This is an optimization exercise on Yosys and OpenROAD, whose aim is small area, not a production implementation. At most, simulation tests tie the RTL to the original design; equivalence was not proved. The series may have gaps, and a smaller design here may also do less where the tests do not look. No functional check of the RTL was part of run 10. Power and IR drop assume default switching activity.

[design.v]
module armreduced(
	input clk,
	input reset,
	output[31:0] pc,
	input[31:0] inst,
	input nIRQ,
	output[3:0] be,
	output[31:0] memaddr,
	output memwrite,
	output memread,
	output[31:0] writedata,
	input[31:0] readdata
	);
	reg [31:0] PCF;
	reg [31:0] instD;
	reg [31:0] rf [0:14];      
	reg [14:0] valid_q;        
	reg [31:0] r15;            
	reg [31:0] instE;          
	reg        validE;         
	reg [3:0]  FlagsE;
	reg [31:0] ReadData1E, ReadData2E;
	reg [31:0] ALUOutM, WriteDataM;
	reg        RegWriteM, MemtoRegM, MemWriteM, PCSrcM, RegSrcM, BranchTakenM;
	reg [3:0]  WA3M;
	reg [31:0] ResultW;
	reg        RegWriteW, PCSrcW, RegSrcW;
	reg [3:0]  WA3W;
	assign be = 4'b1111;
	assign memread = 1'b1;
	assign pc = PCF;
	assign memaddr = ALUOutM;
	assign memwrite = MemWriteM;
	assign writedata = WriteDataM;
	wire brD = (instD[27:26] == 2'b10);
	wire [3:0] RA1D = instD[19:16];
	wire [3:0] RA2D = (instD[27:26] == 2'b01 && !instD[20]) ? instD[15:12] : instD[3:0];
	wire [28:0] r15inc = r15[31:3] + 29'd1;
	wire [31:0] r15p8 = {r15inc, r15[2:0]};
	wire [31:0] r15p4 = {r15[2] ? r15inc : r15[31:3], ~r15[2], r15[1:0]};
	reg [31:0] RD1, RD2;
	integer k;
	always @(*) begin
		RD1 = (brD || RA1D == 4'd15) ? r15p8 : 32'd0;
		RD2 = brD ? r15p4 : (RA2D == 4'd15) ? r15p8 : 32'd0;
		for (k = 0; k < 15; k = k + 1) begin
			RD1 = RD1 | ({32{!brD && valid_q[k] && RA1D == k}} & rf[k]);
			RD2 = RD2 | ({32{!brD && valid_q[k] && RA2D == k}} & rf[k]);
		end
	end
	wire [1:0] opE  = instE[27:26];
	wire [3:0] cmdE = instE[24:21];
	wire dpE  = (opE == 2'b00);
	wire memE = (opE == 2'b01);
	wire brE  = (opE == 2'b10);
	wire LE   = instE[20];
	wire cmpOnlyE = (cmdE[3:2] == 2'b10);
	wire RegWriteE  = validE & ((dpE & ~cmpOnlyE) | (memE & LE) | (brE & instE[24]));
	wire MemtoRegE  = validE & memE & LE;
	wire MemWriteE  = validE & memE & ~LE;
	wire BranchE    = validE & brE;
	wire RegSrcE    = validE & brE;
	wire FlagWriteE = validE & dpE & (instE[20] | cmpOnlyE);
	wire PCSrcE     = validE & (instE[15:12] == 4'b1111) & (cmdE == 4'b1101);
	wire ALUSrcE    = dpE ? instE[25] : ~opE[1] | ~opE[0];
	wire [3:0] ALUOpE = dpE ? cmdE : (memE & ~instE[23]) ? 4'b0010 : 4'b0100;
	wire [3:0] RA1E = instE[19:16];
	wire [3:0] RA2E = (memE && !LE) ? instE[15:12] : instE[3:0];
	wire [3:0] WA3E = instE[15:12];
	wire [31:0] ExtImmE = memE ? {20'd0, instE[11:0]} :
	                      brE  ? {{6{instE[23]}}, instE[23:0], 2'b00} :
	                             {{24{instE[7]}}, instE[7:0]};
	wire fA_M = RegWriteM && (RA1E == WA3M);
	wire fA_W = RegWriteW && (RA1E == WA3W);
	wire fB_M = !brE && RegWriteM && (RA2E == WA3M);
	wire fB_W = !brE && RegWriteW && (RA2E == WA3W);
	wire [31:0] SrcAE = fA_M ? ALUOutM : fA_W ? ResultW : ReadData1E;
	wire [31:0] WriteDataE = fB_M ? ALUOutM : fB_W ? ResultW : ReadData2E;
	wire [31:0] SrcBE = ALUSrcE ? ExtImmE : WriteDataE;
	wire [31:0] ALUResultE;
	wire [3:0] ALUFlags;
	ALU32bit _ALU32bit(.SrcA(SrcAE), .SrcB(SrcBE), .ALUOp(ALUOpE), .ALUResult(ALUResultE), .ALUFlags(ALUFlags));
	wire condEx;
	condCheck _condCheck(.cond(instE[31:28]), .flags(FlagsE), .condEx(condEx));
	wire BranchTakenE = BranchE & condEx;
	wire [3:0] NZCV = (FlagWriteE & condEx) ? ALUFlags : FlagsE;
	wire Flush = BranchTakenE | (PCSrcE & condEx) | PCSrcM | PCSrcW;
	wire Stall = (RegWriteE && memE && (WA3E == RA1D || WA3E == RA2D)) ||
	             (!BranchTakenE && RegWriteW && (WA3W == RA1D || WA3W == RA2D));
	wire [31:0] NextPC = BranchTakenE ? ALUResultE : PCSrcW ? ResultW : PCF + 32'd4;
	always @(negedge clk) begin
		if (reset)
			PCF <= 32'd0;
		else if (!Stall)
			PCF <= NextPC;
		if (Flush || reset)
			instD <= 32'd0;
		else if (!Stall)
			instD <= inst;
		instE <= instD;
		if (Flush || reset)
			instE[15:12] <= 4'd0;
		validE <= !(Flush || reset || Stall);
		FlagsE <= (Flush || reset) ? 4'd0 : NZCV;
		ReadData1E <= RD1;
		ReadData2E <= RD2;
		PCSrcM <= reset ? 1'b0 : (PCSrcE & condEx);
		RegWriteM <= RegWriteE & condEx;
		MemtoRegM <= MemtoRegE;
		MemWriteM <= MemWriteE & condEx;
		WA3M <= BranchTakenE ? 4'd14 : WA3E;
		ALUOutM <= ALUResultE;
		WriteDataM <= WriteDataE;
		RegSrcM <= RegSrcE;
		BranchTakenM <= BranchTakenE;
		PCSrcW <= reset ? 1'b0 : PCSrcM;
		RegWriteW <= RegWriteM;
		WA3W <= WA3M;
		RegSrcW <= RegSrcM;
		ResultW <= BranchTakenM ? WriteDataM : MemtoRegM ? readdata : ALUOutM;
		if (reset)
			r15 <= 32'd0;
		else if (RegSrcW || WA3W != 4'd15)
			r15 <= PCF;
		else if (RegWriteW)
			r15 <= ResultW;
	end
	integer i;
	always @(posedge clk) begin
		for (i = 0; i < 15; i = i + 1)
			if (RegWriteW && WA3W == i)
				rf[i] <= ResultW;
		if (reset)
			valid_q <= 15'd0;
		else if (RegWriteW && WA3W != 4'd15)
			valid_q[WA3W] <= 1'b1;
	end
endmodule
module ALU32bit(
	input [31:0] SrcA,
	input [31:0] SrcB,
	input [3:0] ALUOp,
	output reg [31:0] ALUResult,
	output [3:0] ALUFlags
	);
	wire sub   = (ALUOp == 4'b0010) | (ALUOp == 4'b0110) | (ALUOp == 4'b1010);
	wire rsb   = (ALUOp == 4'b0011) | (ALUOp == 4'b0111);
	wire add   = (ALUOp == 4'b0100) | (ALUOp == 4'b0101) | (ALUOp == 4'b1011);
	wire arith = sub | rsb | add;
	wire invB  = sub;
	wire [31:0] X = SrcA ^ {32{rsb}};
	wire [31:0] Y = SrcB ^ {32{invB}};
	wire [32:0] c;
	wire [31:0] s;
	assign c[0] = sub | rsb;
	genvar g;
	generate
		for (g = 0; g < 32; g = g + 1) begin : rc
			assign s[g] = X[g] ^ Y[g] ^ c[g];
			assign c[g+1] = (X[g] & Y[g]) | (c[g] & (X[g] ^ Y[g]));
		end
	endgenerate
	reg [3:0] T;
	always @ (*)
	begin
		case(ALUOp)
		4'b0000, 4'b1000: T = 4'b1000;    
		4'b0001, 4'b1001: T = 4'b0110;    
		4'b1100: T = 4'b1110;             
		4'b1101: T = 4'b1100;             
		4'b1110: T = 4'b0010;             
		default: T = 4'b0011;             
		endcase
	end
	integer j;
	always @ (*)
	begin
		for (j = 0; j < 32; j = j + 1)
			ALUResult[j] = arith ? s[j] : T[{SrcB[j], SrcA[j]}];
	end
	assign ALUFlags[3] = ALUResult[31];
	assign ALUFlags[2] = (ALUResult == 32'd0);
	assign ALUFlags[1] = arith & c[32];
	assign ALUFlags[0] = arith & (X[31] == Y[31]) & (ALUResult[31] != X[31]);
endmodule
module condCheck(
	input [3:0] cond,
	input [3:0] flags,
	output reg condEx
	);
	wire N = flags[3];
	wire Z = flags[2];
	wire C = flags[1];
	wire V = flags[0];
	always @ (*)
	begin
		case(cond)
		4'b0000: condEx = Z;
		4'b0001: condEx = ~Z;
		4'b0010: condEx = C;
		4'b0011: condEx = ~C;
		4'b0100: condEx = N;
		4'b0101: condEx = ~N;
		4'b0110: condEx = V;
		4'b0111: condEx = ~V;
		4'b1000: condEx = C & ~Z;
		4'b1001: condEx = ~C | Z;
		4'b1010: condEx = (N == V);
		4'b1011: condEx = (N != V);
		4'b1100: condEx = ~Z & (N == V);
		4'b1101: condEx = Z | (N != V);
		default: condEx = 1'b1;
		endcase
	end
endmodule
[config.mk]
export PLATFORM = sky130hd
export DESIGN_NAME = armreduced
export DESIGN_NICKNAME = armreduced
export VERILOG_FILES = /design/flow/design.v
export SDC_FILE = /design/flow/constraint.sdc
export NUM_CORES = 4
export LEC_CHECK = 0
export CAP_MARGIN = 20
export CORE_MARGIN = 2
export CORE_UTILIZATION = 55
export CTS_BUF_LIST = sky130_fd_sc_hd__clkbuf_8
export CTS_CLUSTER_DIAMETER = 60
export CTS_CLUSTER_SIZE = 14
export SLEW_MARGIN = 20
[constraint.sdc]
create_clock -name core_clock -period 20.0 [get_ports {clk}]
set_input_delay 4.0000 -clock core_clock [delete_from_list [all_inputs] [get_ports {clk}]]
set_output_delay 4.0000 -clock core_clock [all_outputs]
set_load 0.01 [all_outputs]
[run.sh]
#!/bin/bash
# synth_recipe.tcl (not shown) runs the flow's synth.tcl, then flattens the netlist and writes it again
# the make line also repeats each setting of config.mk as NAME=value (left out here)
make -C /OpenROAD-flow-scripts/flow DESIGN_CONFIG=/design/flow/config.mk WORK_HOME=/design/flow/orfs CLKGATE_MAP_FILE= SYNTH_SCRIPT=/design/flow/synth_recipe.tcl finish
Figure 1. Pin map (run 1).
(2 px per um) Pins as bars across the die edge, other pins in grey.
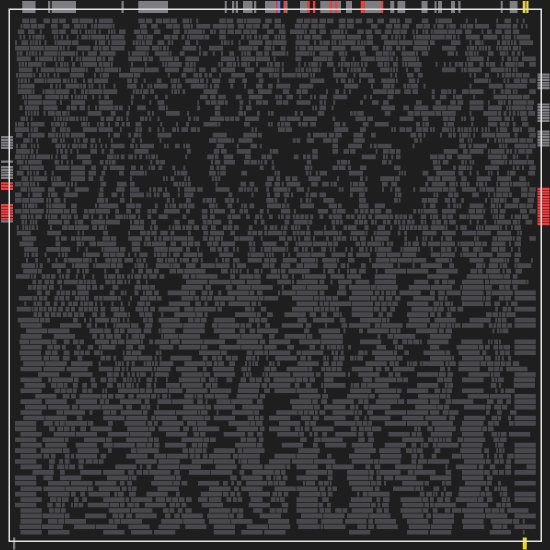
Yellow stands for be, pins 4, direction output, edge 2 north, 2 south. Red stands for pc, pins 32, direction output, edge 14 east, 9 north, 9 west. Blue stands for reset, pins 1, direction input, edge north.

Figure 2. The metal 4 layer (run 1).
(2 px per um) Cells faint in the background.
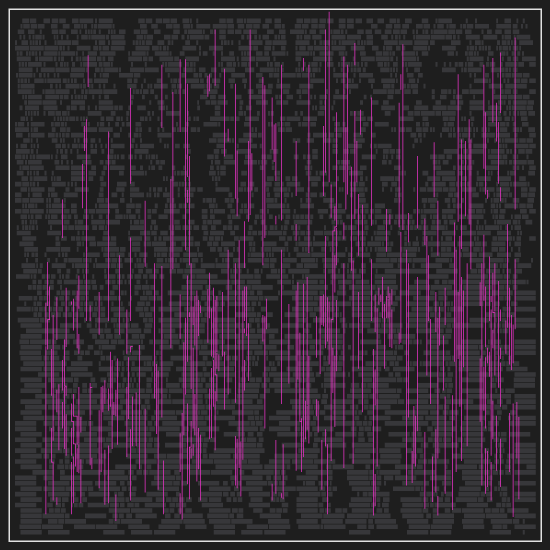
175 nets have wire on it. The layer carries 10,900 um of wire. The layer holds 7.0% of the routed length.
Vias: 33.6k
final wirelength: 157,000 um

Figure 3. Placement density heat map (run 1).
(1.5 px per um) The die is cut into 27 by 27 equal tiles; black is low, pale yellow is high, 0 to 100% covered.
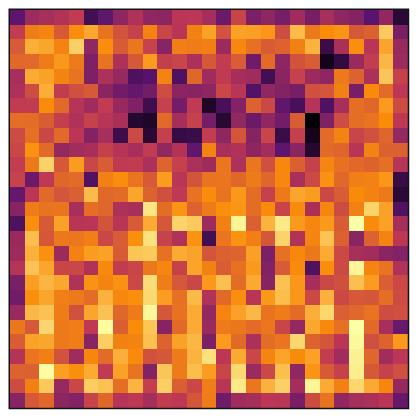
22% of the tiles are over 75% full. 0.10% of the tiles are nearly empty. The fullest tile reaches 100%. The mean over all tiles is 60%.
core area: 67,400 um^2
Initial Util: 0.557
final core utilization: 0.638

Figure 4. Clock tree after CTS (run 1).
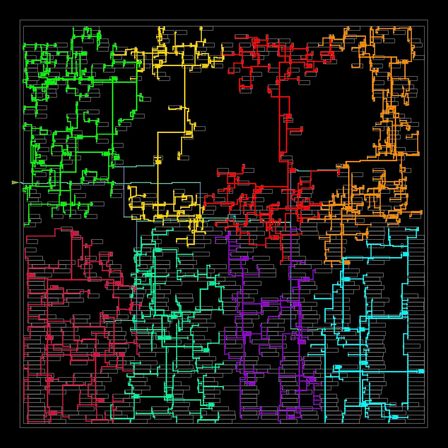
CTS root buffer: clkbuf_8
H-tree levels: 3
CTS buffer count: 72
layout sequential cell count: 805
clock sinks: 805

==> run_results.csv, run 1 <==
group,metric,value,unit
outcome,status,"no timing/DRC/antenna violations",
detailed_routing,route.detailed.drc,0,
clocking,clk_path_buf_depth,3,
timing,maxSlewHeadroom,0.160,
cells_and_area,multi_input_area_share,0.362,
worst_setup_path,worst_path_max_delay_cell,"fa_1",
worst_setup_path,crit_top_cell,"fa_1",
floorplan,die-area,70300,um^2
logic_synthesis,synth_ff_type,"edfxtp_1",
global_route,grt_pass1_vias,32400,
logic_synthesis,synthXorXnorAreaFrac,0.0404,
cells_and_area,nNonClkBuffers,274,
placed_design,dpl.hpwl,96100,um
detailed_routing,dr.pass1.iters,17,
power_and_ir_drop,peakVddDrop,107,uV
timing,clock_skew,0.0665,ns
cells_and_area,buf_share,0.0572,
cells_and_area,nets,3854,
worst_setup_path,critPathMaxFanout,9,
detailed_routing,drt_iter0_drc,6602,
cells_and_area,sh_seq_area,0.487,
global_route,overflow,0,
worst_setup_path,cp_slowest_stage_delay,0.57,ns
timing,report.final.setup_viol,0,
worst_setup_path,cp-startpoint,"instE[20]",
placed_design,dp_cells,4237,
clocking,cts_tree,"yes",
cells_and_area,final-clk-cell-share,0.0656,
cells_and_area,drive_above_1_share,0.0793,
logic_synthesis,avgSynthCellArea,11.1,um^2
worst_setup_path,start_kind,"flip-flop",
worst_setup_path,rr_startpoint,"instE[20]",
timing,max_freq,52.2,MHz
logic_synthesis,synth.distinct_cells,89,
clocking,cts_hold_buf,0,
clocking,post_cts_buffers,0,
timing,fin_ws,0.854,ns
logic_synthesis,yosysTopAreaCell,"edfxtp_1",
logic_synthesis,synth_compound_area_frac,0.189,
min_path,hp-start,"RegSrcM",
logic_synthesis,yosys-top-cells-area,"edfxtp_1 (38%), dfxtp_1 (17%), a22oi_1 (4.3%)",
logic_synthesis,syn_inst,3370,
cells_and_area,postLayoutCellArea,43000,um^2
timing,finalSetupTns,0,ns
timing,hold_viol_final,0,
power_and_ir_drop,leakage,15.9,nW
cells_and_area,final_cell_mix,"edfxtp_1 (480), inv_1 (353), dfxtp_1 (321)",
global_route,grt_pass1_wl,221000,um
worst_setup_path,worst_setup_path_end_kind,"flip-flop",
placed_design,portBuffers,162,
logic_synthesis,netlist.area_leader.share,0.384,
worst_setup_path,path_class,"flip-flop to flip-flop",
clocking,clk_pin_slew,0.05,ns
logic_synthesis,synth_mux_area_frac,0.0437,
logic_synthesis,synth-simple-area-share,0.116,
job,drv_cap,0,
timing,final.period_utilization,0.957,
## run 1: per-layer routing
layer	vias to the layer above	share of wire	global-route usage
met1	16100	0.36	0.566
met5	-	0.000083	0
met2	3107	0.43	0.645
met4	2	0.069	0.259
li1	13700	-	-
met3	718	0.15	0.140
## run 1: logic make-up after synthesis
logic type | after synthesis
other | 1
AND/OR/NAND/NOR | 922
AO/OA/AOI/OAI | 953
buffers and inverters | 317
adder cells (fa/ha/maj) | 40
XOR/XNOR | 173
multiplexers | 159
flip-flops | 805
## run 1: registers in the layout, summed over array words and instances (netlist names), 15 cells and up
signal      count
PCF            32
instE          32
instD          32
ALUOutM        32
ReadData1E     32
rf            480
r15            32
valid_q        15
ReadData2E     32
ResultW        32
WriteDataM     32
## run 1: final timing paths
path | slack (ns) | end | depth (start not counted)
max reg2reg | 0.85 | FlagsE[2] | 51
max | 0.85 | FlagsE[2] | 51
min reg2reg | 0.32 | RegSrcW | 0
min | 0.32 | RegSrcW | 0
## run 1: critical path, delay by kind of cell, from the launching register on
family | cells | cell delay, ns
flip-flops | 1 | 0.40
AND/OR/NAND/NOR | 9 | 2.80
XOR/XNOR | 1 | 0.18
buffers and inverters | 3 | 0.19
adder cells (fa/ha/maj) | 32 | 13.98
AO/OA/AOI/OAI | 6 | 1.55
## run 1: synthesized netlist by cell type, types with 6 or more instances
master     count
and3_1        81
edfxtp_1     480
a21o_1         9
a211oi_1      59
buf_1         18
or3_1          9
nand3_1       75
a211o_1       13
buf_2          9
mux2_2        16
and4_1         6
o31ai_1       21
a222oi_1      58
nor4_1        19
ha_1           8
a21oi_1      132
clkbuf_1     248
nor2b_1       20
o211ai_1       9
o2111ai_1     20
a22o_1        87
inv_1         32
xor2_1        83
a31oi_1       32
mux2i_1      140
nor3b_1       11
o21ai_0      116
dfxtp_1      325
buf_4          7
a22oi_1      214
nand2_1      292
and2_1        18
nand4_1       58
a221o_1        6
a221oi_1     105
or2_2          6
a311oi_1      13
nor2_1       248
nor3_1        49
xnor2_1       90
nand2b_1      14
fa_1          32
## run 1: report_power, final
group	switching [W]	internal, W
sequential	0.000213	0.00198
combinational	0.000472	0.000261
clock	0.000779	0.000614
## run 1: timing repair
item	4_1_cts	5_1_grt
gates resized for setup	0	4
hold endpoints to repair	0	0
endpoints found under the setup margin	0	1
Figure 5. Selected gate families (run 1).
(2 px per um)
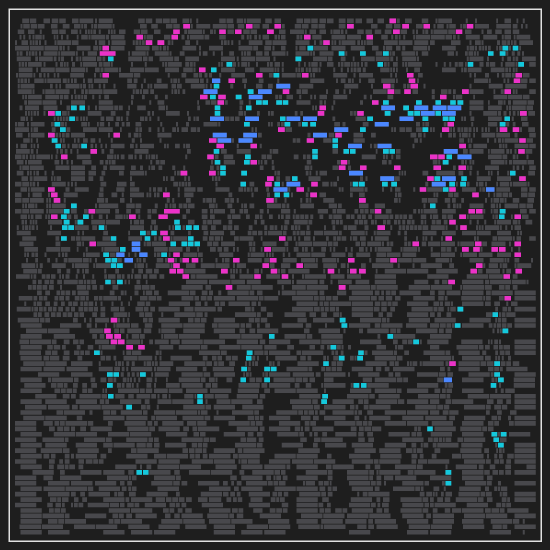

## Run 2: what changed since run 1
--- a/design.v
+++ b/design.v
@@ -30,3 +30,3 @@
 	assign memread = 1'b1;
-	assign pc = PCF;
+	assign pc = reset ? 32'd0 : PCF;
 	assign memaddr = ALUOutM;
@@ -40,12 +40,20 @@
 	wire [31:0] r15p4 = {r15[2] ? r15inc : r15[31:3], ~r15[2], r15[1:0]};
-	reg [31:0] RD1, RD2;
-	integer k;
-	always @(*) begin
-		RD1 = (brD || RA1D == 4'd15) ? r15p8 : 32'd0;
-		RD2 = brD ? r15p4 : (RA2D == 4'd15) ? r15p8 : 32'd0;
-		for (k = 0; k < 15; k = k + 1) begin
-			RD1 = RD1 | ({32{!brD && valid_q[k] && RA1D == k}} & rf[k]);
-			RD2 = RD2 | ({32{!brD && valid_q[k] && RA2D == k}} & rf[k]);
+	wire [16:0] selA, selB;
+	genvar g;
+	generate
+		for (g = 0; g < 15; g = g + 1) begin : rd
+			assign selA[g] = !brD && valid_q[g] && RA1D == g;
+			assign selB[g] = !brD && valid_q[g] && RA2D == g;
 		end
-	end
+	endgenerate
+	assign selA[15] = brD || RA1D == 4'd15;
+	assign selA[16] = 1'b0;
+	assign selB[15] = !brD && RA2D == 4'd15;
+	assign selB[16] = brD;
+	wire [32*17-1:0] rdin = {r15p4, r15p8,
+		rf[14], rf[13], rf[12], rf[11], rf[10], rf[9], rf[8], rf[7],
+		rf[6], rf[5], rf[4], rf[3], rf[2], rf[1], rf[0]};
+	wire [31:0] RD1, RD2;
+	selectOr17 _readA(.sel(selA), .d(rdin), .y(RD1));
+	selectOr17 _readB(.sel(selB), .d(rdin), .y(RD2));
 	wire [1:0] opE  = instE[27:26];
@@ -90,8 +98,10 @@
 	wire [31:0] NextPC = BranchTakenE ? ALUResultE : PCSrcW ? ResultW : PCF + 32'd4;
-	always @(negedge clk) begin
-		if (reset)
-			PCF <= 32'd0;
+	always @(posedge clk) begin
+		if (reset)
+			PCF <= 32'd4;
 		else if (!Stall)
 			PCF <= NextPC;
-		if (Flush || reset)
+		if (reset)
+			instD <= inst;
+		else if (Flush)
 			instD <= 32'd0;
@@ -99,6 +109,11 @@
 			instD <= inst;
-		instE <= instD;
-		if (Flush || reset)
-			instE[15:12] <= 4'd0;
-		validE <= !(Flush || reset || Stall);
+		if (reset) begin
+			instE <= 32'd0;
+			validE <= 1'b1;
+		end else begin
+			instE <= instD;
+			if (Flush)
+				instE[15:12] <= 4'd0;
+			validE <= !(Flush || Stall);
+		end
 		FlagsE <= (Flush || reset) ? 4'd0 : NZCV;
@@ -107,14 +122,14 @@
 		PCSrcM <= reset ? 1'b0 : (PCSrcE & condEx);
-		RegWriteM <= RegWriteE & condEx;
-		MemtoRegM <= MemtoRegE;
-		MemWriteM <= MemWriteE & condEx;
-		WA3M <= BranchTakenE ? 4'd14 : WA3E;
+		RegWriteM <= reset ? 1'b0 : (RegWriteE & condEx);
+		MemtoRegM <= reset ? 1'b0 : MemtoRegE;
+		MemWriteM <= reset ? 1'b0 : (MemWriteE & condEx);
+		WA3M <= reset ? 4'd0 : BranchTakenE ? 4'd14 : WA3E;
 		ALUOutM <= ALUResultE;
 		WriteDataM <= WriteDataE;
-		RegSrcM <= RegSrcE;
-		BranchTakenM <= BranchTakenE;
+		RegSrcM <= reset ? 1'b0 : RegSrcE;
+		BranchTakenM <= reset ? 1'b0 : BranchTakenE;
 		PCSrcW <= reset ? 1'b0 : PCSrcM;
-		RegWriteW <= RegWriteM;
-		WA3W <= WA3M;
-		RegSrcW <= RegSrcM;
+		RegWriteW <= reset ? 1'b0 : RegWriteM;
+		WA3W <= reset ? 4'd0 : WA3M;
+		RegSrcW <= reset ? 1'b0 : RegSrcM;
 		ResultW <= BranchTakenM ? WriteDataM : MemtoRegM ? readdata : ALUOutM;
@@ -136,2 +151,14 @@
 			valid_q[WA3W] <= 1'b1;
+	end
+endmodule
+module selectOr17(
+	input [16:0] sel,
+	input [32*17-1:0] d,
+	output reg [31:0] y
+	);
+	integer k;
+	always @(*) begin
+		y = 32'd0;
+		for (k = 0; k < 17; k = k + 1)
+			y = y | ({32{sel[k]}} & d[32*k +: 32]);
 	end
Figure 6. Selected gate families (run 2).
(2 px per um)
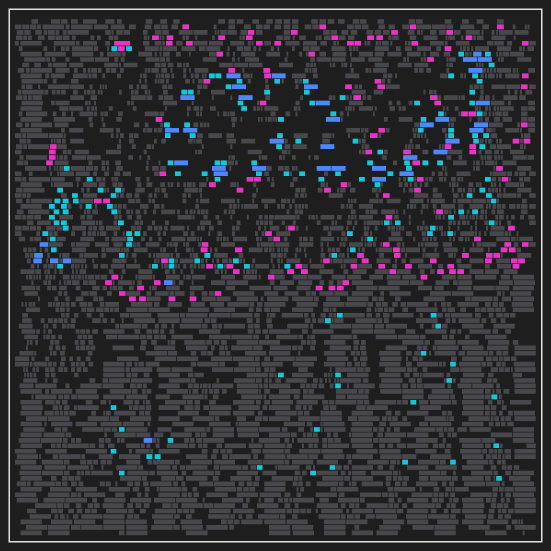
Magenta stands for multiplexers, cells 134, most used mux2i_1. Blue stands for adder and majority cells, cells 40, most used fa_1. Cyan stands for XOR/XNOR gates, cells 152, most used xor2_1.
Final Non-Filler Cells: 4,306
fraction of area in multi-input gates: 0.370
leading cell type in the layout, fill and taps excluded: edfxtp_1

Figure 7. Pin map (run 2).
(2 px per um) Pins as bars across the die edge, other pins in grey.
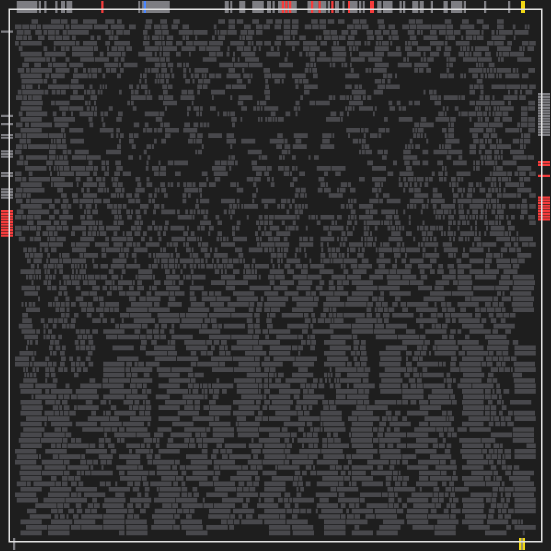
Yellow stands for be, pins 4, direction output, edge 2 south, 2 north. Red stands for pc, pins 32, direction output, edge 12 east, 10 north, 10 west. Blue stands for reset, pins 1, direction input, edge north.
All pins by edge: 113 north, 28 east, 24 west, 4 south.
I/O Buffers: 162
die height: 265 um
die width: 265 um

Figure 8. Clock tree after CTS (run 2).
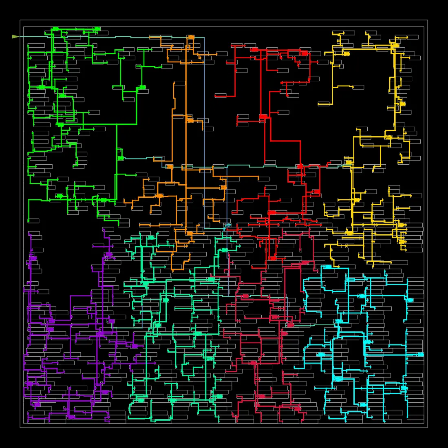

==> run 2 against run 1 <==
Against the previous run:
- critical path type unchanged
- sequential share of layout area up 2.6 points
- synthesized cell count down 1.2%
- critical endpoint is now FlagsE[2]
- register-to-register slack better by 0.66 ns
- flip-flop and latch count unchanged
- clock skew down 0.0029 ns
==> run_results.csv, run 2 <==
group,metric,value,unit
logic_synthesis,yosys-top-cells-count,"edfxtp_1 (512), dfxtp_1 (293), nor2_1 (257)",
global_route,overflow,0,
floorplan,coreArea,67400,um^2
floorplan,die-area,70500,um^2
timing,fin_ws,1.51,ns
timing,maxSlewHeadroom,0.193,
timing,report.final.setup_viol,0,
logic_synthesis,syn_inst,3330,
cells_and_area,largest-register,"rf",
timing,final.period_utilization,0.924,
clocking,cts_buffers,72,
worst_setup_path,cp_slowest_stage_delay,0.81,ns
worst_setup_path,start_kind,"flip-flop",
placed_design,dpl.hpwl,93700,um
detailed_routing,drt-total-wl,151000,um
outcome,status,"no timing/DRC/antenna violations",
worst_setup_path,worst_path_max_delay_cell,"dfxtp_1",
detailed_routing,route.detailed.drc,0,
logic_synthesis,yosys-top-cells-area,"edfxtp_1 (41%), dfxtp_1 (16%), a22oi_1 (3.7%)",
worst_setup_path,worst_setup_path_end_kind,"flip-flop",
clocking,h-tree-depth,3,
logic_synthesis,avgSynthCellArea,11.3,um^2
cells_and_area,drive_above_1_share,0.0691,
clocking,cts_hold_buf,0,
clocking,clockRootBuffer,"clkbuf_8",
global_route,grt_pass1_wl,213000,um
cells_and_area,largest_register_ff_count,480,
worst_setup_path,crit_family,"adder cells",
detailed_routing,dr.pass1.iters,8,
power_and_ir_drop,peakVddDrop,77.5,uV
worst_setup_path,crit_buf_inv,5,
clocking,clk_pin_slew,0.09,ns
-- run 2: area by class of cell --
| class | instances | share of cell area |
|---|---|---|
| inverter | 43 | 0.00390 |
| antenna | 3 | 0.000181 |
| tap | 873 | 0.0264 |
| timing repair buffer | 248 | 0.0547 |
| sequential | 805 | 0.513 |
| clock buffer | 75 | 0.0249 |
| clock inverter | 52 | 0.00731 |
| multi-input combinational | 2207 | 0.370 |
-- run 2: routing by layer --
metal	part of all wire	global-route usage	routed length (um)	vias up
met4	0.071	0.246	10700	4
met3	0.14	0.118	21900	685
met5	0.00018	0	27	-
met1	0.36	0.550	53900	15000
met2	0.43	0.630	64700	2726
li1	-	-	-	12900
-- run 2: final timing paths --
| check | startpoint | endpoint | slack (ns) | depth (start not counted) |
|---|---|---|---|---|
| worst max-delay path | instE[27] | FlagsE[2] | 1.51 | 50 |
| worst min-delay path | RegSrcM | RegSrcW | 0.46 | 1 |
| worst max register to register | instE[27] | FlagsE[2] | 1.51 | 50 |
| worst min register to register | RegSrcM | RegSrcW | 0.46 | 1 |
-- run 2: logic make-up after synthesis --
logic type	Yosys count	share of synthesized area
AO/OA/AOI/OAI	980	0.193
XOR/XNOR	152	0.0354
flip-flops	805	0.565
buffers and inverters	322	0.0336
other	1	0.0000997
adder cells (fa/ha/maj)	40	0.0197
AND/OR/NAND/NOR	896	0.117
multiplexers	134	0.0363
-- run 2: power by group --
part	switching, W	internal (W)
logic	0.000316	0.000202
clock network	0.000590	0.000372
registers	0.000235	0.00195
total	0.00114	0.00252
-- run 2: per-stage QoR --
stage               utilization  std cells  power (W)  cell area [um^2]
finish                    0.615       4306    0.00366             41400
CTS                       0.614       4303    0.00364             41400
floorplan                     -       3334    0.00236             37600
detailed placement        0.595       4176    0.00272             40100
global route              0.614       4304    0.00376             41400
global placement          0.595       4176    0.00271             40100
Figure 9. Placement density heat map (run 2).
(1.5 px per um) The die is cut into 27 by 27 equal tiles; black is low, pale yellow is high, 0 to 100% covered.
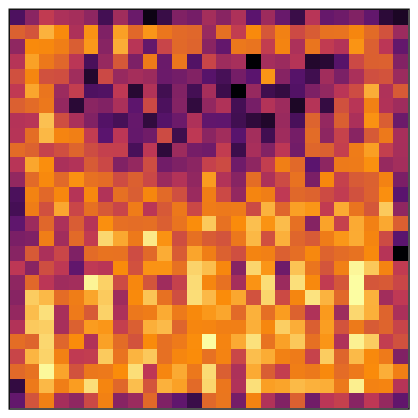

## Run 3: what changed since run 2
==> flow/run.sh (new file) <==
#!/bin/bash
# Layout flow: the standard layout (standard.sh: the standard synthesis,
# floorplan, placement, CTS and routing), with two changes:
#  - the port buffers that placement inserts are the smallest buffer
#    (buf_1; the resizer may still upsize them),
#  - clock tree synthesis inserts no dummy loads.
# The make output goes to flow_make.log; each ORFS step writes its own log
# under orfs/logs/.
set -euo pipefail
bash standard.sh \
  "BUFFER_PORTS_ARGS=-buffer_cell sky130_fd_sc_hd__buf_1" \
  "CTS_ARGS=-sink_clustering_enable -repair_clock_nets -sink_clustering_size 14 -sink_clustering_max_diameter 60 -buf_list sky130_fd_sc_hd__clkbuf_8 -dont_use_dummy_load" \
  finish > flow_make.log 2>&1
==> standard.sh (new file) <==
#!/bin/bash
# synth_recipe.tcl (not shown) runs the flow's synth.tcl, then flattens the netlist and writes it again
# the make line also repeats each setting of config.mk as NAME=value (left out here)
make -C /OpenROAD-flow-scripts/flow DESIGN_CONFIG=/design/flow/config.mk WORK_HOME=/design/flow/orfs CLKGATE_MAP_FILE= SYNTH_SCRIPT=/design/flow/synth_recipe.tcl "${@:-finish}"
removed: run.sh
Figure 10. Placement density heat map (run 3).
(1.5 px per um) The die is cut into 27 by 27 equal tiles; black is low, pale yellow is high, 0 to 100% covered.
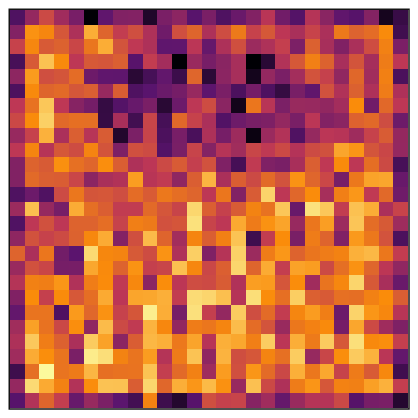
18% of the tiles are over 75% full. The mean over all tiles is 55%. The emptiest ninth of the die: north. The fullest tile reaches 99%. 0.40% of the tiles are nearly empty.

Figure 11. Selected gate families (run 3).
(2 px per um)
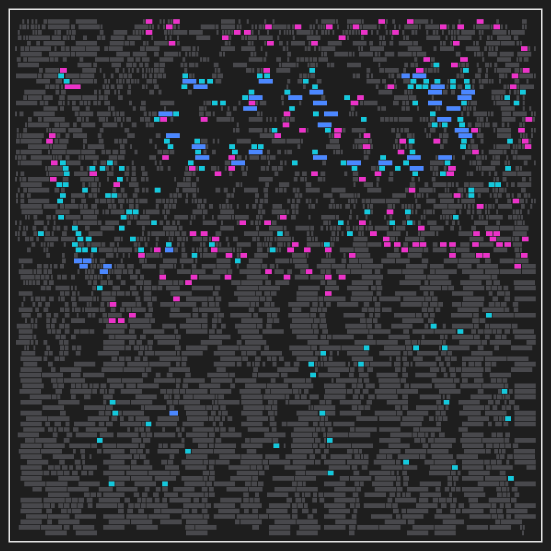
Magenta stands for multiplexers, cells 134, most used mux2i_1. Cyan stands for XOR/XNOR gates, cells 152, most used xor2_1, where all over the die. Blue stands for adder and majority cells, cells 40, most used fa_1.

==> run 3 against run 2 <==
Against the previous run:
- die area unchanged
- combinational power fell by 7.7%
- synthesized cell count unchanged
- maximum frequency shrank 0.70%
- cell area down 3.2%
- global-route usage up 0.51 points
- clock power decreased by 11%
- register-to-register slack lost 0.13 ns
- via count about the same
- first-iteration DRC count up 2.0%
- critical endpoint unchanged
==> run_results.csv, run 3 <==
group,metric,value,unit
outcome,status,"no timing/DRC/antenna violations",
job,drv_cap,0,
timing,finalSetupTns,0,ns
clocking,clk_path_buf_depth,3,
timing,max_freq,53.7,MHz
worst_setup_path,r2r_slack,1.39,ns
clocking,clockRootBuffer,"clkbuf_8",
timing,hold_viol_final,0,
logic_synthesis,syn_inst,3330,
clocking,cts_hold_buf,0,
power_and_ir_drop,power.total,0.00351,W
global_route,use_met2,0.644,
logic_synthesis,synth_ff_type,"edfxtp_1",
timing,maxSlewHeadroom,0.181,
floorplan,die-area,70500,um^2
worst_setup_path,path_class,"flip-flop to flip-flop",
timing,report.final.setup_viol,0,
detailed_routing,drt_iter0_drc,5107,
power_and_ir_drop,leakage,13.5,nW
cells_and_area,largest-register,"rf",
logic_synthesis,yosys-top-cells-area,"edfxtp_1 (41%), dfxtp_1 (16%), a22oi_1 (3.7%)",
detailed_routing,drt-total-wl,153000,um
worst_setup_path,cp_slowest_stage_delay,0.71,ns
worst_setup_path,crit_family,"adder cells",
clocking,cts_tree,"yes",
global_route,grt_pass1_vias,30000,
logic_synthesis,synthXorXnorAreaFrac,0.0354,
placed_design,dpl.hpwl,94000,um
detailed_routing,route.detailed.drc,0,
clocking,ctsResizeCount,0,
logic_synthesis,synth-simple-area-share,0.117,
clocking,cts_buffers,72,
cells_and_area,drive_above_1_share,0.0666,
worst_setup_path,crit_top_cell,"fa_1",
logic_synthesis,netlist.area_leader.share,0.409,
logic_synthesis,synth-adder-area-share,0.0197,
clocking,cts.sinks,805,
cells_and_area,nets,3485,
timing,final.period_utilization,0.931,
power_and_ir_drop,peakVddDrop,63.7,uV
timing,clock_skew,0.121,ns
floorplan,die_x,265,um
logic_synthesis,synth_mux_area_frac,0.0363,
clocking,post_cts_buffers,0,
worst_setup_path,worst_path_max_delay_cell,"dfxtp_1",
logic_synthesis,synth.distinct_cells,80,
cells_and_area,layout_commonest_cell,"edfxtp_1",
floorplan,die_h,265,um
floorplan,start_util,0.558,
placed_design,portBuffers,162,
cells_and_area,final_cell_mix,"edfxtp_1 (512), dfxtp_1 (289), nor2_1 (239)",
logic_synthesis,avgSynthCellArea,11.3,um^2
global_route,grt_pass1_wl,215000,um
global_route,use_met1,0.565,
logic_synthesis,yosysMostFrequentCell,"edfxtp_1",
logic_synthesis,synth_top_family_by_area,"compound AO/OA/AOI/OAI gates",
worst_setup_path,crit_buf_inv,4,
worst_setup_path,worst_setup_path_end_kind,"flip-flop",
Figure 12. Clock tree after CTS (run 3).
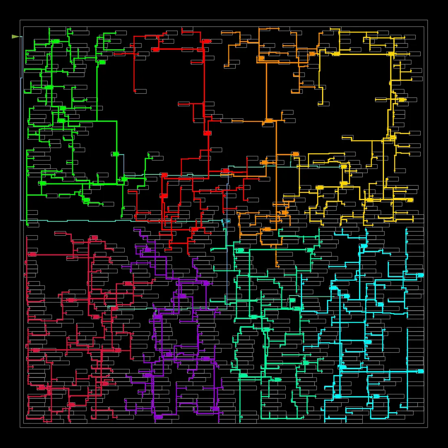

==> run 3: changes by cell type in the layout (fill, tap and decap cells not counted), moves of 3 or more <==
cell             delta
and3_1              -6
and3_2              +6
buf_1             +161
clkbuf_8            -3
clkdlybuf4s50_1   -161
clkinvlp_4          -5
inv_1              -35
inv_6               -3
inv_8               -3
==> run 3: path summary, 6_finish.rpt <==
check                 start         to  depth (start not counted)
setup / recovery  instE[26]  FlagsE[2]                         49
hold / removal      RegSrcM    RegSrcW                          1
setup reg to reg  instE[26]  FlagsE[2]                         49
hold reg to reg     RegSrcM    RegSrcW                          1
==> run 3: metrics by stage <==
stage                util  std cells  instance area (um^2)  hold slack (ns)  setup WS, ns
floorplan               -       3334                 37600            0.414          3.29
global placement    0.580       4177                 39100            0.424          1.80
detailed placement  0.580       4177                 39100            0.435          1.66
CTS                 0.594       4249                 40100            0.447          1.51
global route        0.595       4251                 40100            0.459         0.814
finish              0.595       4253                 40100            0.447          1.39
==> run 3: cell families after synthesis <==
logic type,count (synthesis)
xor+xnor,152
compound gates,980
other cells,1
fa+ha+maj,40
buf+inv,322
simple gates,896
flops,805
mux,134
==> run 3: cell type report <==
type | instances | area, um^2
Fill cell | 5489 | 27300
Sequential cell | 805 | 21200
Multi-Input combinational cell | 2207 | 15300
Timing Repair Buffer | 249 | 1260
Tap cell | 873 | 1090
Clock buffer | 72 | 991
Inverter | 43 | 161
Antenna cell | 4 | 10.0
==> run 3: per-layer routing <==
layer | part of all wire | up-vias
li1 | - | 12800
met1 | 0.36 | 15100
met2 | 0.43 | 2700
met3 | 0.14 | 626
met4 | 0.067 | 8
met5 | 0.00030 | -
==> run 3: worst register-to-register path: cells and delay by family, from the launching register on <==
family,cells,cell delay (ns)
AOI/OAI and AO/OA,4,0.95
xor gates and xnor gates,1,0.17
adders and majority gates,31,13.63
buffers and inverters,4,0.60
DFF,1,0.71
muxes,1,0.35
and+or+nand+nor,8,2.06
==> run 3: power by group <==
part | switching (W) | total, W | leakage, nW | internal, W
Sequential | 0.000228 | 0.00217 | 7.08 | 0.00195
Clock | 0.000535 | 0.000857 | 0.518 | 0.000322
Combinational | 0.000321 | 0.000477 | 5.89 | 0.000155
Figure 13. The metal 4 layer (run 3).
(2 px per um) Cells faint in the background.
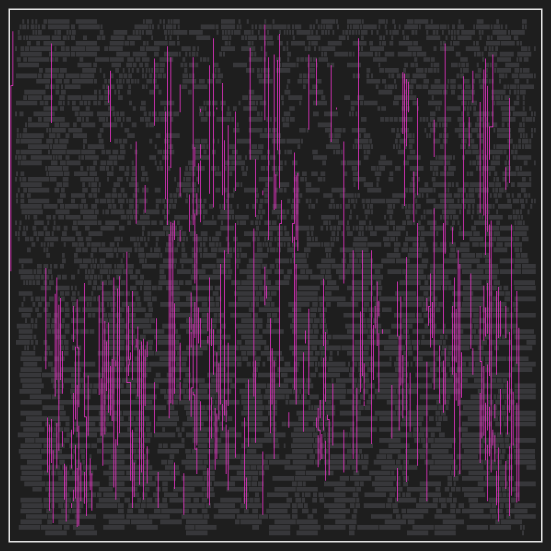

## Run 4: what changed since run 3
--- a/config.mk
+++ b/config.mk
@@ -9,3 +9,3 @@
 export CORE_MARGIN = 2
-export CORE_UTILIZATION = 55
+export CORE_UTILIZATION = 80
 export CTS_BUF_LIST = sky130_fd_sc_hd__clkbuf_8
@@ -13,2 +13,3 @@
 export CTS_CLUSTER_SIZE = 14
+export PLACE_DENSITY = 0.85
 export SLEW_MARGIN = 20
Figure 14. The metal 4 layer (run 4).
(3 px per um) Cells faint in the background.
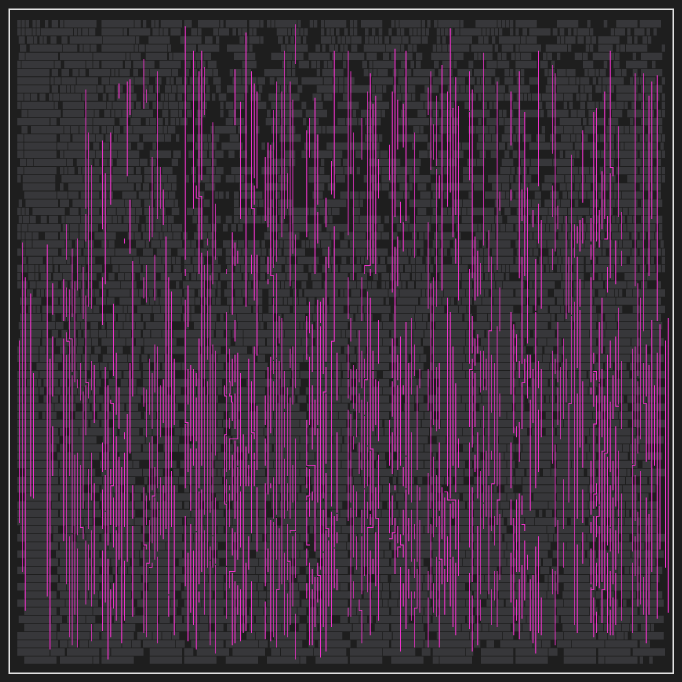
The longest straight run is 117 um. The layer holds 12% of the routed length. 353 nets have wire on it.
final wirelength: 146,000 um
Vias: 33.8k

Figure 15. Clock tree after CTS (run 4).
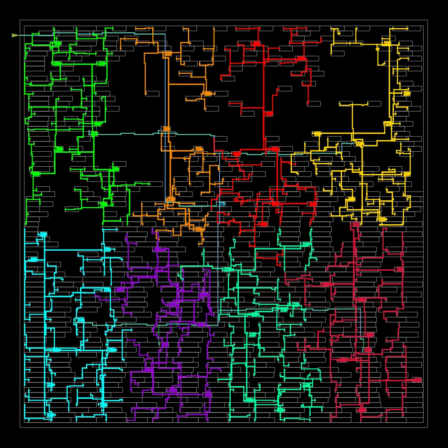
CTS buffer count: 69

Figure 16. Pin map (run 4).
(2 px per um) Pins as bars across the die edge, other pins in grey.
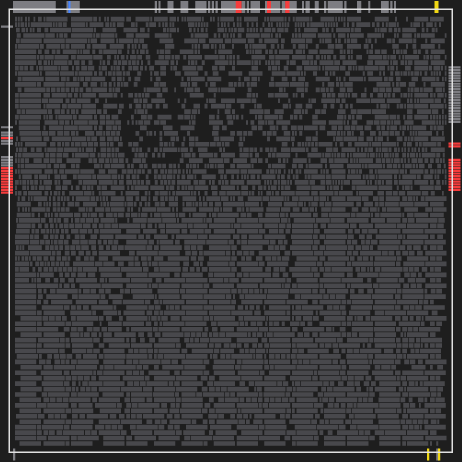
Blue stands for reset, pins 1, direction input, edge north. Red stands for pc, pins 32, direction output, edge 14 east, 11 west, 7 north. Yellow stands for be, pins 4, direction output, edge 2 south, 2 north.
die width: 221 um
die height: 221 um

==> run 4 against run 3 <==
Against the previous run:
- cell count shrank 6.6%
- critical endpoint unchanged
- via count is 8.0% higher
- synthesized area unchanged
- clock skew down 0.036 ns
- combinational power shrank 8.4%
- routed wire length fell by 4.4%
- largest power group unchanged
- sequential share of layout area up 0.62 points
- clock power fell by 2.3%
- critical path type unchanged
==> run_results.csv, run 4 <==
group,metric,value,unit
outcome,status,"no timing/DRC/antenna violations",
logic_synthesis,netlist.area_leader.share,0.409,
logic_synthesis,synth_ff_type,"edfxtp_1",
worst_setup_path,worst_setup_path_end_kind,"flip-flop",
power_and_ir_drop,leakage,13.4,nW
worst_setup_path,crit_top_cell,"fa_1",
detailed_routing,route.detailed.drc,0,
timing,maxSlewHeadroom,0.162,
worst_setup_path,worst_path_max_delay_cell,"dfxtp_1",
timing,report.final.setup_viol,0,
cells_and_area,nets,3471,
logic_synthesis,yosysTopAreaCell,"edfxtp_1",
placed_design,pre_cts_ws,1.78,ns
timing,finalSetupTns,0,ns
clocking,cts.sinks,805,
floorplan,placement_rows,79,
clocking,clk_path_buf_depth,3,
clocking,h-tree-depth,3,
clocking,cts_tree,"yes",
job,drv_cap,0,
cells_and_area,largest_register_ff_count,480,
worst_setup_path,critPathMaxFanout,22,
cells_and_area,largest-register,"rf",
logic_synthesis,syn_inst,3330,
global_route,grt_pass1_vias,32900,
global_route,antenna_found_initial,12,
clocking,post_cts_buffers,0,
worst_setup_path,cp_slowest_stage_delay,0.70,ns
timing,clock_skew,0.0845,ns
detailed_routing,dr.pass1.iters,22,
logic_synthesis,yosys-top-cells-count,"edfxtp_1 (512), dfxtp_1 (293), nor2_1 (257)",
timing,hold_viol_final,0,
placed_design,portBuffers,162,
power_and_ir_drop,peakVddDrop,85.4,uV
cells_and_area,final_util,0.853,
clocking,ctsResizeCount,0,
placed_design,dpl.hpwl,87700,um
worst_setup_path,start_kind,"flip-flop",
floorplan,coreArea,46500,um^2
global_route,grt_pass1_wl,210000,um
timing,max_freq,54.3,MHz
logic_synthesis,yosysMostFrequentCell,"edfxtp_1",
cells_and_area,layout_commonest_cell,"edfxtp_1",
cells_and_area,drive_above_1_share,0.0607,
logic_synthesis,avgSynthCellArea,11.3,um^2
floorplan,start_util,0.809,
timing,fin_ws,1.59,ns
clocking,cts_hold_buf,0,
logic_synthesis,yosys-top-cells-area,"edfxtp_1 (41%), dfxtp_1 (16%), a22oi_1 (3.7%)",
global_route,overflow,0,
timing,final.period_utilization,0.921,
## run 4: stage by stage
| step | hold slack (ns) | std cells | area (um^2) | power, W |
|---|---|---|---|---|
| CTS | 0.443 | 3968 | 39600 | 0.00340 |
| floorplan | 0.414 | 3334 | 37600 | 0.00236 |
| global placement | 0.430 | 3899 | 38600 | 0.00260 |
| global route | 0.455 | 3970 | 39600 | 0.00353 |
| finish | 0.444 | 3973 | 39600 | 0.00348 |
| detailed placement | 0.443 | 3899 | 38600 | 0.00263 |
## run 4: area by class of cell
cell class	instances	area, um^2	area share
sequential	805	21200	0.536
timing repair buffer	238	1180	0.0299
tap	607	759	0.0192
clock buffer	69	950	0.0240
inverter	43	161	0.00407
antenna	4	10.0	0.000253
multi-input combinational	2207	15300	0.386
## run 4: power by group
part | total, W | internal (W) | switching, W
sequential | 0.00220 | 0.00195 | 0.000258
combinational | 0.000437 | 0.000150 | 0.000287
clock | 0.000837 | 0.000310 | 0.000528
total | 0.00348 | 0.00241 | 0.00107
## run 4: critical path: cells and delay by family, from the launching register on
family	cells	cell delay, ns
adders and majority gates	31	13.60
and+or+nand+nor	7	1.72
AOI/OAI and AO/OA	5	1.41
DFF	1	0.70
buffers and inverters	4	0.49
xor gates and xnor gates	1	0.21
muxes	1	0.20
## run 4: final timing paths
check             cells past startpoint           to            from  slack [ns]
setup / recovery                     49    FlagsE[2]       instE[26]        1.59
hold / removal                        2  ResultW[11]  WriteDataM[11]        0.44
hold reg to reg                       2  ResultW[11]  WriteDataM[11]        0.44
setup reg to reg                     49    FlagsE[2]       instE[26]        1.59
## run 4: metal layers
layer | GRT usage | up-vias | wire length (um)
met2 | 0.796 | 4367 | 57100
met1 | 0.694 | 15100 | 41300
met5 | 0.00587 | - | 70
met4 | 0.470 | 12 | 17600
li1 | - | 12800 | -
met3 | 0.307 | 1538 | 29800
## run 4: cell families after synthesis
logic type / Yosys count / synth area share
and+or+nand+nor: 896 / 0.117
muxes: 134 / 0.0363
xor gates and xnor gates: 152 / 0.0354
AOI/OAI and AO/OA: 980 / 0.193
buffers and inverters: 322 / 0.0336
adders and majority gates: 40 / 0.0197
DFF: 805 / 0.565
other: 1 / 0.0000997
Figure 17. Selected gate families (run 4).
(2 px per um)
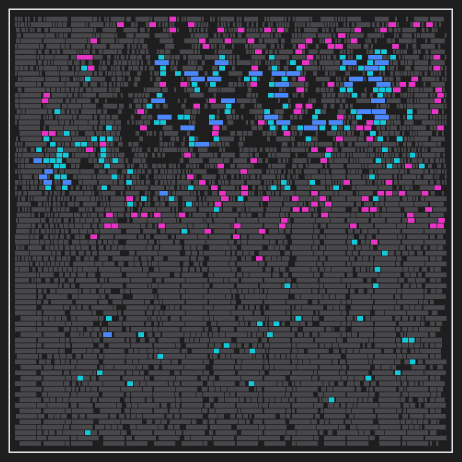

## Run 5: what changed since run 4
==> flow/run.sh (replaced) <==
#!/bin/bash
# Layout flow: the standard layout (standard.sh), with these changes:
#  - after the floorplan, OpenROAD's restructure remaps the combinational
#    logic for area (flow/restructure.tcl); registers are not touched,
#  - the port buffers that placement inserts are the smallest buffer (buf_1;
#    the resizer may still upsize them),
#  - clock tree synthesis inserts no dummy loads.
# Each tool's output goes to a log file of its own in this folder; each ORFS
# step also writes its own log under orfs/logs/.
set -euo pipefail
ARGS=(
  "BUFFER_PORTS_ARGS=-buffer_cell sky130_fd_sc_hd__buf_1"
  "CTS_ARGS=-sink_clustering_enable -repair_clock_nets -sink_clustering_size 14 -sink_clustering_max_diameter 60 -buf_list sky130_fd_sc_hd__clkbuf_8 -dont_use_dummy_load"
)
bash standard.sh "${ARGS[@]}" floorplan > flow_make_floorplan.log 2>&1
mkdir -p orfs/restructure
python3 flow/filterlib.py "$FLOW_HOME/platforms/sky130hd/lib/sky130_fd_sc_hd__tt_025C_1v80.lib" \
  orfs/restructure/lib_no_dont_use.lib > flow_filterlib.log 2>&1
openroad -no_init -exit flow/restructure.tcl > flow_restructure.log 2>&1
bash standard.sh "${ARGS[@]}" finish > flow_make_finish.log 2>&1
==> flow/filterlib.py (new file) <==
#!/usr/bin/env python3
"""Copy a Liberty file without the cells the platform marks don't-use
(sky130_fd_sc_hd__lpflow_*, probe_p_8, probec_p_8), so that a remapping
step cannot pick them. Usage: filterlib.py IN OUT"""
import re, sys

def dont_use(name):
    return (name.startswith("sky130_fd_sc_hd__lpflow_")
            or name in ("sky130_fd_sc_hd__probe_p_8", "sky130_fd_sc_hd__probec_p_8"))

src = open(sys.argv[1]).read()
out = []
i = 0
pat = re.compile(r'\n(\s*)cell\s*\(\s*"?([A-Za-z0-9_]+)"?\s*\)\s*\{')
while True:
    m = pat.search(src, i)
    if not m:
        out.append(src[i:])
        break
    start = m.start() + 1
    # find the matching closing brace of this cell group
    depth = 0
    j = m.end() - 1
    while True:
        c = src[j]
        if c == '{':
            depth += 1
        elif c == '}':
            depth -= 1
            if depth == 0:
                break
        j += 1
    if dont_use(m.group(2)):
        out.append(src[i:start])
    else:
        out.append(src[i:j + 1])
    i = j + 1
open(sys.argv[2], "w").write("".join(out))
==> flow/restructure.tcl (new file) <==
# Area recovery on the floorplan: OpenROAD's restructure remaps the
# combinational logic between registers and ports with ABC for area. The
# registers are left as the standard synthesis made them. The library given
# to ABC is the platform's without its don't-use cells.
set R orfs/results/sky130hd/armreduced/base
read_liberty $::env(FLOW_HOME)/platforms/sky130hd/lib/sky130_fd_sc_hd__tt_025C_1v80.lib
read_db $R/2_floorplan.odb
read_sdc $R/2_floorplan.sdc
source $::env(FLOW_HOME)/platforms/sky130hd/setRC.tcl
report_design_area
file mkdir orfs/restructure
restructure -target area -liberty_file orfs/restructure/lib_no_dont_use.lib \
  -tielo_port sky130_fd_sc_hd__conb_1/LO -tiehi_port sky130_fd_sc_hd__conb_1/HI \
  -work_dir orfs/restructure -abc_logfile orfs/restructure/abc.log
report_design_area
write_db $R/2_floorplan.odb
--- a/config.mk
+++ b/config.mk
@@ -9,3 +9,3 @@
 export CORE_MARGIN = 2
-export CORE_UTILIZATION = 80
+export CORE_UTILIZATION = 70
 export CTS_BUF_LIST = sky130_fd_sc_hd__clkbuf_8
@@ -13,3 +13,3 @@
 export CTS_CLUSTER_SIZE = 14
-export PLACE_DENSITY = 0.85
+export PLACE_DENSITY = 0.78
 export SLEW_MARGIN = 20
Figure 18. Selected gate families (run 5).
(2 px per um)
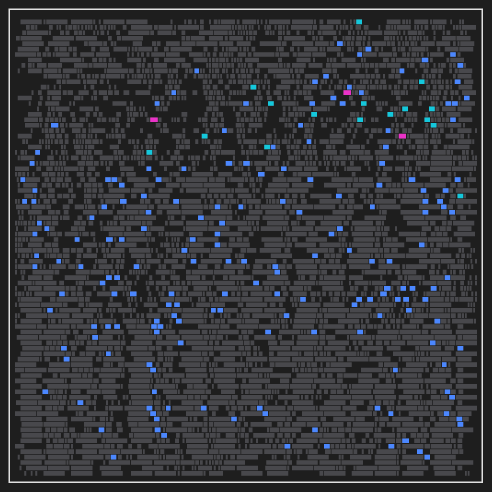
Magenta stands for multiplexers, cells 3, most used mux2_1. Blue stands for AND-OR and OR-AND gates, cells 184, most used a22o_1, where all over the die. Cyan stands for XOR/XNOR gates, cells 16, most used xnor2_1.
Final Non-Filler Cells: 4,251
fraction of area in multi-input gates: 0.334

Figure 19. The metal 4 layer (run 5).
(3 px per um) Cells faint in the background.
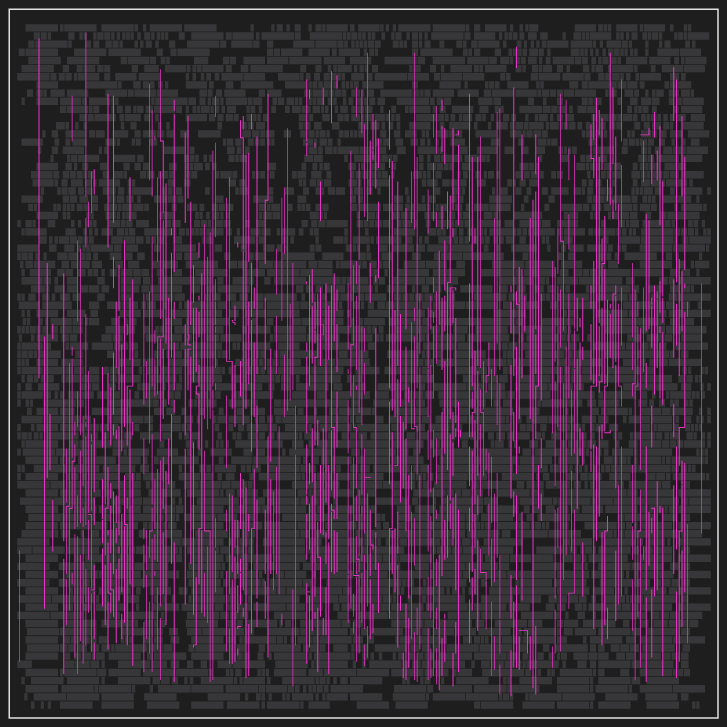
340 nets have wire on it. The layer holds 11% of the routed length. The longest straight run is 163 um.

==> run 5 against run 4 <==
Against the previous run:
- still clean on timing, DRC and antenna
- sequential power shrank 3%
- routed wire length grew 10%
- via count grew 5.4%
- synthesized cell count is the same
- largest cell class unchanged
==> run_results.csv, run 5 <==
group,metric,value,unit
job,drv_cap,0,
floorplan,coreArea,52900,um^2
clocking,clockRootBuffer,"clkbuf_8",
logic_synthesis,netlist.area_leader.share,0.409,
placed_design,placed_area,38100,um^2
timing,hold_viol_final,0,
logic_synthesis,yosys-top-cells-area,"edfxtp_1 (41%), dfxtp_1 (16%), a22oi_1 (3.7%)",
logic_synthesis,syn_inst,3330,
clocking,clk_path_buf_depth,3,
detailed_routing,drt_iter0_drc,9369,
logic_synthesis,synth_compound_area_frac,0.193,
logic_synthesis,synth-simple-area-share,0.117,
worst_setup_path,critPathMaxFanout,32,
clocking,cts_hold_buf,0,
placed_design,portBuffers,162,
detailed_routing,route.detailed.drc,0,
logic_synthesis,synthXorXnorAreaFrac,0.0354,
timing,max_freq,73.1,MHz
logic_synthesis,synth_mux_area_frac,0.0363,
worst_setup_path,worst_setup_path_end_kind,"flip-flop",
worst_setup_path,path_class,"flip-flop to flip-flop",
worst_setup_path,rr_startpoint,"instE[26]",
cells_and_area,largest_register_ff_count,480,
worst_setup_path,cp_slowest_stage_delay,0.84,ns
clocking,post_cts_buffers,0,
detailed_routing,drt-total-wl,161000,um
clocking,clk_pin_slew,0.09,ns
outcome,status,"no timing/DRC/antenna violations",
clocking,ctsResizeCount,0,
clocking,cts.sinks,805,
power_and_ir_drop,leakage,12.1,nW
global_route,overflow,0,
power_and_ir_drop,peakVddDrop,75.4,uV
cells_and_area,postLayoutCellArea,39100,um^2
detailed_routing,dr.pass1.iters,14,
cells_and_area,drive_above_1_share,0.0641,
cells_and_area,final_util,0.739,
worst_setup_path,cp-startpoint,"instE[26]",
cells_and_area,layout_commonest_cell,"edfxtp_1",
Figure 20. Clock tree after CTS (run 5).
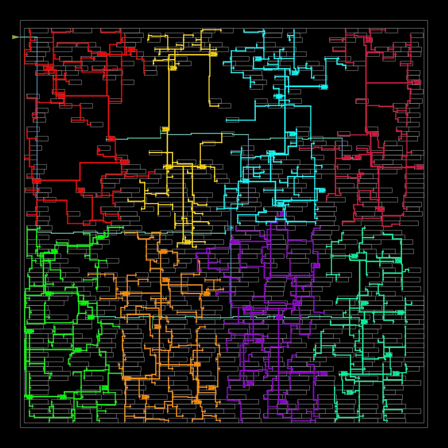
CTS buffer count: 70

[run 5: cell count changes in the layout (fill, tap and decap cells not counted), moves of 76 or more]
cell      delta
and3_1      -84
a22oi_1     -76
clkinv_1   +429
o21ai_0    +114
mux2i_1    -124
o22ai_1    +371
xor2_1      -86
[run 5: critical path: cells and delay by family (launching register included)]
family / cells / cell delay [ns]
buffers and inverters: 7 / 2.19
flip-flops: 1 / 0.45
AND/OR/NAND/NOR: 19 / 3.00
AO/OA/AOI/OAI: 36 / 7.97
[run 5: stage by stage]
stage | total power [W] | setup WS, ns
detailed placement | 0.00259 | 7.23
finish | 0.00346 | 6.31
CTS | 0.00339 | 7.20
global route | 0.00351 | 5.40
global placement | 0.00257 | 7.51
floorplan | 0.00236 | 3.29
[run 5: path summary, 6_finish.rpt]
| path | slack, ns | to | depth (start not counted) |
|---|---|---|---|
| min | 0.43 | ResultW[8] | 2 |
| min reg2reg | 0.43 | ResultW[8] | 2 |
| max reg2reg | 6.31 | PCF[31] | 62 |
| max | 6.31 | PCF[31] | 62 |
[run 5: cell type report]
type                       instances  area [um^2]
antenna                            7         17.5
clock buffer                      70          963
fill                            3678        13800
inverter                         430         1610
multi-input combinational       1994        13100
sequential                       805        21200
tap                              688          861
timing repair buffer             257         1330
[run 5: power breakdown]
group	internal, W	switching [W]
logic	0.000147	0.000336
registers	0.00193	0.000197
clock network	0.000314	0.000537
total	0.00239	0.00107
[run 5: cells by family (layout without fill, tap and decap cells)]
family          after synthesis  in the layout
xor+xnor                    152             16
buf+inv                     322            757
other cells                   1             17
compound gates              980           1389
flops                       805            805
fa+ha+maj                    40              0
mux                         134              3
simple gates                896            576
[run 5: layer usage]
layer,global-route usage,part of all wire,up-vias
li1,-,-,13500
met1,0.686,0.30,16100
met2,0.746,0.38,4527
met3,0.305,0.21,1490
met4,0.414,0.11,14
met5,0.0156,0.0014,-
Figure 21. Placement density heat map (run 5).
(1.5 px per um) The die is cut into 24 by 24 equal tiles; black is low, pale yellow is high, 0 to 100% covered.
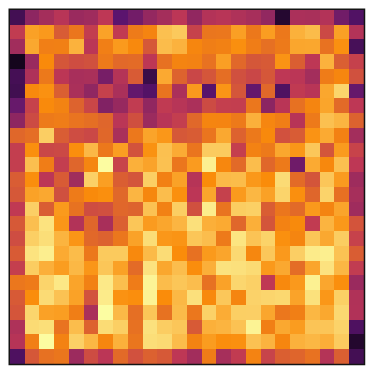

## Run 6: what changed since run 5
--- a/flow/run.sh
+++ b/flow/run.sh
@@ -3,3 +3,4 @@
 #  - after the floorplan, OpenROAD's restructure remaps the combinational
-#    logic for area (flow/restructure.tcl); registers are not touched,
+#    logic for area, four times over (flow/restructure.tcl); registers are
+#    not touched,
 #  - the port buffers that placement inserts are the smallest buffer (buf_1;
--- a/flow/restructure.tcl
+++ b/flow/restructure.tcl
@@ -10,6 +10,17 @@
 report_design_area
-file mkdir orfs/restructure
-restructure -target area -liberty_file orfs/restructure/lib_no_dont_use.lib \
-  -tielo_port sky130_fd_sc_hd__conb_1/LO -tiehi_port sky130_fd_sc_hd__conb_1/HI \
-  -work_dir orfs/restructure -abc_logfile orfs/restructure/abc.log
+# four passes: each one remaps the result of the one before
+foreach pass {1 2 3 4} {
+  file mkdir orfs/restructure/pass$pass
+  restructure -target area -liberty_file orfs/restructure/lib_no_dont_use.lib \
+    -tielo_port sky130_fd_sc_hd__conb_1/LO -tiehi_port sky130_fd_sc_hd__conb_1/HI \
+    -work_dir orfs/restructure/pass$pass -abc_logfile orfs/restructure/pass$pass/abc.log
+  report_design_area
+  # the next pass makes its tie cells under the same names: rename these
+  foreach inst [[ord::get_db_block] getInsts] {
+    set name [$inst getName]
+    if {[string match "rmp_const_*" $name]} {
+      $inst rename "rmp_p${pass}_[string range $name 4 end]"
+    }
+  }
+}
 report_design_area
Figure 22. Placement density heat map (run 6).
(1.5 px per um) The die is cut into 24 by 24 equal tiles; black is low, pale yellow is high, 0 to 100% covered.
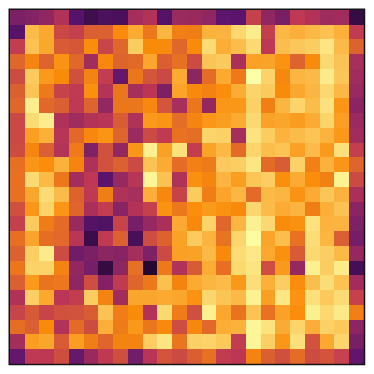
The mean over all tiles is 69%. 46% of the tiles are over 75% full. The fullest tile reaches 100%.

Figure 23. Selected gate families (run 6).
(2 px per um)
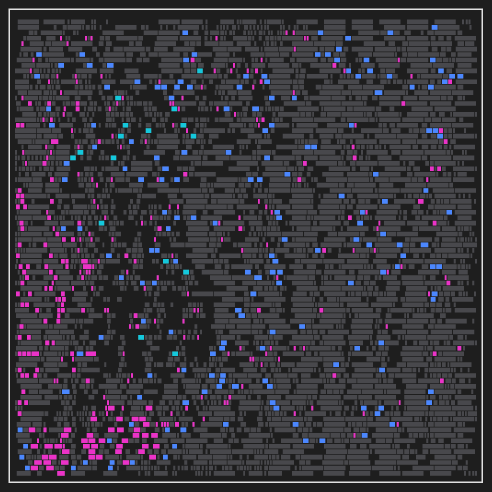
Cyan stands for XOR/XNOR gates, cells 16, most used xnor2_1. Magenta stands for NOR gates, cells 330, most used nor2_1, where all over the die. Blue stands for AND-OR and OR-AND gates, cells 176, most used o22a_1, where all over the die.

==> run 6 against run 5 <==
Against the previous run:
- power down 1.4%
- global-route usage decreased by 0.081 points
- worst setup slack worse by 0.84 ns
- still clean on timing, DRC and antenna
- non-clock buffer count unchanged
- critical path depth is 8 lower
- clock-buffer cell count decreased by 1
- largest cell class unchanged
- critical path type unchanged
- routed wire length shrank 0.29%
- clock skew grew 0.015 ns
- sequential power about the same
==> run_results.csv, run 6 <==
group,metric,value,unit
detailed_routing,route.detailed.drc,0,
min_path,holdPathStages,2,
timing,report.final.setup_viol,0,
logic_synthesis,avgSynthCellArea,11.3,um^2
worst_setup_path,r2r_cells,54,
worst_setup_path,crit_family,"compound AO/OA/AOI/OAI gates",
placed_design,pre_cts_ws,6.31,ns
floorplan,die-area,55600,um^2
clocking,cts_hold_buf,0,
clocking,cts.sinks,805,
global_route,overflow,0,
clocking,clk_pin_slew,0.10,ns
global_route,grt_pass1_wl,222000,um
clocking,cts_buffers,69,
logic_synthesis,yosys-top-cells-area,"edfxtp_1 (41%), dfxtp_1 (16%), a22oi_1 (3.7%)",
floorplan,die_h,236,um
clocking,clockRootBuffer,"clkbuf_8",
placed_design,dpl.hpwl,94100,um
cells_and_area,nets,3597,
clocking,cts_tree,"yes",
cells_and_area,regArea,21200,um^2
outcome,status,"no timing/DRC/antenna violations",
logic_synthesis,synth_ff_type,"edfxtp_1",
logic_synthesis,yosysTopAreaCell,"edfxtp_1",
cells_and_area,largest_register_ff_count,480,
logic_synthesis,yosys-top-cells-count,"edfxtp_1 (512), dfxtp_1 (293), nor2_1 (257)",
power_and_ir_drop,leakage,12.1,nW
Figure 24. The metal 4 layer (run 6).
(3 px per um) Cells faint in the background.
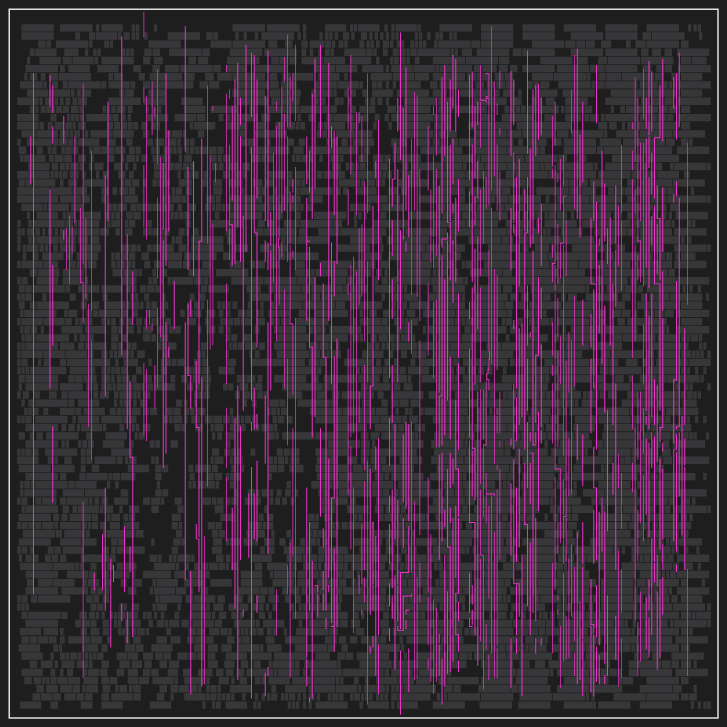
The wires run mostly vertical. The layer carries 16,900 um of wire. The longest straight run is 173 um. 262 nets have wire on it.
final wirelength: 161,000 um
Vias: 35.1k

[run 6: area by class of cell]
class	instances	share of cell area
sequential	805	0.545
multi-input combinational	1995	0.335
tap	688	0.0221
inverter	402	0.0387
timing repair buffer	257	0.0340
antenna	7	0.000450
clock buffer	69	0.0244
[run 6: tightest hold or removal path, cell delays in order (launching register included)]
cell	delay [ns]
dfxtp_1	0.33
clkinv_1	0.07
a21oi_1	0.05
[run 6: through the flow]
stage | cells | utilization
CTS | 4216 | 0.737
global placement | 4147 | 0.719
detailed placement | 4147 | 0.719
global route | 4217 | 0.737
finish | 4223 | 0.737
floorplan | 3334 | -
[run 6: worst paths after layout]
check,end,from,slack (ns)
min reg2reg,r15[1],PCF[1],0.41
max,PCF[31],instE[26],5.47
min,r15[1],PCF[1],0.41
max reg2reg,PCF[31],instE[26],5.47
[run 6: per-layer routing]
| metal | GRT usage | part of all wire | up-vias |
|---|---|---|---|
| met3 | 0.339 | 0.21 | 1377 |
| met2 | 0.742 | 0.37 | 4357 |
| li1 | - | - | 13500 |
| met1 | 0.670 | 0.31 | 15900 |
| met4 | 0.399 | 0.11 | 16 |
| met5 | 0.0173 | 0.0018 | - |
[run 6: where the power goes]
group          leakage (nW)  internal [W]  switching, W  total [W]
logic                  4.51      0.000144      0.000308   0.000451
clock network         0.496      0.000309      0.000531   0.000841
registers              7.09       0.00193      0.000193    0.00212
total                  12.1       0.00238       0.00103    0.00341
[run 6: kinds of logic after synthesis]
family	share of synthesized area
AO/OA/AOI/OAI	0.193
AND/OR/NAND/NOR	0.117
flip-flops	0.565
buffers and inverters	0.0336
XOR/XNOR	0.0354
multiplexers	0.0363
adder cells (fa/ha/maj)	0.0197
other	0.0000997
Figure 25. Pin map (run 6).
(2 px per um) Pins as bars across the die edge, other pins in grey.
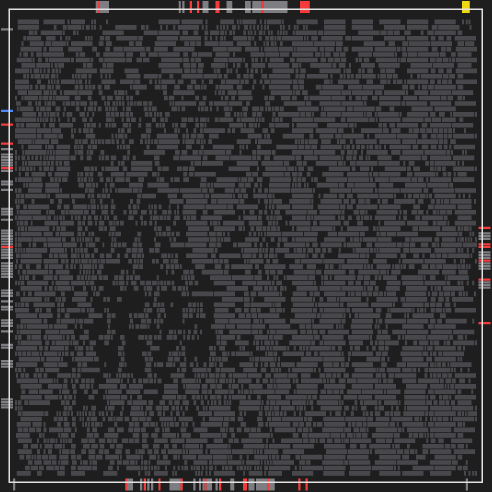

## Run 7: what changed since run 6
--- a/flow/run.sh
+++ b/flow/run.sh
@@ -13,3 +13,3 @@
   "BUFFER_PORTS_ARGS=-buffer_cell sky130_fd_sc_hd__buf_1"
-  "CTS_ARGS=-sink_clustering_enable -repair_clock_nets -sink_clustering_size 14 -sink_clustering_max_diameter 60 -buf_list sky130_fd_sc_hd__clkbuf_8 -dont_use_dummy_load"
+  "CTS_ARGS=-sink_clustering_enable -repair_clock_nets -sink_clustering_size 16 -sink_clustering_max_diameter 60 -buf_list sky130_fd_sc_hd__clkbuf_8 -dont_use_dummy_load"
 )
--- a/config.mk
+++ b/config.mk
@@ -9,7 +9,7 @@
 export CORE_MARGIN = 2
-export CORE_UTILIZATION = 70
+export CORE_UTILIZATION = 65
 export CTS_BUF_LIST = sky130_fd_sc_hd__clkbuf_8
 export CTS_CLUSTER_DIAMETER = 60
-export CTS_CLUSTER_SIZE = 14
-export PLACE_DENSITY = 0.78
+export CTS_CLUSTER_SIZE = 16
+export PLACE_DENSITY = 0.75
 export SLEW_MARGIN = 20
Figure 26. Pin map (run 7).
(2 px per um) Pins as bars across the die edge, other pins in grey.
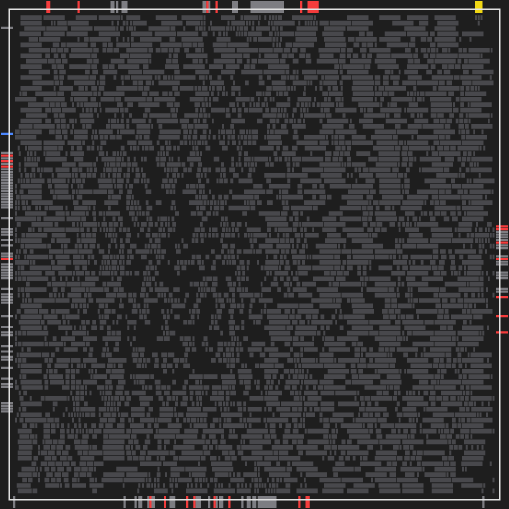
Yellow stands for be, pins 4, direction output, edge north. Blue stands for reset, pins 1, direction input, edge west. Red stands for pc, pins 32, direction output, edge 12 north, 9 south, 7 east, 4 west.
All pins by edge: 59 west, 46 north, 43 south, 21 east.
die height: 245 um
die width: 245 um

Figure 27. Placement density heat map (run 7).
(1.5 px per um) The die is cut into 24 by 24 equal tiles; black is low, pale yellow is high, 0 to 100% covered.
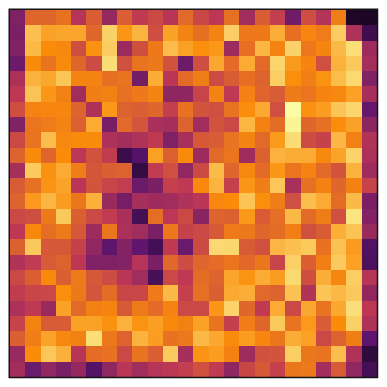
The mean over all tiles is 64%. The fullest tile reaches 100%. 26% of the tiles are over 75% full.
Initial Util: 0.654
core area: 57,500 um^2

==> run 7 against run 6 <==
Against the previous run:
- cell area is essentially flat
- global-route usage shrank 3.4 points
- register-to-register slack gained 0.33 ns
- flip-flop and latch count is the same
- power shrank 2.3%
- worst setup slack gained 0.33 ns
- critical path type unchanged
- worst hold slack lost 0.0075 ns
- die area grew 7.6%
- clock power shrank 7.7%
- via count shrank 1.9%
- core utilization shrank 5.9 points
==> run_results.csv, run 7 <==
group,metric,value,unit
clocking,cts_hold_buf,0,
logic_synthesis,avgSynthCellArea,11.3,um^2
placed_design,portBuffers,162,
logic_synthesis,yosysMostFrequentCell,"edfxtp_1",
timing,whs,0.404,ns
clocking,clk_pin_slew,0.11,ns
timing,clock_skew,0.132,ns
worst_setup_path,rr_startpoint,"instE[26]",
logic_synthesis,yosys-top-cells-count,"edfxtp_1 (512), dfxtp_1 (293), nor2_1 (257)",
clocking,cts_buffers,58,
cells_and_area,largest_register_ff_count,480,
logic_synthesis,synthXorXnorAreaFrac,0.0354,
detailed_routing,drt-total-wl,162000,um
logic_synthesis,synth-simple-area-share,0.117,
cells_and_area,largest-register,"rf",
timing,report.final.setup_viol,0,
worst_setup_path,r2r_cells,54,
timing,final.period_utilization,0.710,
power_and_ir_drop,power.total,0.00333,W
power_and_ir_drop,p_sw,0.00100,W
global_route,antenna_found_initial,13,
power_and_ir_drop,peakVddDrop,70.9,uV
logic_synthesis,syn_inst,3330,
worst_setup_path,crit_top_cell,"o21ai_0",
detailed_routing,drt_iter0_drc,8210,
cells_and_area,layout_commonest_cell,"edfxtp_1",
timing,maxSlewHeadroom,0.0841,
power_and_ir_drop,clock_power_share,0.233,
global_route,grt_pass1_wl,222000,um
logic_synthesis,synth_top_family_by_area,"compound AO/OA/AOI/OAI gates",
logic_synthesis,synth-adder-area-share,0.0197,
timing,hold_viol_final,0,
cells_and_area,filler_cell_count,4416,
floorplan,placement_rows,88,
cells_and_area,final_cell_mix,"edfxtp_1 (512), clkinv_1 (401), o22ai_1 (369)",
clocking,cts.sinks,805,
cells_and_area,nets,3588,
timing,finalSetupTns,0,ns
clocking,clockRootBuffer,"clkbuf_8",
detailed_routing,dr_total_vias,34400,
cells_and_area,final_util,0.678,
clocking,clk_path_buf_depth,3,
outcome,status,"no timing/DRC/antenna violations",
global_route,grt_pass1_vias,31400,
logic_synthesis,yosys-top-cells-area,"edfxtp_1 (41%), dfxtp_1 (16%), a22oi_1 (3.7%)",
clocking,ctsResizeCount,0,
worst_setup_path,worst_path_max_delay_cell,"clkinv_1",
power_and_ir_drop,p_int,0.00233,W
logic_synthesis,synth.distinct_cells,80,
power_and_ir_drop,combinationalPowerShare,0.132,
Figure 28. The metal 4 layer (run 7).
(3 px per um) Cells faint in the background.
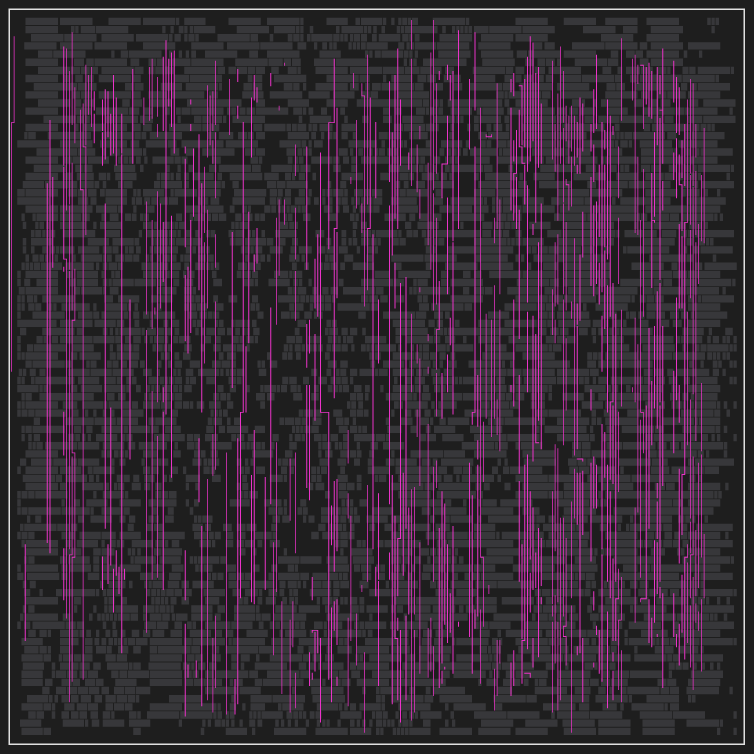
The layer holds 9.5% of the routed length. 232 nets have wire on it. The longest straight run is 166 um. The layer carries 15,300 um of wire. The wires run mostly vertical.

run 7: cell type report:
class | instances | area, um^2 | area share
antenna | 14 | 35.0 | 0.000899
tap | 765 | 957 | 0.0246
timing repair buffer | 259 | 1340 | 0.0344
clock buffer | 58 | 798 | 0.0205
sequential | 805 | 21200 | 0.545
multi-input combinational | 1995 | 13100 | 0.335
inverter | 402 | 1510 | 0.0387
run 7: worst paths after layout:
path | endpoint | slack, ns
max | PCF[31] | 5.81
min reg2reg | ResultW[21] | 0.40
max reg2reg | PCF[31] | 5.81
min | ResultW[21] | 0.40
run 7: logic make-up after synthesis:
| group | count (synthesis) |
|---|---|
| AOI/OAI and AO/OA | 980 |
| adders and majority gates | 40 |
| DFF | 805 |
| xor gates and xnor gates | 152 |
| buffers and inverters | 322 |
| muxes | 134 |
| other | 1 |
| and+or+nand+nor | 896 |
run 7: per-layer routing:
layer	track usage	part of all wire	vias to the layer above
met5	0.00654	0.0018	-
met4	0.358	0.095	20
met3	0.263	0.20	1110
met2	0.729	0.39	4048
met1	0.643	0.32	15800
li1	-	-	13400
run 7: power by group through the flow:
stage               Combinational (W)  Clock [W]  Sequential (W)
floorplan                    0.000260          0         0.00210
finish                       0.000440   0.000776         0.00212
global placement             0.000404          0         0.00213
CTS                          0.000416   0.000758         0.00210
global route                 0.000460   0.000815         0.00212
detailed placement           0.000414          0         0.00214
run 7: stage by stage:
stage	std cells	cell area, um^2	worst slack (ns)
after floorplan	3334	37600	3.29
after global placement	4226	38100	6.81
after detailed placement	4226	38100	6.57
after CTS	4284	38900	6.56
after global routing	4285	38900	4.91
final	4298	38900	5.81
run 7: worst max-delay path, delay by kind of cell, from the launching register on:
family	cells	cell delay (ns)
AO/OA/AOI/OAI	40	10.01
buffers and inverters	8	2.54
flip-flops	1	0.47
AND/OR/NAND/NOR	6	1.16
Figure 29. Clock tree after CTS (run 7).
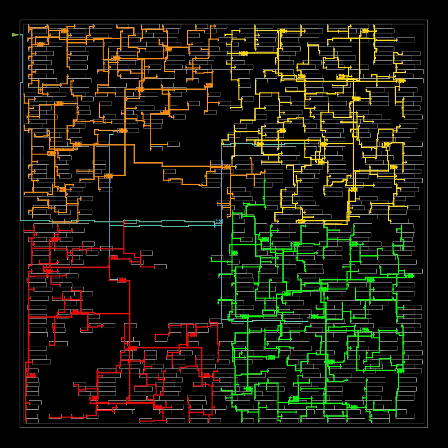

## Run 8: what changed since run 7
--- a/design.v
+++ b/design.v
@@ -16,3 +16,2 @@
 	reg [31:0] rf [0:14];      
-	reg [14:0] valid_q;        
 	reg [31:0] r15;            
@@ -44,4 +43,4 @@
 		for (g = 0; g < 15; g = g + 1) begin : rd
-			assign selA[g] = !brD && valid_q[g] && RA1D == g;
-			assign selB[g] = !brD && valid_q[g] && RA2D == g;
+			assign selA[g] = !brD && RA1D == g;
+			assign selB[g] = !brD && RA2D == g;
 		end
@@ -142,2 +141,3 @@
 	end
+	wire [31:0] rfWriteData = ResultW & {32{~reset}};
 	integer i;
@@ -145,8 +145,4 @@
 		for (i = 0; i < 15; i = i + 1)
-			if (RegWriteW && WA3W == i)
-				rf[i] <= ResultW;
-		if (reset)
-			valid_q <= 15'd0;
-		else if (RegWriteW && WA3W != 4'd15)
-			valid_q[WA3W] <= 1'b1;
+			if (reset || (RegWriteW && WA3W == i))
+				rf[i] <= rfWriteData;
 	end
Figure 30. Clock tree after CTS (run 8).
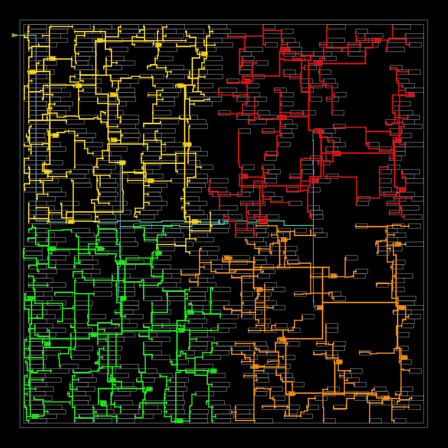
layout sequential cell count: 790
H-tree levels: 2
clock sinks: 790
CTS buffer count: 59

Figure 31. The metal 4 layer (run 8).
(3 px per um) Cells faint in the background.
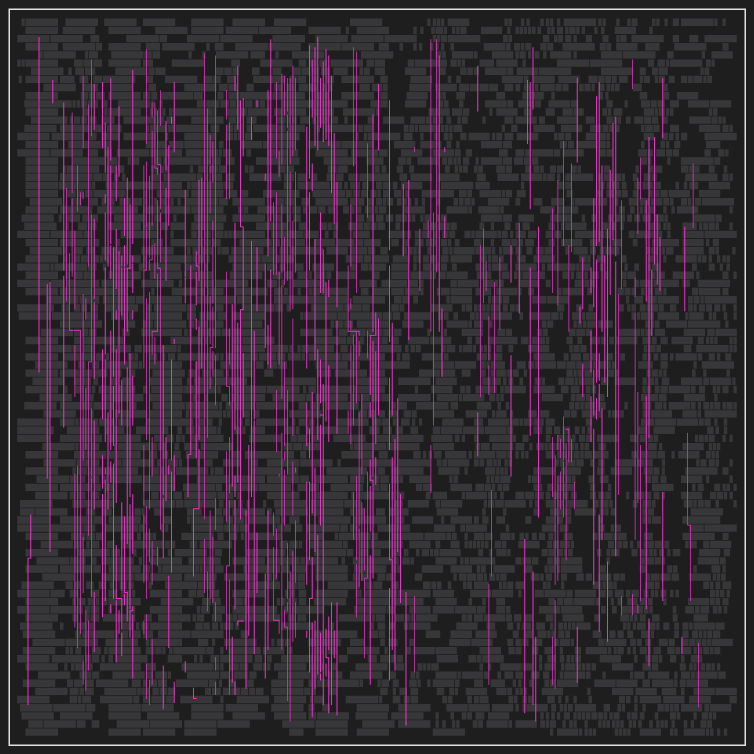
The layer holds 8.5% of the routed length. 231 nets have wire on it. The longest straight run is 155 um. The wires run mostly vertical. The layer carries 12,900 um of wire.

Figure 32. Pin map (run 8).
(2 px per um) Pins as bars across the die edge, other pins in grey.
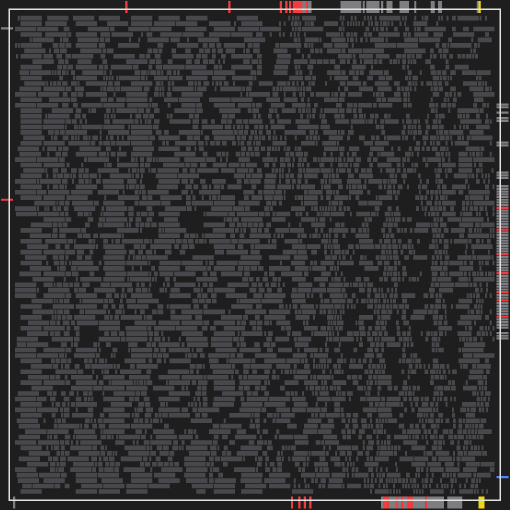
Yellow stands for be, pins 4, direction output, edge 3 south, 1 north. Blue stands for reset, pins 1, direction input, edge east. Red stands for pc, pins 32, direction output, edge 13 south, 11 north, 7 east, 1 west.
All pins by edge: 67 east, 50 south, 50 north, 2 west.
die height: 245 um
die width: 245 um

==> run 8 against run 7 <==
Against the previous run:
- still clean
- first-iteration DRC count increased by 0.41%
- die area up 0.23%
- clock skew fell by 0.039 ns
- clock-buffer cell count rose by 1
- worst hold slack improved by 0.058 ns
- synthesized area grew 0.23%
==> run_results.csv, run 8 <==
group,metric,value,unit
outcome,status,"no timing/DRC/antenna violations",
placed_design,portBuffers,162,
worst_setup_path,r2r_slack,5.63,ns
detailed_routing,dr_total_vias,34100,
clocking,clockRootBuffer,"clkbuf_8",
cells_and_area,largest_register_ff_count,480,
detailed_routing,drt_iter0_drc,8244,
cells_and_area,nets,3600,
cells_and_area,filler_cell_count,4464,
job,drv_cap,0,
logic_synthesis,syn_inst,3349,
min_path,holdPathStages,1,
worst_setup_path,crit_top_cell,"o21ai_0",
worst_setup_path,cp-startpoint,"instE[26]",
logic_synthesis,yosysTopAreaCell,"edfxtp_1",
clocking,ctsResizeCount,0,
worst_setup_path,reg2reg_to,"FlagsE[2]",
logic_synthesis,yosysMostFrequentCell,"edfxtp_1",
worst_setup_path,rr_startpoint,"instE[26]",
logic_synthesis,synth_ff_type,"edfxtp_1",
global_route,grt_pass1_vias,30800,
cells_and_area,multiInputGateArea,13300,um^2
detailed_routing,drt-total-wl,153000,um
power_and_ir_drop,peakVddDrop,88.6,uV
cells_and_area,largest-register,"rf",
timing,report.final.setup_viol,0,
timing,maxSlewHeadroom,0.145,
floorplan,placement_rows,88,
worst_setup_path,cp-endpoint,"FlagsE[2]",
detailed_routing,dr.pass1.iters,10,
clocking,post_cts_buffers,0,
power_and_ir_drop,leakage,12.6,nW
worst_setup_path,cp_slowest_stage_delay,0.87,ns
floorplan,coreArea,57500,um^2
timing,finalSetupTns,0,ns
worst_setup_path,critPathMaxFanout,47,
-- run 8: through the flow --
stage	hold slack [ns]	std cells	setup slack (ns)	utilization
2_1_floorplan	0.414	3353	2.19	-
3_3_place_gp	0.440	4237	6.76	0.661
3_5_place_dp	0.441	4237	6.48	0.661
4_1_cts	0.471	4296	6.43	0.675
5_1_grt	0.490	4298	4.91	0.675
6_report	0.462	4302	5.63	0.675
-- run 8: logic make-up after synthesis --
kind of cell             after synthesis  share of synthesized area
AO/OA/AOI/OAI                        975                      0.189
AND/OR/NAND/NOR                      919                      0.119
flip-flops                           790                      0.556
buffers and inverters                305                     0.0320
multiplexers                         175                     0.0514
XOR/XNOR                             149                     0.0346
adder cells (fa/ha/maj)               35                     0.0180
other                                  1                  0.0000995
-- run 8: metal layers --
metal | part of all wire | vias to the layer above | track usage
met3 | 0.19 | 1005 | 0.222
met4 | 0.084 | 4 | 0.311
met5 | 0.00066 | - | 0.0114
li1 | - | 13500 | -
met1 | 0.33 | 15800 | 0.635
met2 | 0.39 | 3804 | 0.677
-- run 8: how the worst min path moves through the flow --
stage | startpoint | end | slack [ns]
after floorplan | RegSrcM | RegSrcW | 0.41
after global placement | WriteDataM[5] | ResultW[5] | 0.44
after detailed placement | instD[7] | instE[7] | 0.44
after CTS | WriteDataM[5] | ResultW[5] | 0.47
after global routing | instD[31] | instE[31] | 0.49
final | instD[31] | instE[31] | 0.46
-- run 8: final cells by class --
cell class	instances	area share
multi-input cells	2039	0.342
diodes	6	0.000387
well taps	765	0.0247
clock buffers	59	0.0209
flip-flops and latches	790	0.540
inverters	375	0.0363
repair buffers	268	0.0363
-- run 8: critical path, delay by kind of cell (launching register included) --
kind                   cells  cell delay [ns]
XOR/XNOR                   1             0.16
AND/OR/NAND/NOR           10             1.92
buffers and inverters      9             2.68
flip-flops                 1             0.50
AO/OA/AOI/OAI             37             9.03
-- run 8: power by group --
group          total (W)  internal, W  switching, W  leakage [nW]
combinational    0.00120     0.000354      0.000845          4.62
sequential       0.00241      0.00214      0.000263          7.55
clock           0.000770     0.000262      0.000508         0.424
Figure 33. Placement density heat map (run 8).
(1.5 px per um) The die is cut into 24 by 24 equal tiles; black is low, pale yellow is high, 0 to 100% covered.
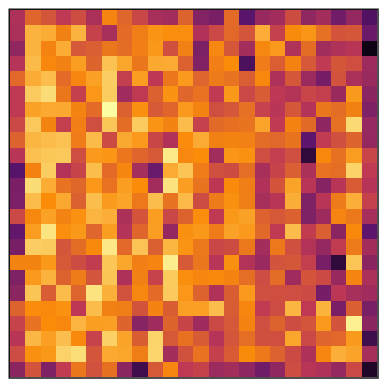

## Run 9: what changed since run 8
--- a/flow/run.sh
+++ b/flow/run.sh
@@ -13,3 +13,3 @@
   "BUFFER_PORTS_ARGS=-buffer_cell sky130_fd_sc_hd__buf_1"
-  "CTS_ARGS=-sink_clustering_enable -repair_clock_nets -sink_clustering_size 16 -sink_clustering_max_diameter 60 -buf_list sky130_fd_sc_hd__clkbuf_8 -dont_use_dummy_load"
+  "CTS_ARGS=-sink_clustering_enable -repair_clock_nets -sink_clustering_size 18 -sink_clustering_max_diameter 55 -buf_list sky130_fd_sc_hd__clkbuf_8 -dont_use_dummy_load"
 )
--- a/config.mk
+++ b/config.mk
@@ -11,4 +11,4 @@
 export CTS_BUF_LIST = sky130_fd_sc_hd__clkbuf_8
-export CTS_CLUSTER_DIAMETER = 60
-export CTS_CLUSTER_SIZE = 16
+export CTS_CLUSTER_DIAMETER = 55
+export CTS_CLUSTER_SIZE = 18
 export PLACE_DENSITY = 0.75
Figure 34. Placement density heat map (run 9).
(1.5 px per um) The die is cut into 24 by 24 equal tiles; black is low, pale yellow is high, 0 to 100% covered.
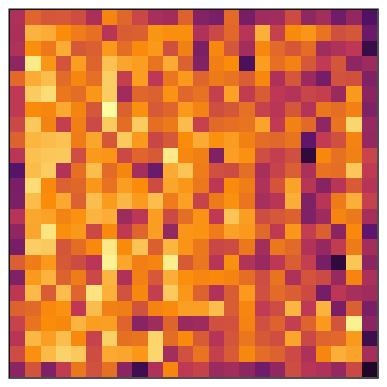
The fullest tile reaches 100%. The mean over all tiles is 63%. 27% of the tiles are over 75% full.

Figure 35. Clock tree after CTS (run 9).
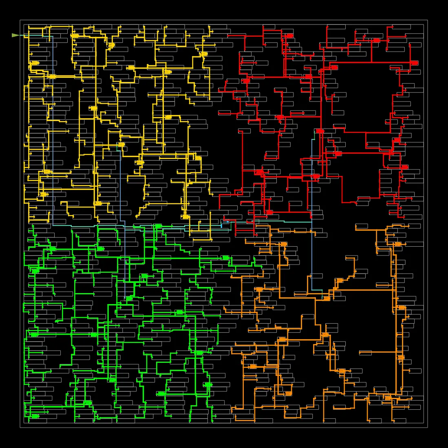
CTS buffer count: 60

Figure 36. Pin map (run 9).
(2 px per um) Pins as bars across the die edge, other pins in grey.
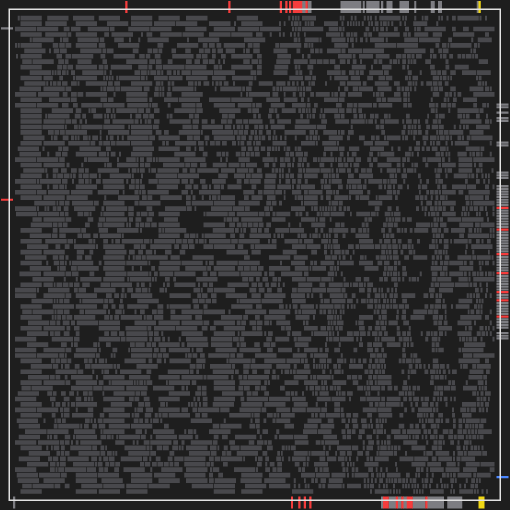
Blue stands for reset, pins 1, direction input, edge east. Yellow stands for be, pins 4, direction output, edge 3 south, 1 north. Red stands for pc, pins 32, direction output, edge 13 south, 11 north, 7 east, 1 west.
All pins by edge: 67 east, 50 south, 50 north, 2 west.

==> run 9 against run 8 <==
Against the previous run:
- critical path depth is the same
- power increased by 0.12%
- flip-flop and latch count unchanged
- still clean
- synthesized area is the same
- die area did not move
- register-to-register slack got worse by 0.09 ns
- global-route usage down 0.058 points
- combinational power about the same
- worst hold slack lost 0.010 ns
- worst setup slack got worse by 0.091 ns
- non-clock buffer count unchanged
- clock power up 0.6%
==> run_results.csv, run 9 <==
group,metric,value,unit
logic_synthesis,synth-simple-area-share,0.119,
global_route,grt_pass1_vias,30800,
timing,whs,0.452,ns
logic_synthesis,synth_ff_type,"edfxtp_1",
worst_setup_path,crit_top_cell,"o21ai_0",
timing,maxSlewHeadroom,0.127,
cells_and_area,nets,3601,
detailed_routing,route.detailed.drc,0,
floorplan,die_x,245,um
detailed_routing,drt_iter0_drc,8570,
global_route,overflow,0,
clocking,h-tree-depth,2,
logic_synthesis,synth_top_family_by_area,"compound AO/OA/AOI/OAI gates",
floorplan,coreArea,57500,um^2
floorplan,die-area,59900,um^2
power_and_ir_drop,peakVddDrop,84.4,uV
worst_setup_path,start_kind,"flip-flop",
worst_setup_path,path_class,"flip-flop to flip-flop",
floorplan,start_util,0.656,
timing,hold_viol_final,0,
worst_setup_path,critPathMaxFanout,47,
logic_synthesis,yosys-top-cells-count,"edfxtp_1 (512), nor2_1 (300), dfxtp_1 (278)",
global_route,grt_pass1_wl,213000,um
cells_and_area,largest_register_ff_count,480,
clocking,clk_path_buf_depth,3,
clocking,post_cts_buffers,0,
logic_synthesis,synth.distinct_cells,88,
power_and_ir_drop,leakage,12.6,nW
clocking,clockRootBuffer,"clkbuf_8",
timing,fin_ws,5.54,ns
cells_and_area,final_cell_mix,"edfxtp_1 (512), clkinv_1 (374), o22ai_1 (337)",
detailed_routing,dr_total_vias,34000,
logic_synthesis,synthXorXnorAreaFrac,0.0346,
logic_synthesis,netlist.area_leader.share,0.408,
detailed_routing,dr.pass1.iters,13,
cells_and_area,final_util,0.675,
clocking,cts_tree,"yes",
timing,report.final.setup_viol,0,
cells_and_area,multiInputGateArea,13300,um^2
clocking,clk_pin_slew,0.11,ns
clocking,cts_hold_buf,0,
timing,max_freq,69.1,MHz
timing,final.period_utilization,0.723,
outcome,status,"no timing/DRC/antenna violations",
placed_design,portBuffers,162,
worst_setup_path,worst_path_max_delay_cell,"clkinv_1",
logic_synthesis,yosysMostFrequentCell,"edfxtp_1",
logic_synthesis,yosysTopAreaCell,"edfxtp_1",
cells_and_area,drive_above_1_share,0.0631,
worst_setup_path,worst_setup_path_end_kind,"flip-flop",
placed_design,pre_cts_ws,6.48,ns
timing,clock_skew,0.145,ns
job,drv_cap,0,
cells_and_area,layout_commonest_cell,"edfxtp_1",
logic_synthesis,synth_mux_area_frac,0.0514,
floorplan,placement_rows,88,
worst_setup_path,cp_slowest_stage_delay,0.87,ns
logic_synthesis,syn_inst,3349,
clocking,ctsResizeCount,0,
==> run 9: final cells by class <==
cell class,count,share of cell area
timing repair buffer,268,0.0363
multi-input combinational,2039,0.342
antenna,5,0.000322
tap,765,0.0247
clock buffer,60,0.0213
sequential,790,0.540
inverter,375,0.0363
==> run 9: critical path, delay by kind of cell, from the launching register on <==
family | cells | cell delay [ns]
flops | 1 | 0.49
xor+xnor | 1 | 0.16
buf+inv | 9 | 2.66
simple gates | 10 | 1.91
compound gates | 37 | 9.17
==> run 9: power by group <==
part	total [W]	internal, W	switching, W
registers	0.00241	0.00214	0.000262
clock network	0.000775	0.000266	0.000509
logic	0.00120	0.000354	0.000846
total	0.00438	0.00277	0.00162
==> run 9: kinds of logic after synthesis <==
logic type / after synthesis
AO/OA/AOI/OAI: 975
AND/OR/NAND/NOR: 919
flip-flops: 790
buffers and inverters: 305
multiplexers: 175
XOR/XNOR: 149
adder cells (fa/ha/maj): 35
other: 1
==> run 9: stage by stage <==
step,area (um^2),cells
2_1_floorplan,37700,3353
3_3_place_gp,38000,4237
3_5_place_dp,38000,4237
4_1_cts,38800,4297
5_1_grt,38800,4299
6_report,38800,4302
==> run 9: path summary, 6_finish.rpt <==
check / from / end / slack, ns / depth (start not counted)
worst max register to register: instE[26] / FlagsE[2] / 5.54 / 57
worst min register to register: PCF[23] / r15[23] / 0.45 / 2
worst max-delay path: instE[26] / FlagsE[2] / 5.54 / 57
worst min-delay path: PCF[23] / r15[23] / 0.45 / 2
==> run 9: per-layer routing <==
layer | vias up | global-route usage | part of all wire
li1 | 13400 | - | -
met1 | 15800 | 0.637 | 0.33
met2 | 3843 | 0.677 | 0.40
met3 | 965 | 0.223 | 0.19
met4 | 6 | 0.300 | 0.082
met5 | - | 0.0114 | 0.0014
Figure 37. The metal 4 layer (run 9).
(3 px per um) Cells faint in the background.
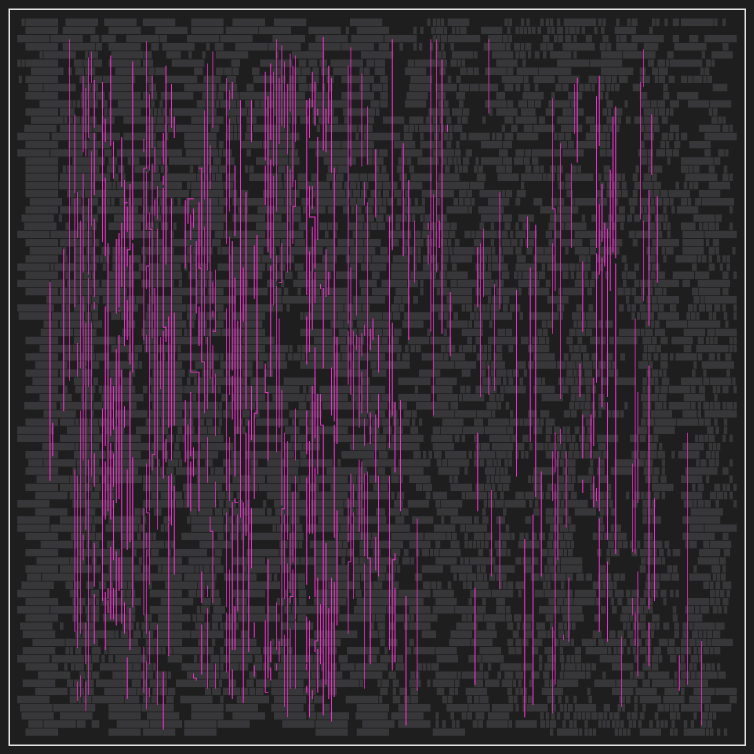

## Run 10: large edit since run 9, in outline
design.v: 238 -> 778 lines; modules unchanged: 0
  ExtendMUX: new, 33 lines
  RegisterFile: new, 71 lines
  armreduced: edited, 149 -> 159 lines
  RegisterIFID: new, 19 lines
  RegisterIDEXE: new, 143 lines
  RegisterEXEMEM: new, 50 lines
  RegisterMEMWB: new, 46 lines
  RegisterWBIF: new, 16 lines
  StallforControlHazard: new, 23 lines
  StallforDataHazard: new, 31 lines
  ForwardforDataHazard: new, 40 lines
  ctrlSig: new, 62 lines
  ALU32bit: edited, 47 -> 51 lines
  conditionUnit: new, 34 lines
  removed: selectOr17, condCheck
==> module StallforControlHazard as of run 10 <==
module StallforControlHazard(
    input newPCSrcE,
    input PCSrcM,
    input PCSrcW,
    input BranchTakenE,
    output reg FlushD,
    output reg FlushE
);
  always @(*) begin
    if (BranchTakenE == 1'b1) begin
       FlushD = 1'b1;
       FlushE = 1'b1;
    end
    else if (newPCSrcE == 1'b1 || PCSrcM == 1'b1 || PCSrcW == 1'b1) begin
       FlushD = 1'b1;
       FlushE = 1'b1;
    end
    else begin
       FlushD = 1'b0;
       FlushE = 1'b0;
    end
  end
endmodule
==> module ctrlSig as of run 10 <==
module ctrlSig(
	input [1:0] op,
	input [5:0] funct,
	output reg [3:0] ALUOp,
	output reg [1:0] ImmSrc,
	output reg [1:0] RegSrc,
	output reg PCSrc,
	output reg RegWrite,
	output reg MemWrite,
	output reg MemtoReg,
	output reg ALUSrc,
	output reg Svalue,
	output reg Branch,
	output reg InvalidReg
	);
	wire [3:0] cmd = funct[4:1];
	wire cmpOnly = (cmd[3:2] == 2'b10);
	always @ (*)
	begin
		ALUOp = 4'b0100;
		ImmSrc = 2'b00;
		RegSrc = 2'b00;
		PCSrc = 1'b0;
		RegWrite = 1'b0;
		MemWrite = 1'b0;
		MemtoReg = 1'b0;
		ALUSrc = 1'b0;
		Svalue = 1'b0;
		Branch = 1'b0;
		InvalidReg = 1'b0;
		case(op)
		2'b00:  
		begin
			ALUOp = cmd;
			ImmSrc = 2'b00;
			ALUSrc = funct[5];
			RegWrite = ~cmpOnly;
			Svalue = funct[0] | cmpOnly;
		end
		2'b01:  
		begin
			ALUOp = funct[3] ? 4'b0100 : 4'b0010;
			ImmSrc = 2'b01;
			ALUSrc = 1'b1;
			RegWrite = funct[0];
			MemtoReg = funct[0];
			MemWrite = ~funct[0];
			RegSrc = {~funct[0], 1'b0};
		end
		2'b10:  
		begin
			ALUOp = 4'b0100;
			ImmSrc = 2'b10;
			ALUSrc = 1'b1;
			RegSrc = 2'b01;
			Branch = 1'b1;
			RegWrite = funct[4];
		end
		default: ;
		endcase
	end
endmodule
==> module ALU32bit as of run 10 <==
module ALU32bit(
	input [31:0] SrcA,
	input [31:0] SrcB,
	input [3:0] ALUOp,
	output reg [31:0] ALUResult,
	output [3:0] ALUFlags
	);
	reg [32:0] sum;
	reg arith;
	reg [31:0] opA, opB;
	always @ (*)
	begin
		arith = 1'b0;
		opA = SrcA;
		opB = SrcB;
		sum = 33'd0;
		case(ALUOp)
		4'b0000, 4'b1000: ALUResult = SrcA & SrcB;        
		4'b0001, 4'b1001: ALUResult = SrcA ^ SrcB;        
		4'b0010, 4'b0110, 4'b1010:                        
		begin
			arith = 1'b1;
			opB = ~SrcB;
			sum = {1'b0, SrcA} + {1'b0, ~SrcB} + 33'd1;
			ALUResult = sum[31:0];
		end
		4'b0011, 4'b0111:                                 
		begin
			arith = 1'b1;
			opA = SrcB;
			opB = ~SrcA;
			sum = {1'b0, SrcB} + {1'b0, ~SrcA} + 33'd1;
			ALUResult = sum[31:0];
		end
		4'b0100, 4'b0101, 4'b1011:                        
		begin
			arith = 1'b1;
			sum = {1'b0, SrcA} + {1'b0, SrcB};
			ALUResult = sum[31:0];
		end
		4'b1100: ALUResult = SrcA | SrcB;                 
		4'b1101: ALUResult = SrcB;                        
		4'b1110: ALUResult = SrcA & ~SrcB;                
		default: ALUResult = ~SrcB;                       
		endcase
	end
	assign ALUFlags[3] = ALUResult[31];
	assign ALUFlags[2] = (ALUResult == 32'd0);
	assign ALUFlags[1] = arith & sum[32];
	assign ALUFlags[0] = arith & (opA[31] == opB[31]) & (ALUResult[31] != opA[31]);
endmodule
==> module RegisterWBIF as of run 10 <==
module RegisterWBIF(
    input clk,
    input en,
    input [31:0] PC,
    input reset,
    output reg [31:0] PCF
);
    always @(negedge clk) begin
		if (reset)
			PCF <= 'h00000000;
        else if (en)
            PCF <= PC;
        else
            PCF <= PCF;
    end
endmodule
==> module conditionUnit as of run 10 <==
module conditionUnit(
	input FlagWriteE,
	input [3:0] condE,
	input [3:0] FlagsE,
	input [3:0] ALUFlags,
	output [3:0] NZCV,
	output reg condEx
	);
	wire N = FlagsE[3];
	wire Z = FlagsE[2];
	wire C = FlagsE[1];
	wire V = FlagsE[0];
	always @ (*)
	begin
		case(condE)
		4'b0000: condEx = Z;                  
		4'b0001: condEx = ~Z;                 
		4'b0010: condEx = C;                  
		4'b0011: condEx = ~C;                 
		4'b0100: condEx = N;                  
		4'b0101: condEx = ~N;                 
		4'b0110: condEx = V;                  
		4'b0111: condEx = ~V;                 
		4'b1000: condEx = C & ~Z;             
		4'b1001: condEx = ~C | Z;             
		4'b1010: condEx = (N == V);           
		4'b1011: condEx = (N != V);           
		4'b1100: condEx = ~Z & (N == V);      
		4'b1101: condEx = Z | (N != V);       
		default: condEx = 1'b1;               
		endcase
	end
	assign NZCV = (FlagWriteE & condEx) ? ALUFlags : FlagsE;
endmodule
==> module StallforDataHazard as of run 10 <==
module StallforDataHazard(
    input [3:0] ReadRegister1,
    input [3:0] ReadRegister2,
    input [3:0] WriteRegisterE,
    input [3:0] WriteRegisterW,
    input [1:0] OpcodeE,
    input RegWriteE,
    input RegWriteW,
    input BranchTakenE,
    input IsReadAddr1_ValidE,
    output reg StallF,
    output reg StallD,
    output reg FlushCtrlD
);
    always @(*) begin
        if (RegWriteE == 1'b1 && OpcodeE == 2'b01 && (WriteRegisterE == ReadRegister1 || WriteRegisterE == ReadRegister2
    )) begin  
                StallF = 1;  
                StallD = 1;
                FlushCtrlD = 1;
          end
        else if (BranchTakenE == 1'b0 && RegWriteW == 1'b1 && (WriteRegisterW == ReadRegister1 || WriteRegisterW == ReadRegister2))
           begin StallF = 1; StallD = 1; FlushCtrlD = 1;
           end
        else begin
            StallF = 0;
            StallD = 0;
            FlushCtrlD = 0;
        end
    end
endmodule
==> module RegisterFile as of run 10 <==
module RegisterFile(
	input clk,
	input reset,
	input we,
	input RegSrcW,
	input[1:0] RegSrc,
	input[3:0] addr1,
	input[3:0] addr2,
	input[3:0] addr3,
	input[3:0] waddr,
	input[31:0] wdata,
	input[31:0] pcin,
	output reg[31:0] data1,
	output reg[31:0] data2,
	output reg[31:0] data3,
	output[31:0] pcout
	);
	reg[31:0] registers[15:0];
	integer idx;
	assign pcout = registers[15] + 32'd4;
	always @ (negedge clk)
	begin
		if (reset)
		begin
			for(idx=0; idx<=15; idx=idx+1) begin
				registers[idx] <= 'h00000000;
			end
		end
		else
		  begin
			if(we)
					registers[waddr] <= wdata;
		    if (RegSrcW == 1'b1) registers[15] <= pcin;
			else if (waddr != 4'b1111)
			    registers[15] <= pcin;	
		end
	end
	always @ (posedge clk)
	begin
		if (reset)
		begin
			data1 <= 'h00000000;
			data2 <= 'h00000000;
		end
		else
	    begin
			if (addr1 == 15) begin
				data1 <= registers[15] +32'd8;
			end
			else begin
				if(RegSrc[0] != 1'b1)
					data1 <= registers[addr1];
				else
					data1 <= registers[15] + 32'd8;
			end
			if (addr2 == 15) begin
				data2 <= registers[15] + 32'd8;
			end
			else
			begin
					data2 <= registers[addr2];
			end
			if (addr3 == 15) begin
				data3 <= registers[15] + 32'd8;
			end
			else begin
				data3 <= registers[addr3];
			end
		end
	end
endmodule
==> module RegisterIFID as of run 10 <==
module RegisterIFID(
    input [31:0] instF,
    input clk,
    input clr,
    input en,
    input reset,
    output reg [31:0] instD
);
    always @(negedge clk) begin
        if (clr)
            instD <= 32'd0;
        else if (reset)
            instD <= 32'd0;
        else if (en)
            instD <= instF;
        else 
            instD <= instD;
    end
endmodule
==> module RegisterEXEMEM as of run 10 <==
module RegisterEXEMEM(
   input PCSrcE,
   input RegWriteE,
   input MemtoRegE,
   input MemWriteE,
   input clk,
   input reset,
   input [31:0] ALUResultE,
   input [31:0] WriteDataE,
   input [3:0] WA3E,
   input RegSrcE,
   input [31:0]pcoutE,
   input BranchTakenE,
   output reg PCSrcM,
   output reg RegWriteM,
   output reg MemtoRegM,
   output reg MemWriteM,
   output reg [3:0] WA3M,
   output reg [31:0] WriteDataM,
   output reg [31:0] ALUOutM,
   output reg RegSrcM,
   output reg [31:0]pcoutM,
   output reg BranchTakenM
   );
   always @ (negedge clk) begin
      if (reset) begin
            PCSrcM <= 1'b0;
            RegWriteM <= 1'b0;
            MemtoRegM <= 1'b0;
            MemWriteM <= 1'b0;
            WA3M <= 4'b0;
            ALUOutM <= 32'b0;
            WriteDataM <= 32'b0;
            RegSrcM <= 1'b0;
            pcoutM <= 32'b0;
            BranchTakenM <= 1'b0;
      end
      else
            PCSrcM <= PCSrcE;
            RegWriteM <= RegWriteE;
            MemtoRegM <= MemtoRegE;
            MemWriteM <= MemWriteE;
            WA3M <= WA3E;
            ALUOutM <= ALUResultE;
            WriteDataM <= WriteDataE;
            RegSrcM <= RegSrcE;
            pcoutM <= pcoutE;
            BranchTakenM <= BranchTakenE;
      end
endmodule
==> run.sh (new file) <==
#!/bin/bash
# synth_recipe.tcl (not shown) runs the flow's synth.tcl, then flattens the netlist and writes it again
# the make line also repeats each setting of config.mk as NAME=value (left out here)
make -C /OpenROAD-flow-scripts/flow DESIGN_CONFIG=/design/flow/config.mk WORK_HOME=/design/flow/orfs CLKGATE_MAP_FILE= SYNTH_SCRIPT=/design/flow/synth_recipe.tcl finish
--- a/config.mk
+++ b/config.mk
@@ -8,8 +8,4 @@
 export CAP_MARGIN = 20
 export CORE_MARGIN = 2
-export CORE_UTILIZATION = 65
-export CTS_BUF_LIST = sky130_fd_sc_hd__clkbuf_8
-export CTS_CLUSTER_DIAMETER = 55
-export CTS_CLUSTER_SIZE = 18
-export PLACE_DENSITY = 0.75
+export CORE_UTILIZATION = 40
 export SLEW_MARGIN = 20
removed: flow/run.sh
removed: flow/filterlib.py
removed: flow/restructure.tcl
removed: standard.sh
Figure 38. The metal 4 layer (run 10).
(2 px per um) Cells faint in the background.
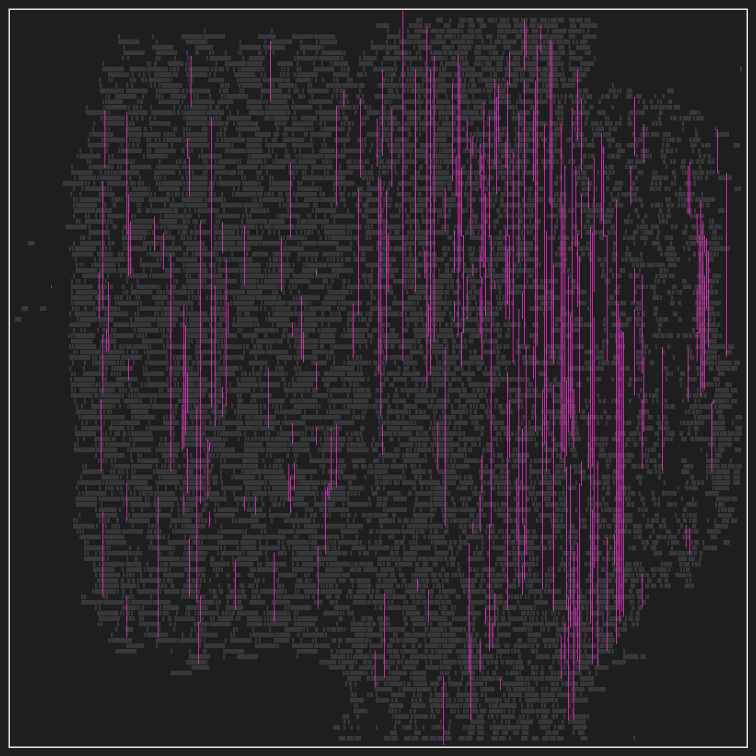
The layer carries 11,800 um of wire. 161 nets have wire on it. The layer holds 5.8% of the routed length. The longest straight run is 222 um. The wires run mostly vertical.

Figure 39. Clock tree after CTS (run 10).
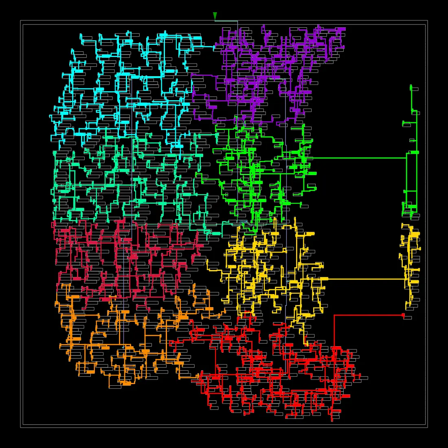
layout sequential cell count: 1,010
CTS buffer count: 110
clock sinks: 1,010
CTS root buffer: clkbuf_16
H-tree levels: 3

==> run 10 against run 9 <==
Against the previous run:
- still clean
- first-iteration DRC count decreased by 37%
- synthesized cell count grew 64%
- synthesized area grew 41%
- cell area grew 64%
- via count increased by 41%
- clock skew decreased by 0.10 ns
- critical path type is now input port to flip-flop
- critical endpoint is now _RegisterFile.registers[12][27]
- largest power group is now the clock network
==> run_results.csv, run 10 <==
group,metric,value,unit
outcome,status,"no timing/DRC/antenna violations",
global_route,grt_pass1_vias,47300,
detailed_routing,drt-total-wl,205000,um
worst_setup_path,crit_family,"simple AND/OR/NAND/NOR gates",
worst_setup_path,critPathMaxFanout,39,
logic_synthesis,synth-simple-area-share,0.185,
logic_synthesis,avgSynthCellArea,9.64,um^2
global_route,overflow,0,
logic_synthesis,synth_ff_type,"edfxtp_1",
floorplan,coreArea,132000,um^2
cells_and_area,layout_commonest_cell,"inv_1",
logic_synthesis,netlist.area_leader.share,0.290,
worst_setup_path,reg2reg_to,"_RegisterFile.data2[25]",
floorplan,die-area,136000,um^2
cells_and_area,largest-register,"_RegisterFile.registers",
logic_synthesis,synthXorXnorAreaFrac,0.0211,
detailed_routing,drt_iter0_drc,5386,
timing,fin_ws,3.21,ns
worst_setup_path,r2r_slack,5.47,ns
cells_and_area,nets,6608,
power_and_ir_drop,peakVddDrop,89.3,uV
clocking,post_cts_buffers,0,
global_route,antenna_found_initial,8,
worst_setup_path,crit_buf_inv,1,
worst_setup_path,start_kind,"input port",
logic_synthesis,yosysTopAreaCell,"edfxtp_1",
logic_synthesis,syn_inst,5502,
cells_and_area,largest_register_ff_count,512,
worst_setup_path,path_class,"input port to flip-flop",
timing,hold_viol_final,0,
floorplan,start_util,0.403,
timing,maxSlewHeadroom,0.209,
worst_setup_path,r2r_cells,15,
min_path,hp-start,"_RegisterEXEMEM.pcoutM[25]",
timing,clock_skew,0.0409,ns
global_route,grt_pass1_wl,299000,um
worst_setup_path,worst_path_max_delay_cell,"nand2b_2",
job,drv_cap,0,
logic_synthesis,synth_mux_area_frac,0.0956,
logic_synthesis,yosys-top-cells-count,"nor2_1 (794), nand2_1 (793), edfxtp_1 (512)",
placed_design,dpl.hpwl,138000,um
worst_setup_path,cp-endpoint,"_RegisterFile.registers[12][27]",
clocking,cts_hold_buf,0,
worst_setup_path,worst_setup_path_end_kind,"flip-flop",
min_path,holdPathEnd,"_RegisterMEMWB.pcoutW[25]",
Figure 40. Pin map (run 10).
(1 px per um) Pins as bars across the die edge, other pins in grey.
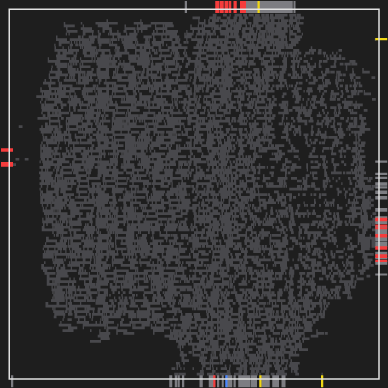
Yellow stands for be, pins 4, direction output, edge 2 south, 1 north, 1 east. Blue stands for reset, pins 1, direction input, edge south. Red stands for pc, pins 32, direction output, edge 15 north, 11 east, 5 west, 1 south.
die width: 368 um
die height: 368 um

==> run 10: cell count changes after synthesis, sizes merged, moves of 108 or more <==
cell,previous run,this run
a21oi,140,254
a221oi,151,32
a22o,120,3
a22oi,164,11
clkbuf,209,343
dfxtp,278,498
ha,3,145
mux4,13,174
nand2,195,793
nand3,64,208
nor2,301,795
nor2b,142,34
==> run 10: kinds of logic (layout without fill, tap and decap cells) <==
kind of cell | after synthesis | in the layout
mux | 280 | 280
fa+ha+maj | 148 | 148
flops | 1010 | 1010
xor+xnor | 128 | 128
compound gates | 1099 | 1099
other cells | 1 | 7
simple gates | 2251 | 2251
buf+inv | 585 | 1563
==> run 10: layout make-up <==
cell class / instances / area (um^2)
Fill cell: 12300 / 68000
Multi-Input combinational cell: 3911 / 25600
Sequential cell: 1010 / 25400
Clock inverter: 1034 / 4560
Clock buffer: 115 / 2820
Timing Repair Buffer: 273 / 2500
Tap cell: 1755 / 2200
Inverter: 141 / 532
Antenna cell: 2 / 5.00
==> run 10: metal layers <==
metal / global-route usage / routed length (um) / vias up
li1: - / - / 21500
met1: 0.368 / 80400 / 23500
met2: 0.460 / 94500 / 2569
met3: 0.0658 / 18600 / 510
met4: 0.188 / 11800 / 4
met5: 0 / 26 / -
==> run 10: where the power goes <==
| group | total (W) | switching [W] | internal [W] |
|---|---|---|---|
| Combinational | 0.00151 | 0.00103 | 0.000479 |
| Clock | 0.00293 | 0.00143 | 0.00150 |
| Sequential | 0.00245 | 0.000130 | 0.00232 |
| Total | 0.00689 | 0.00259 | 0.00430 |
==> run 10: metrics by stage <==
step | cell area [um^2] | cells | hold WS, ns | total power (W) | utilization
after detailed placement | 56200 | 7091 | 0.312 | 0.00421 | 0.427
after global routing | 63600 | 8239 | 0.314 | 0.00725 | 0.483
after global placement | 56200 | 7090 | 0.310 | 0.00421 | 0.427
after CTS | 63600 | 8239 | 0.310 | 0.00689 | 0.483
after floorplan | 53100 | 5506 | 0.310 | 0.00359 | -
final | 63600 | 8241 | 0.309 | 0.00689 | 0.483

port drivers added, routing unchanged:
The flow's constraints put no driver on any port. The routed layouts listed below were extracted and timed again, unchanged, in two steps.
Step 1 (the two cells are an assumption about what drives the block):
set clk [get_ports {clk}]
set_driving_cell -lib_cell sky130_fd_sc_hd__clkbuf_16 $clk
set_driving_cell -lib_cell sky130_fd_sc_hd__buf_2 [delete_from_list [all_inputs] $clk]
Step 2 moves the port delays by t, midway between the first and last clock arrival at a register: inputs arrive t later, outputs are due t later. That takes back most of the time a late clock gives input paths.
a / b / c = ideal / step 1 / step 2; a / b = the first two.
run | t, ns | setup slack, ns | cell pins on the clock port's net
run 2 | 0.782 | 1.515 / 1.515 / 1.515 | 1
run 3 | 0.730 | 1.385 / 1.385 / 1.385 | 1
run 4 | 0.742 | 1.590 / 1.590 / 1.590 | 1
run 5 | 0.755 | 6.313 / 6.313 / 6.313 | 1
run 6 | 0.731 | 5.475 / 5.475 / 5.475 | 1
run 7 | 0.808 | 5.807 / 5.807 / 5.807 | 1
run 8 | 0.793 | 5.627 / 5.627 / 5.627 | 1
run 9 | 0.795 | 5.536 / 5.536 / 5.536 | 1
After both steps setup and hold are still met in every run listed.
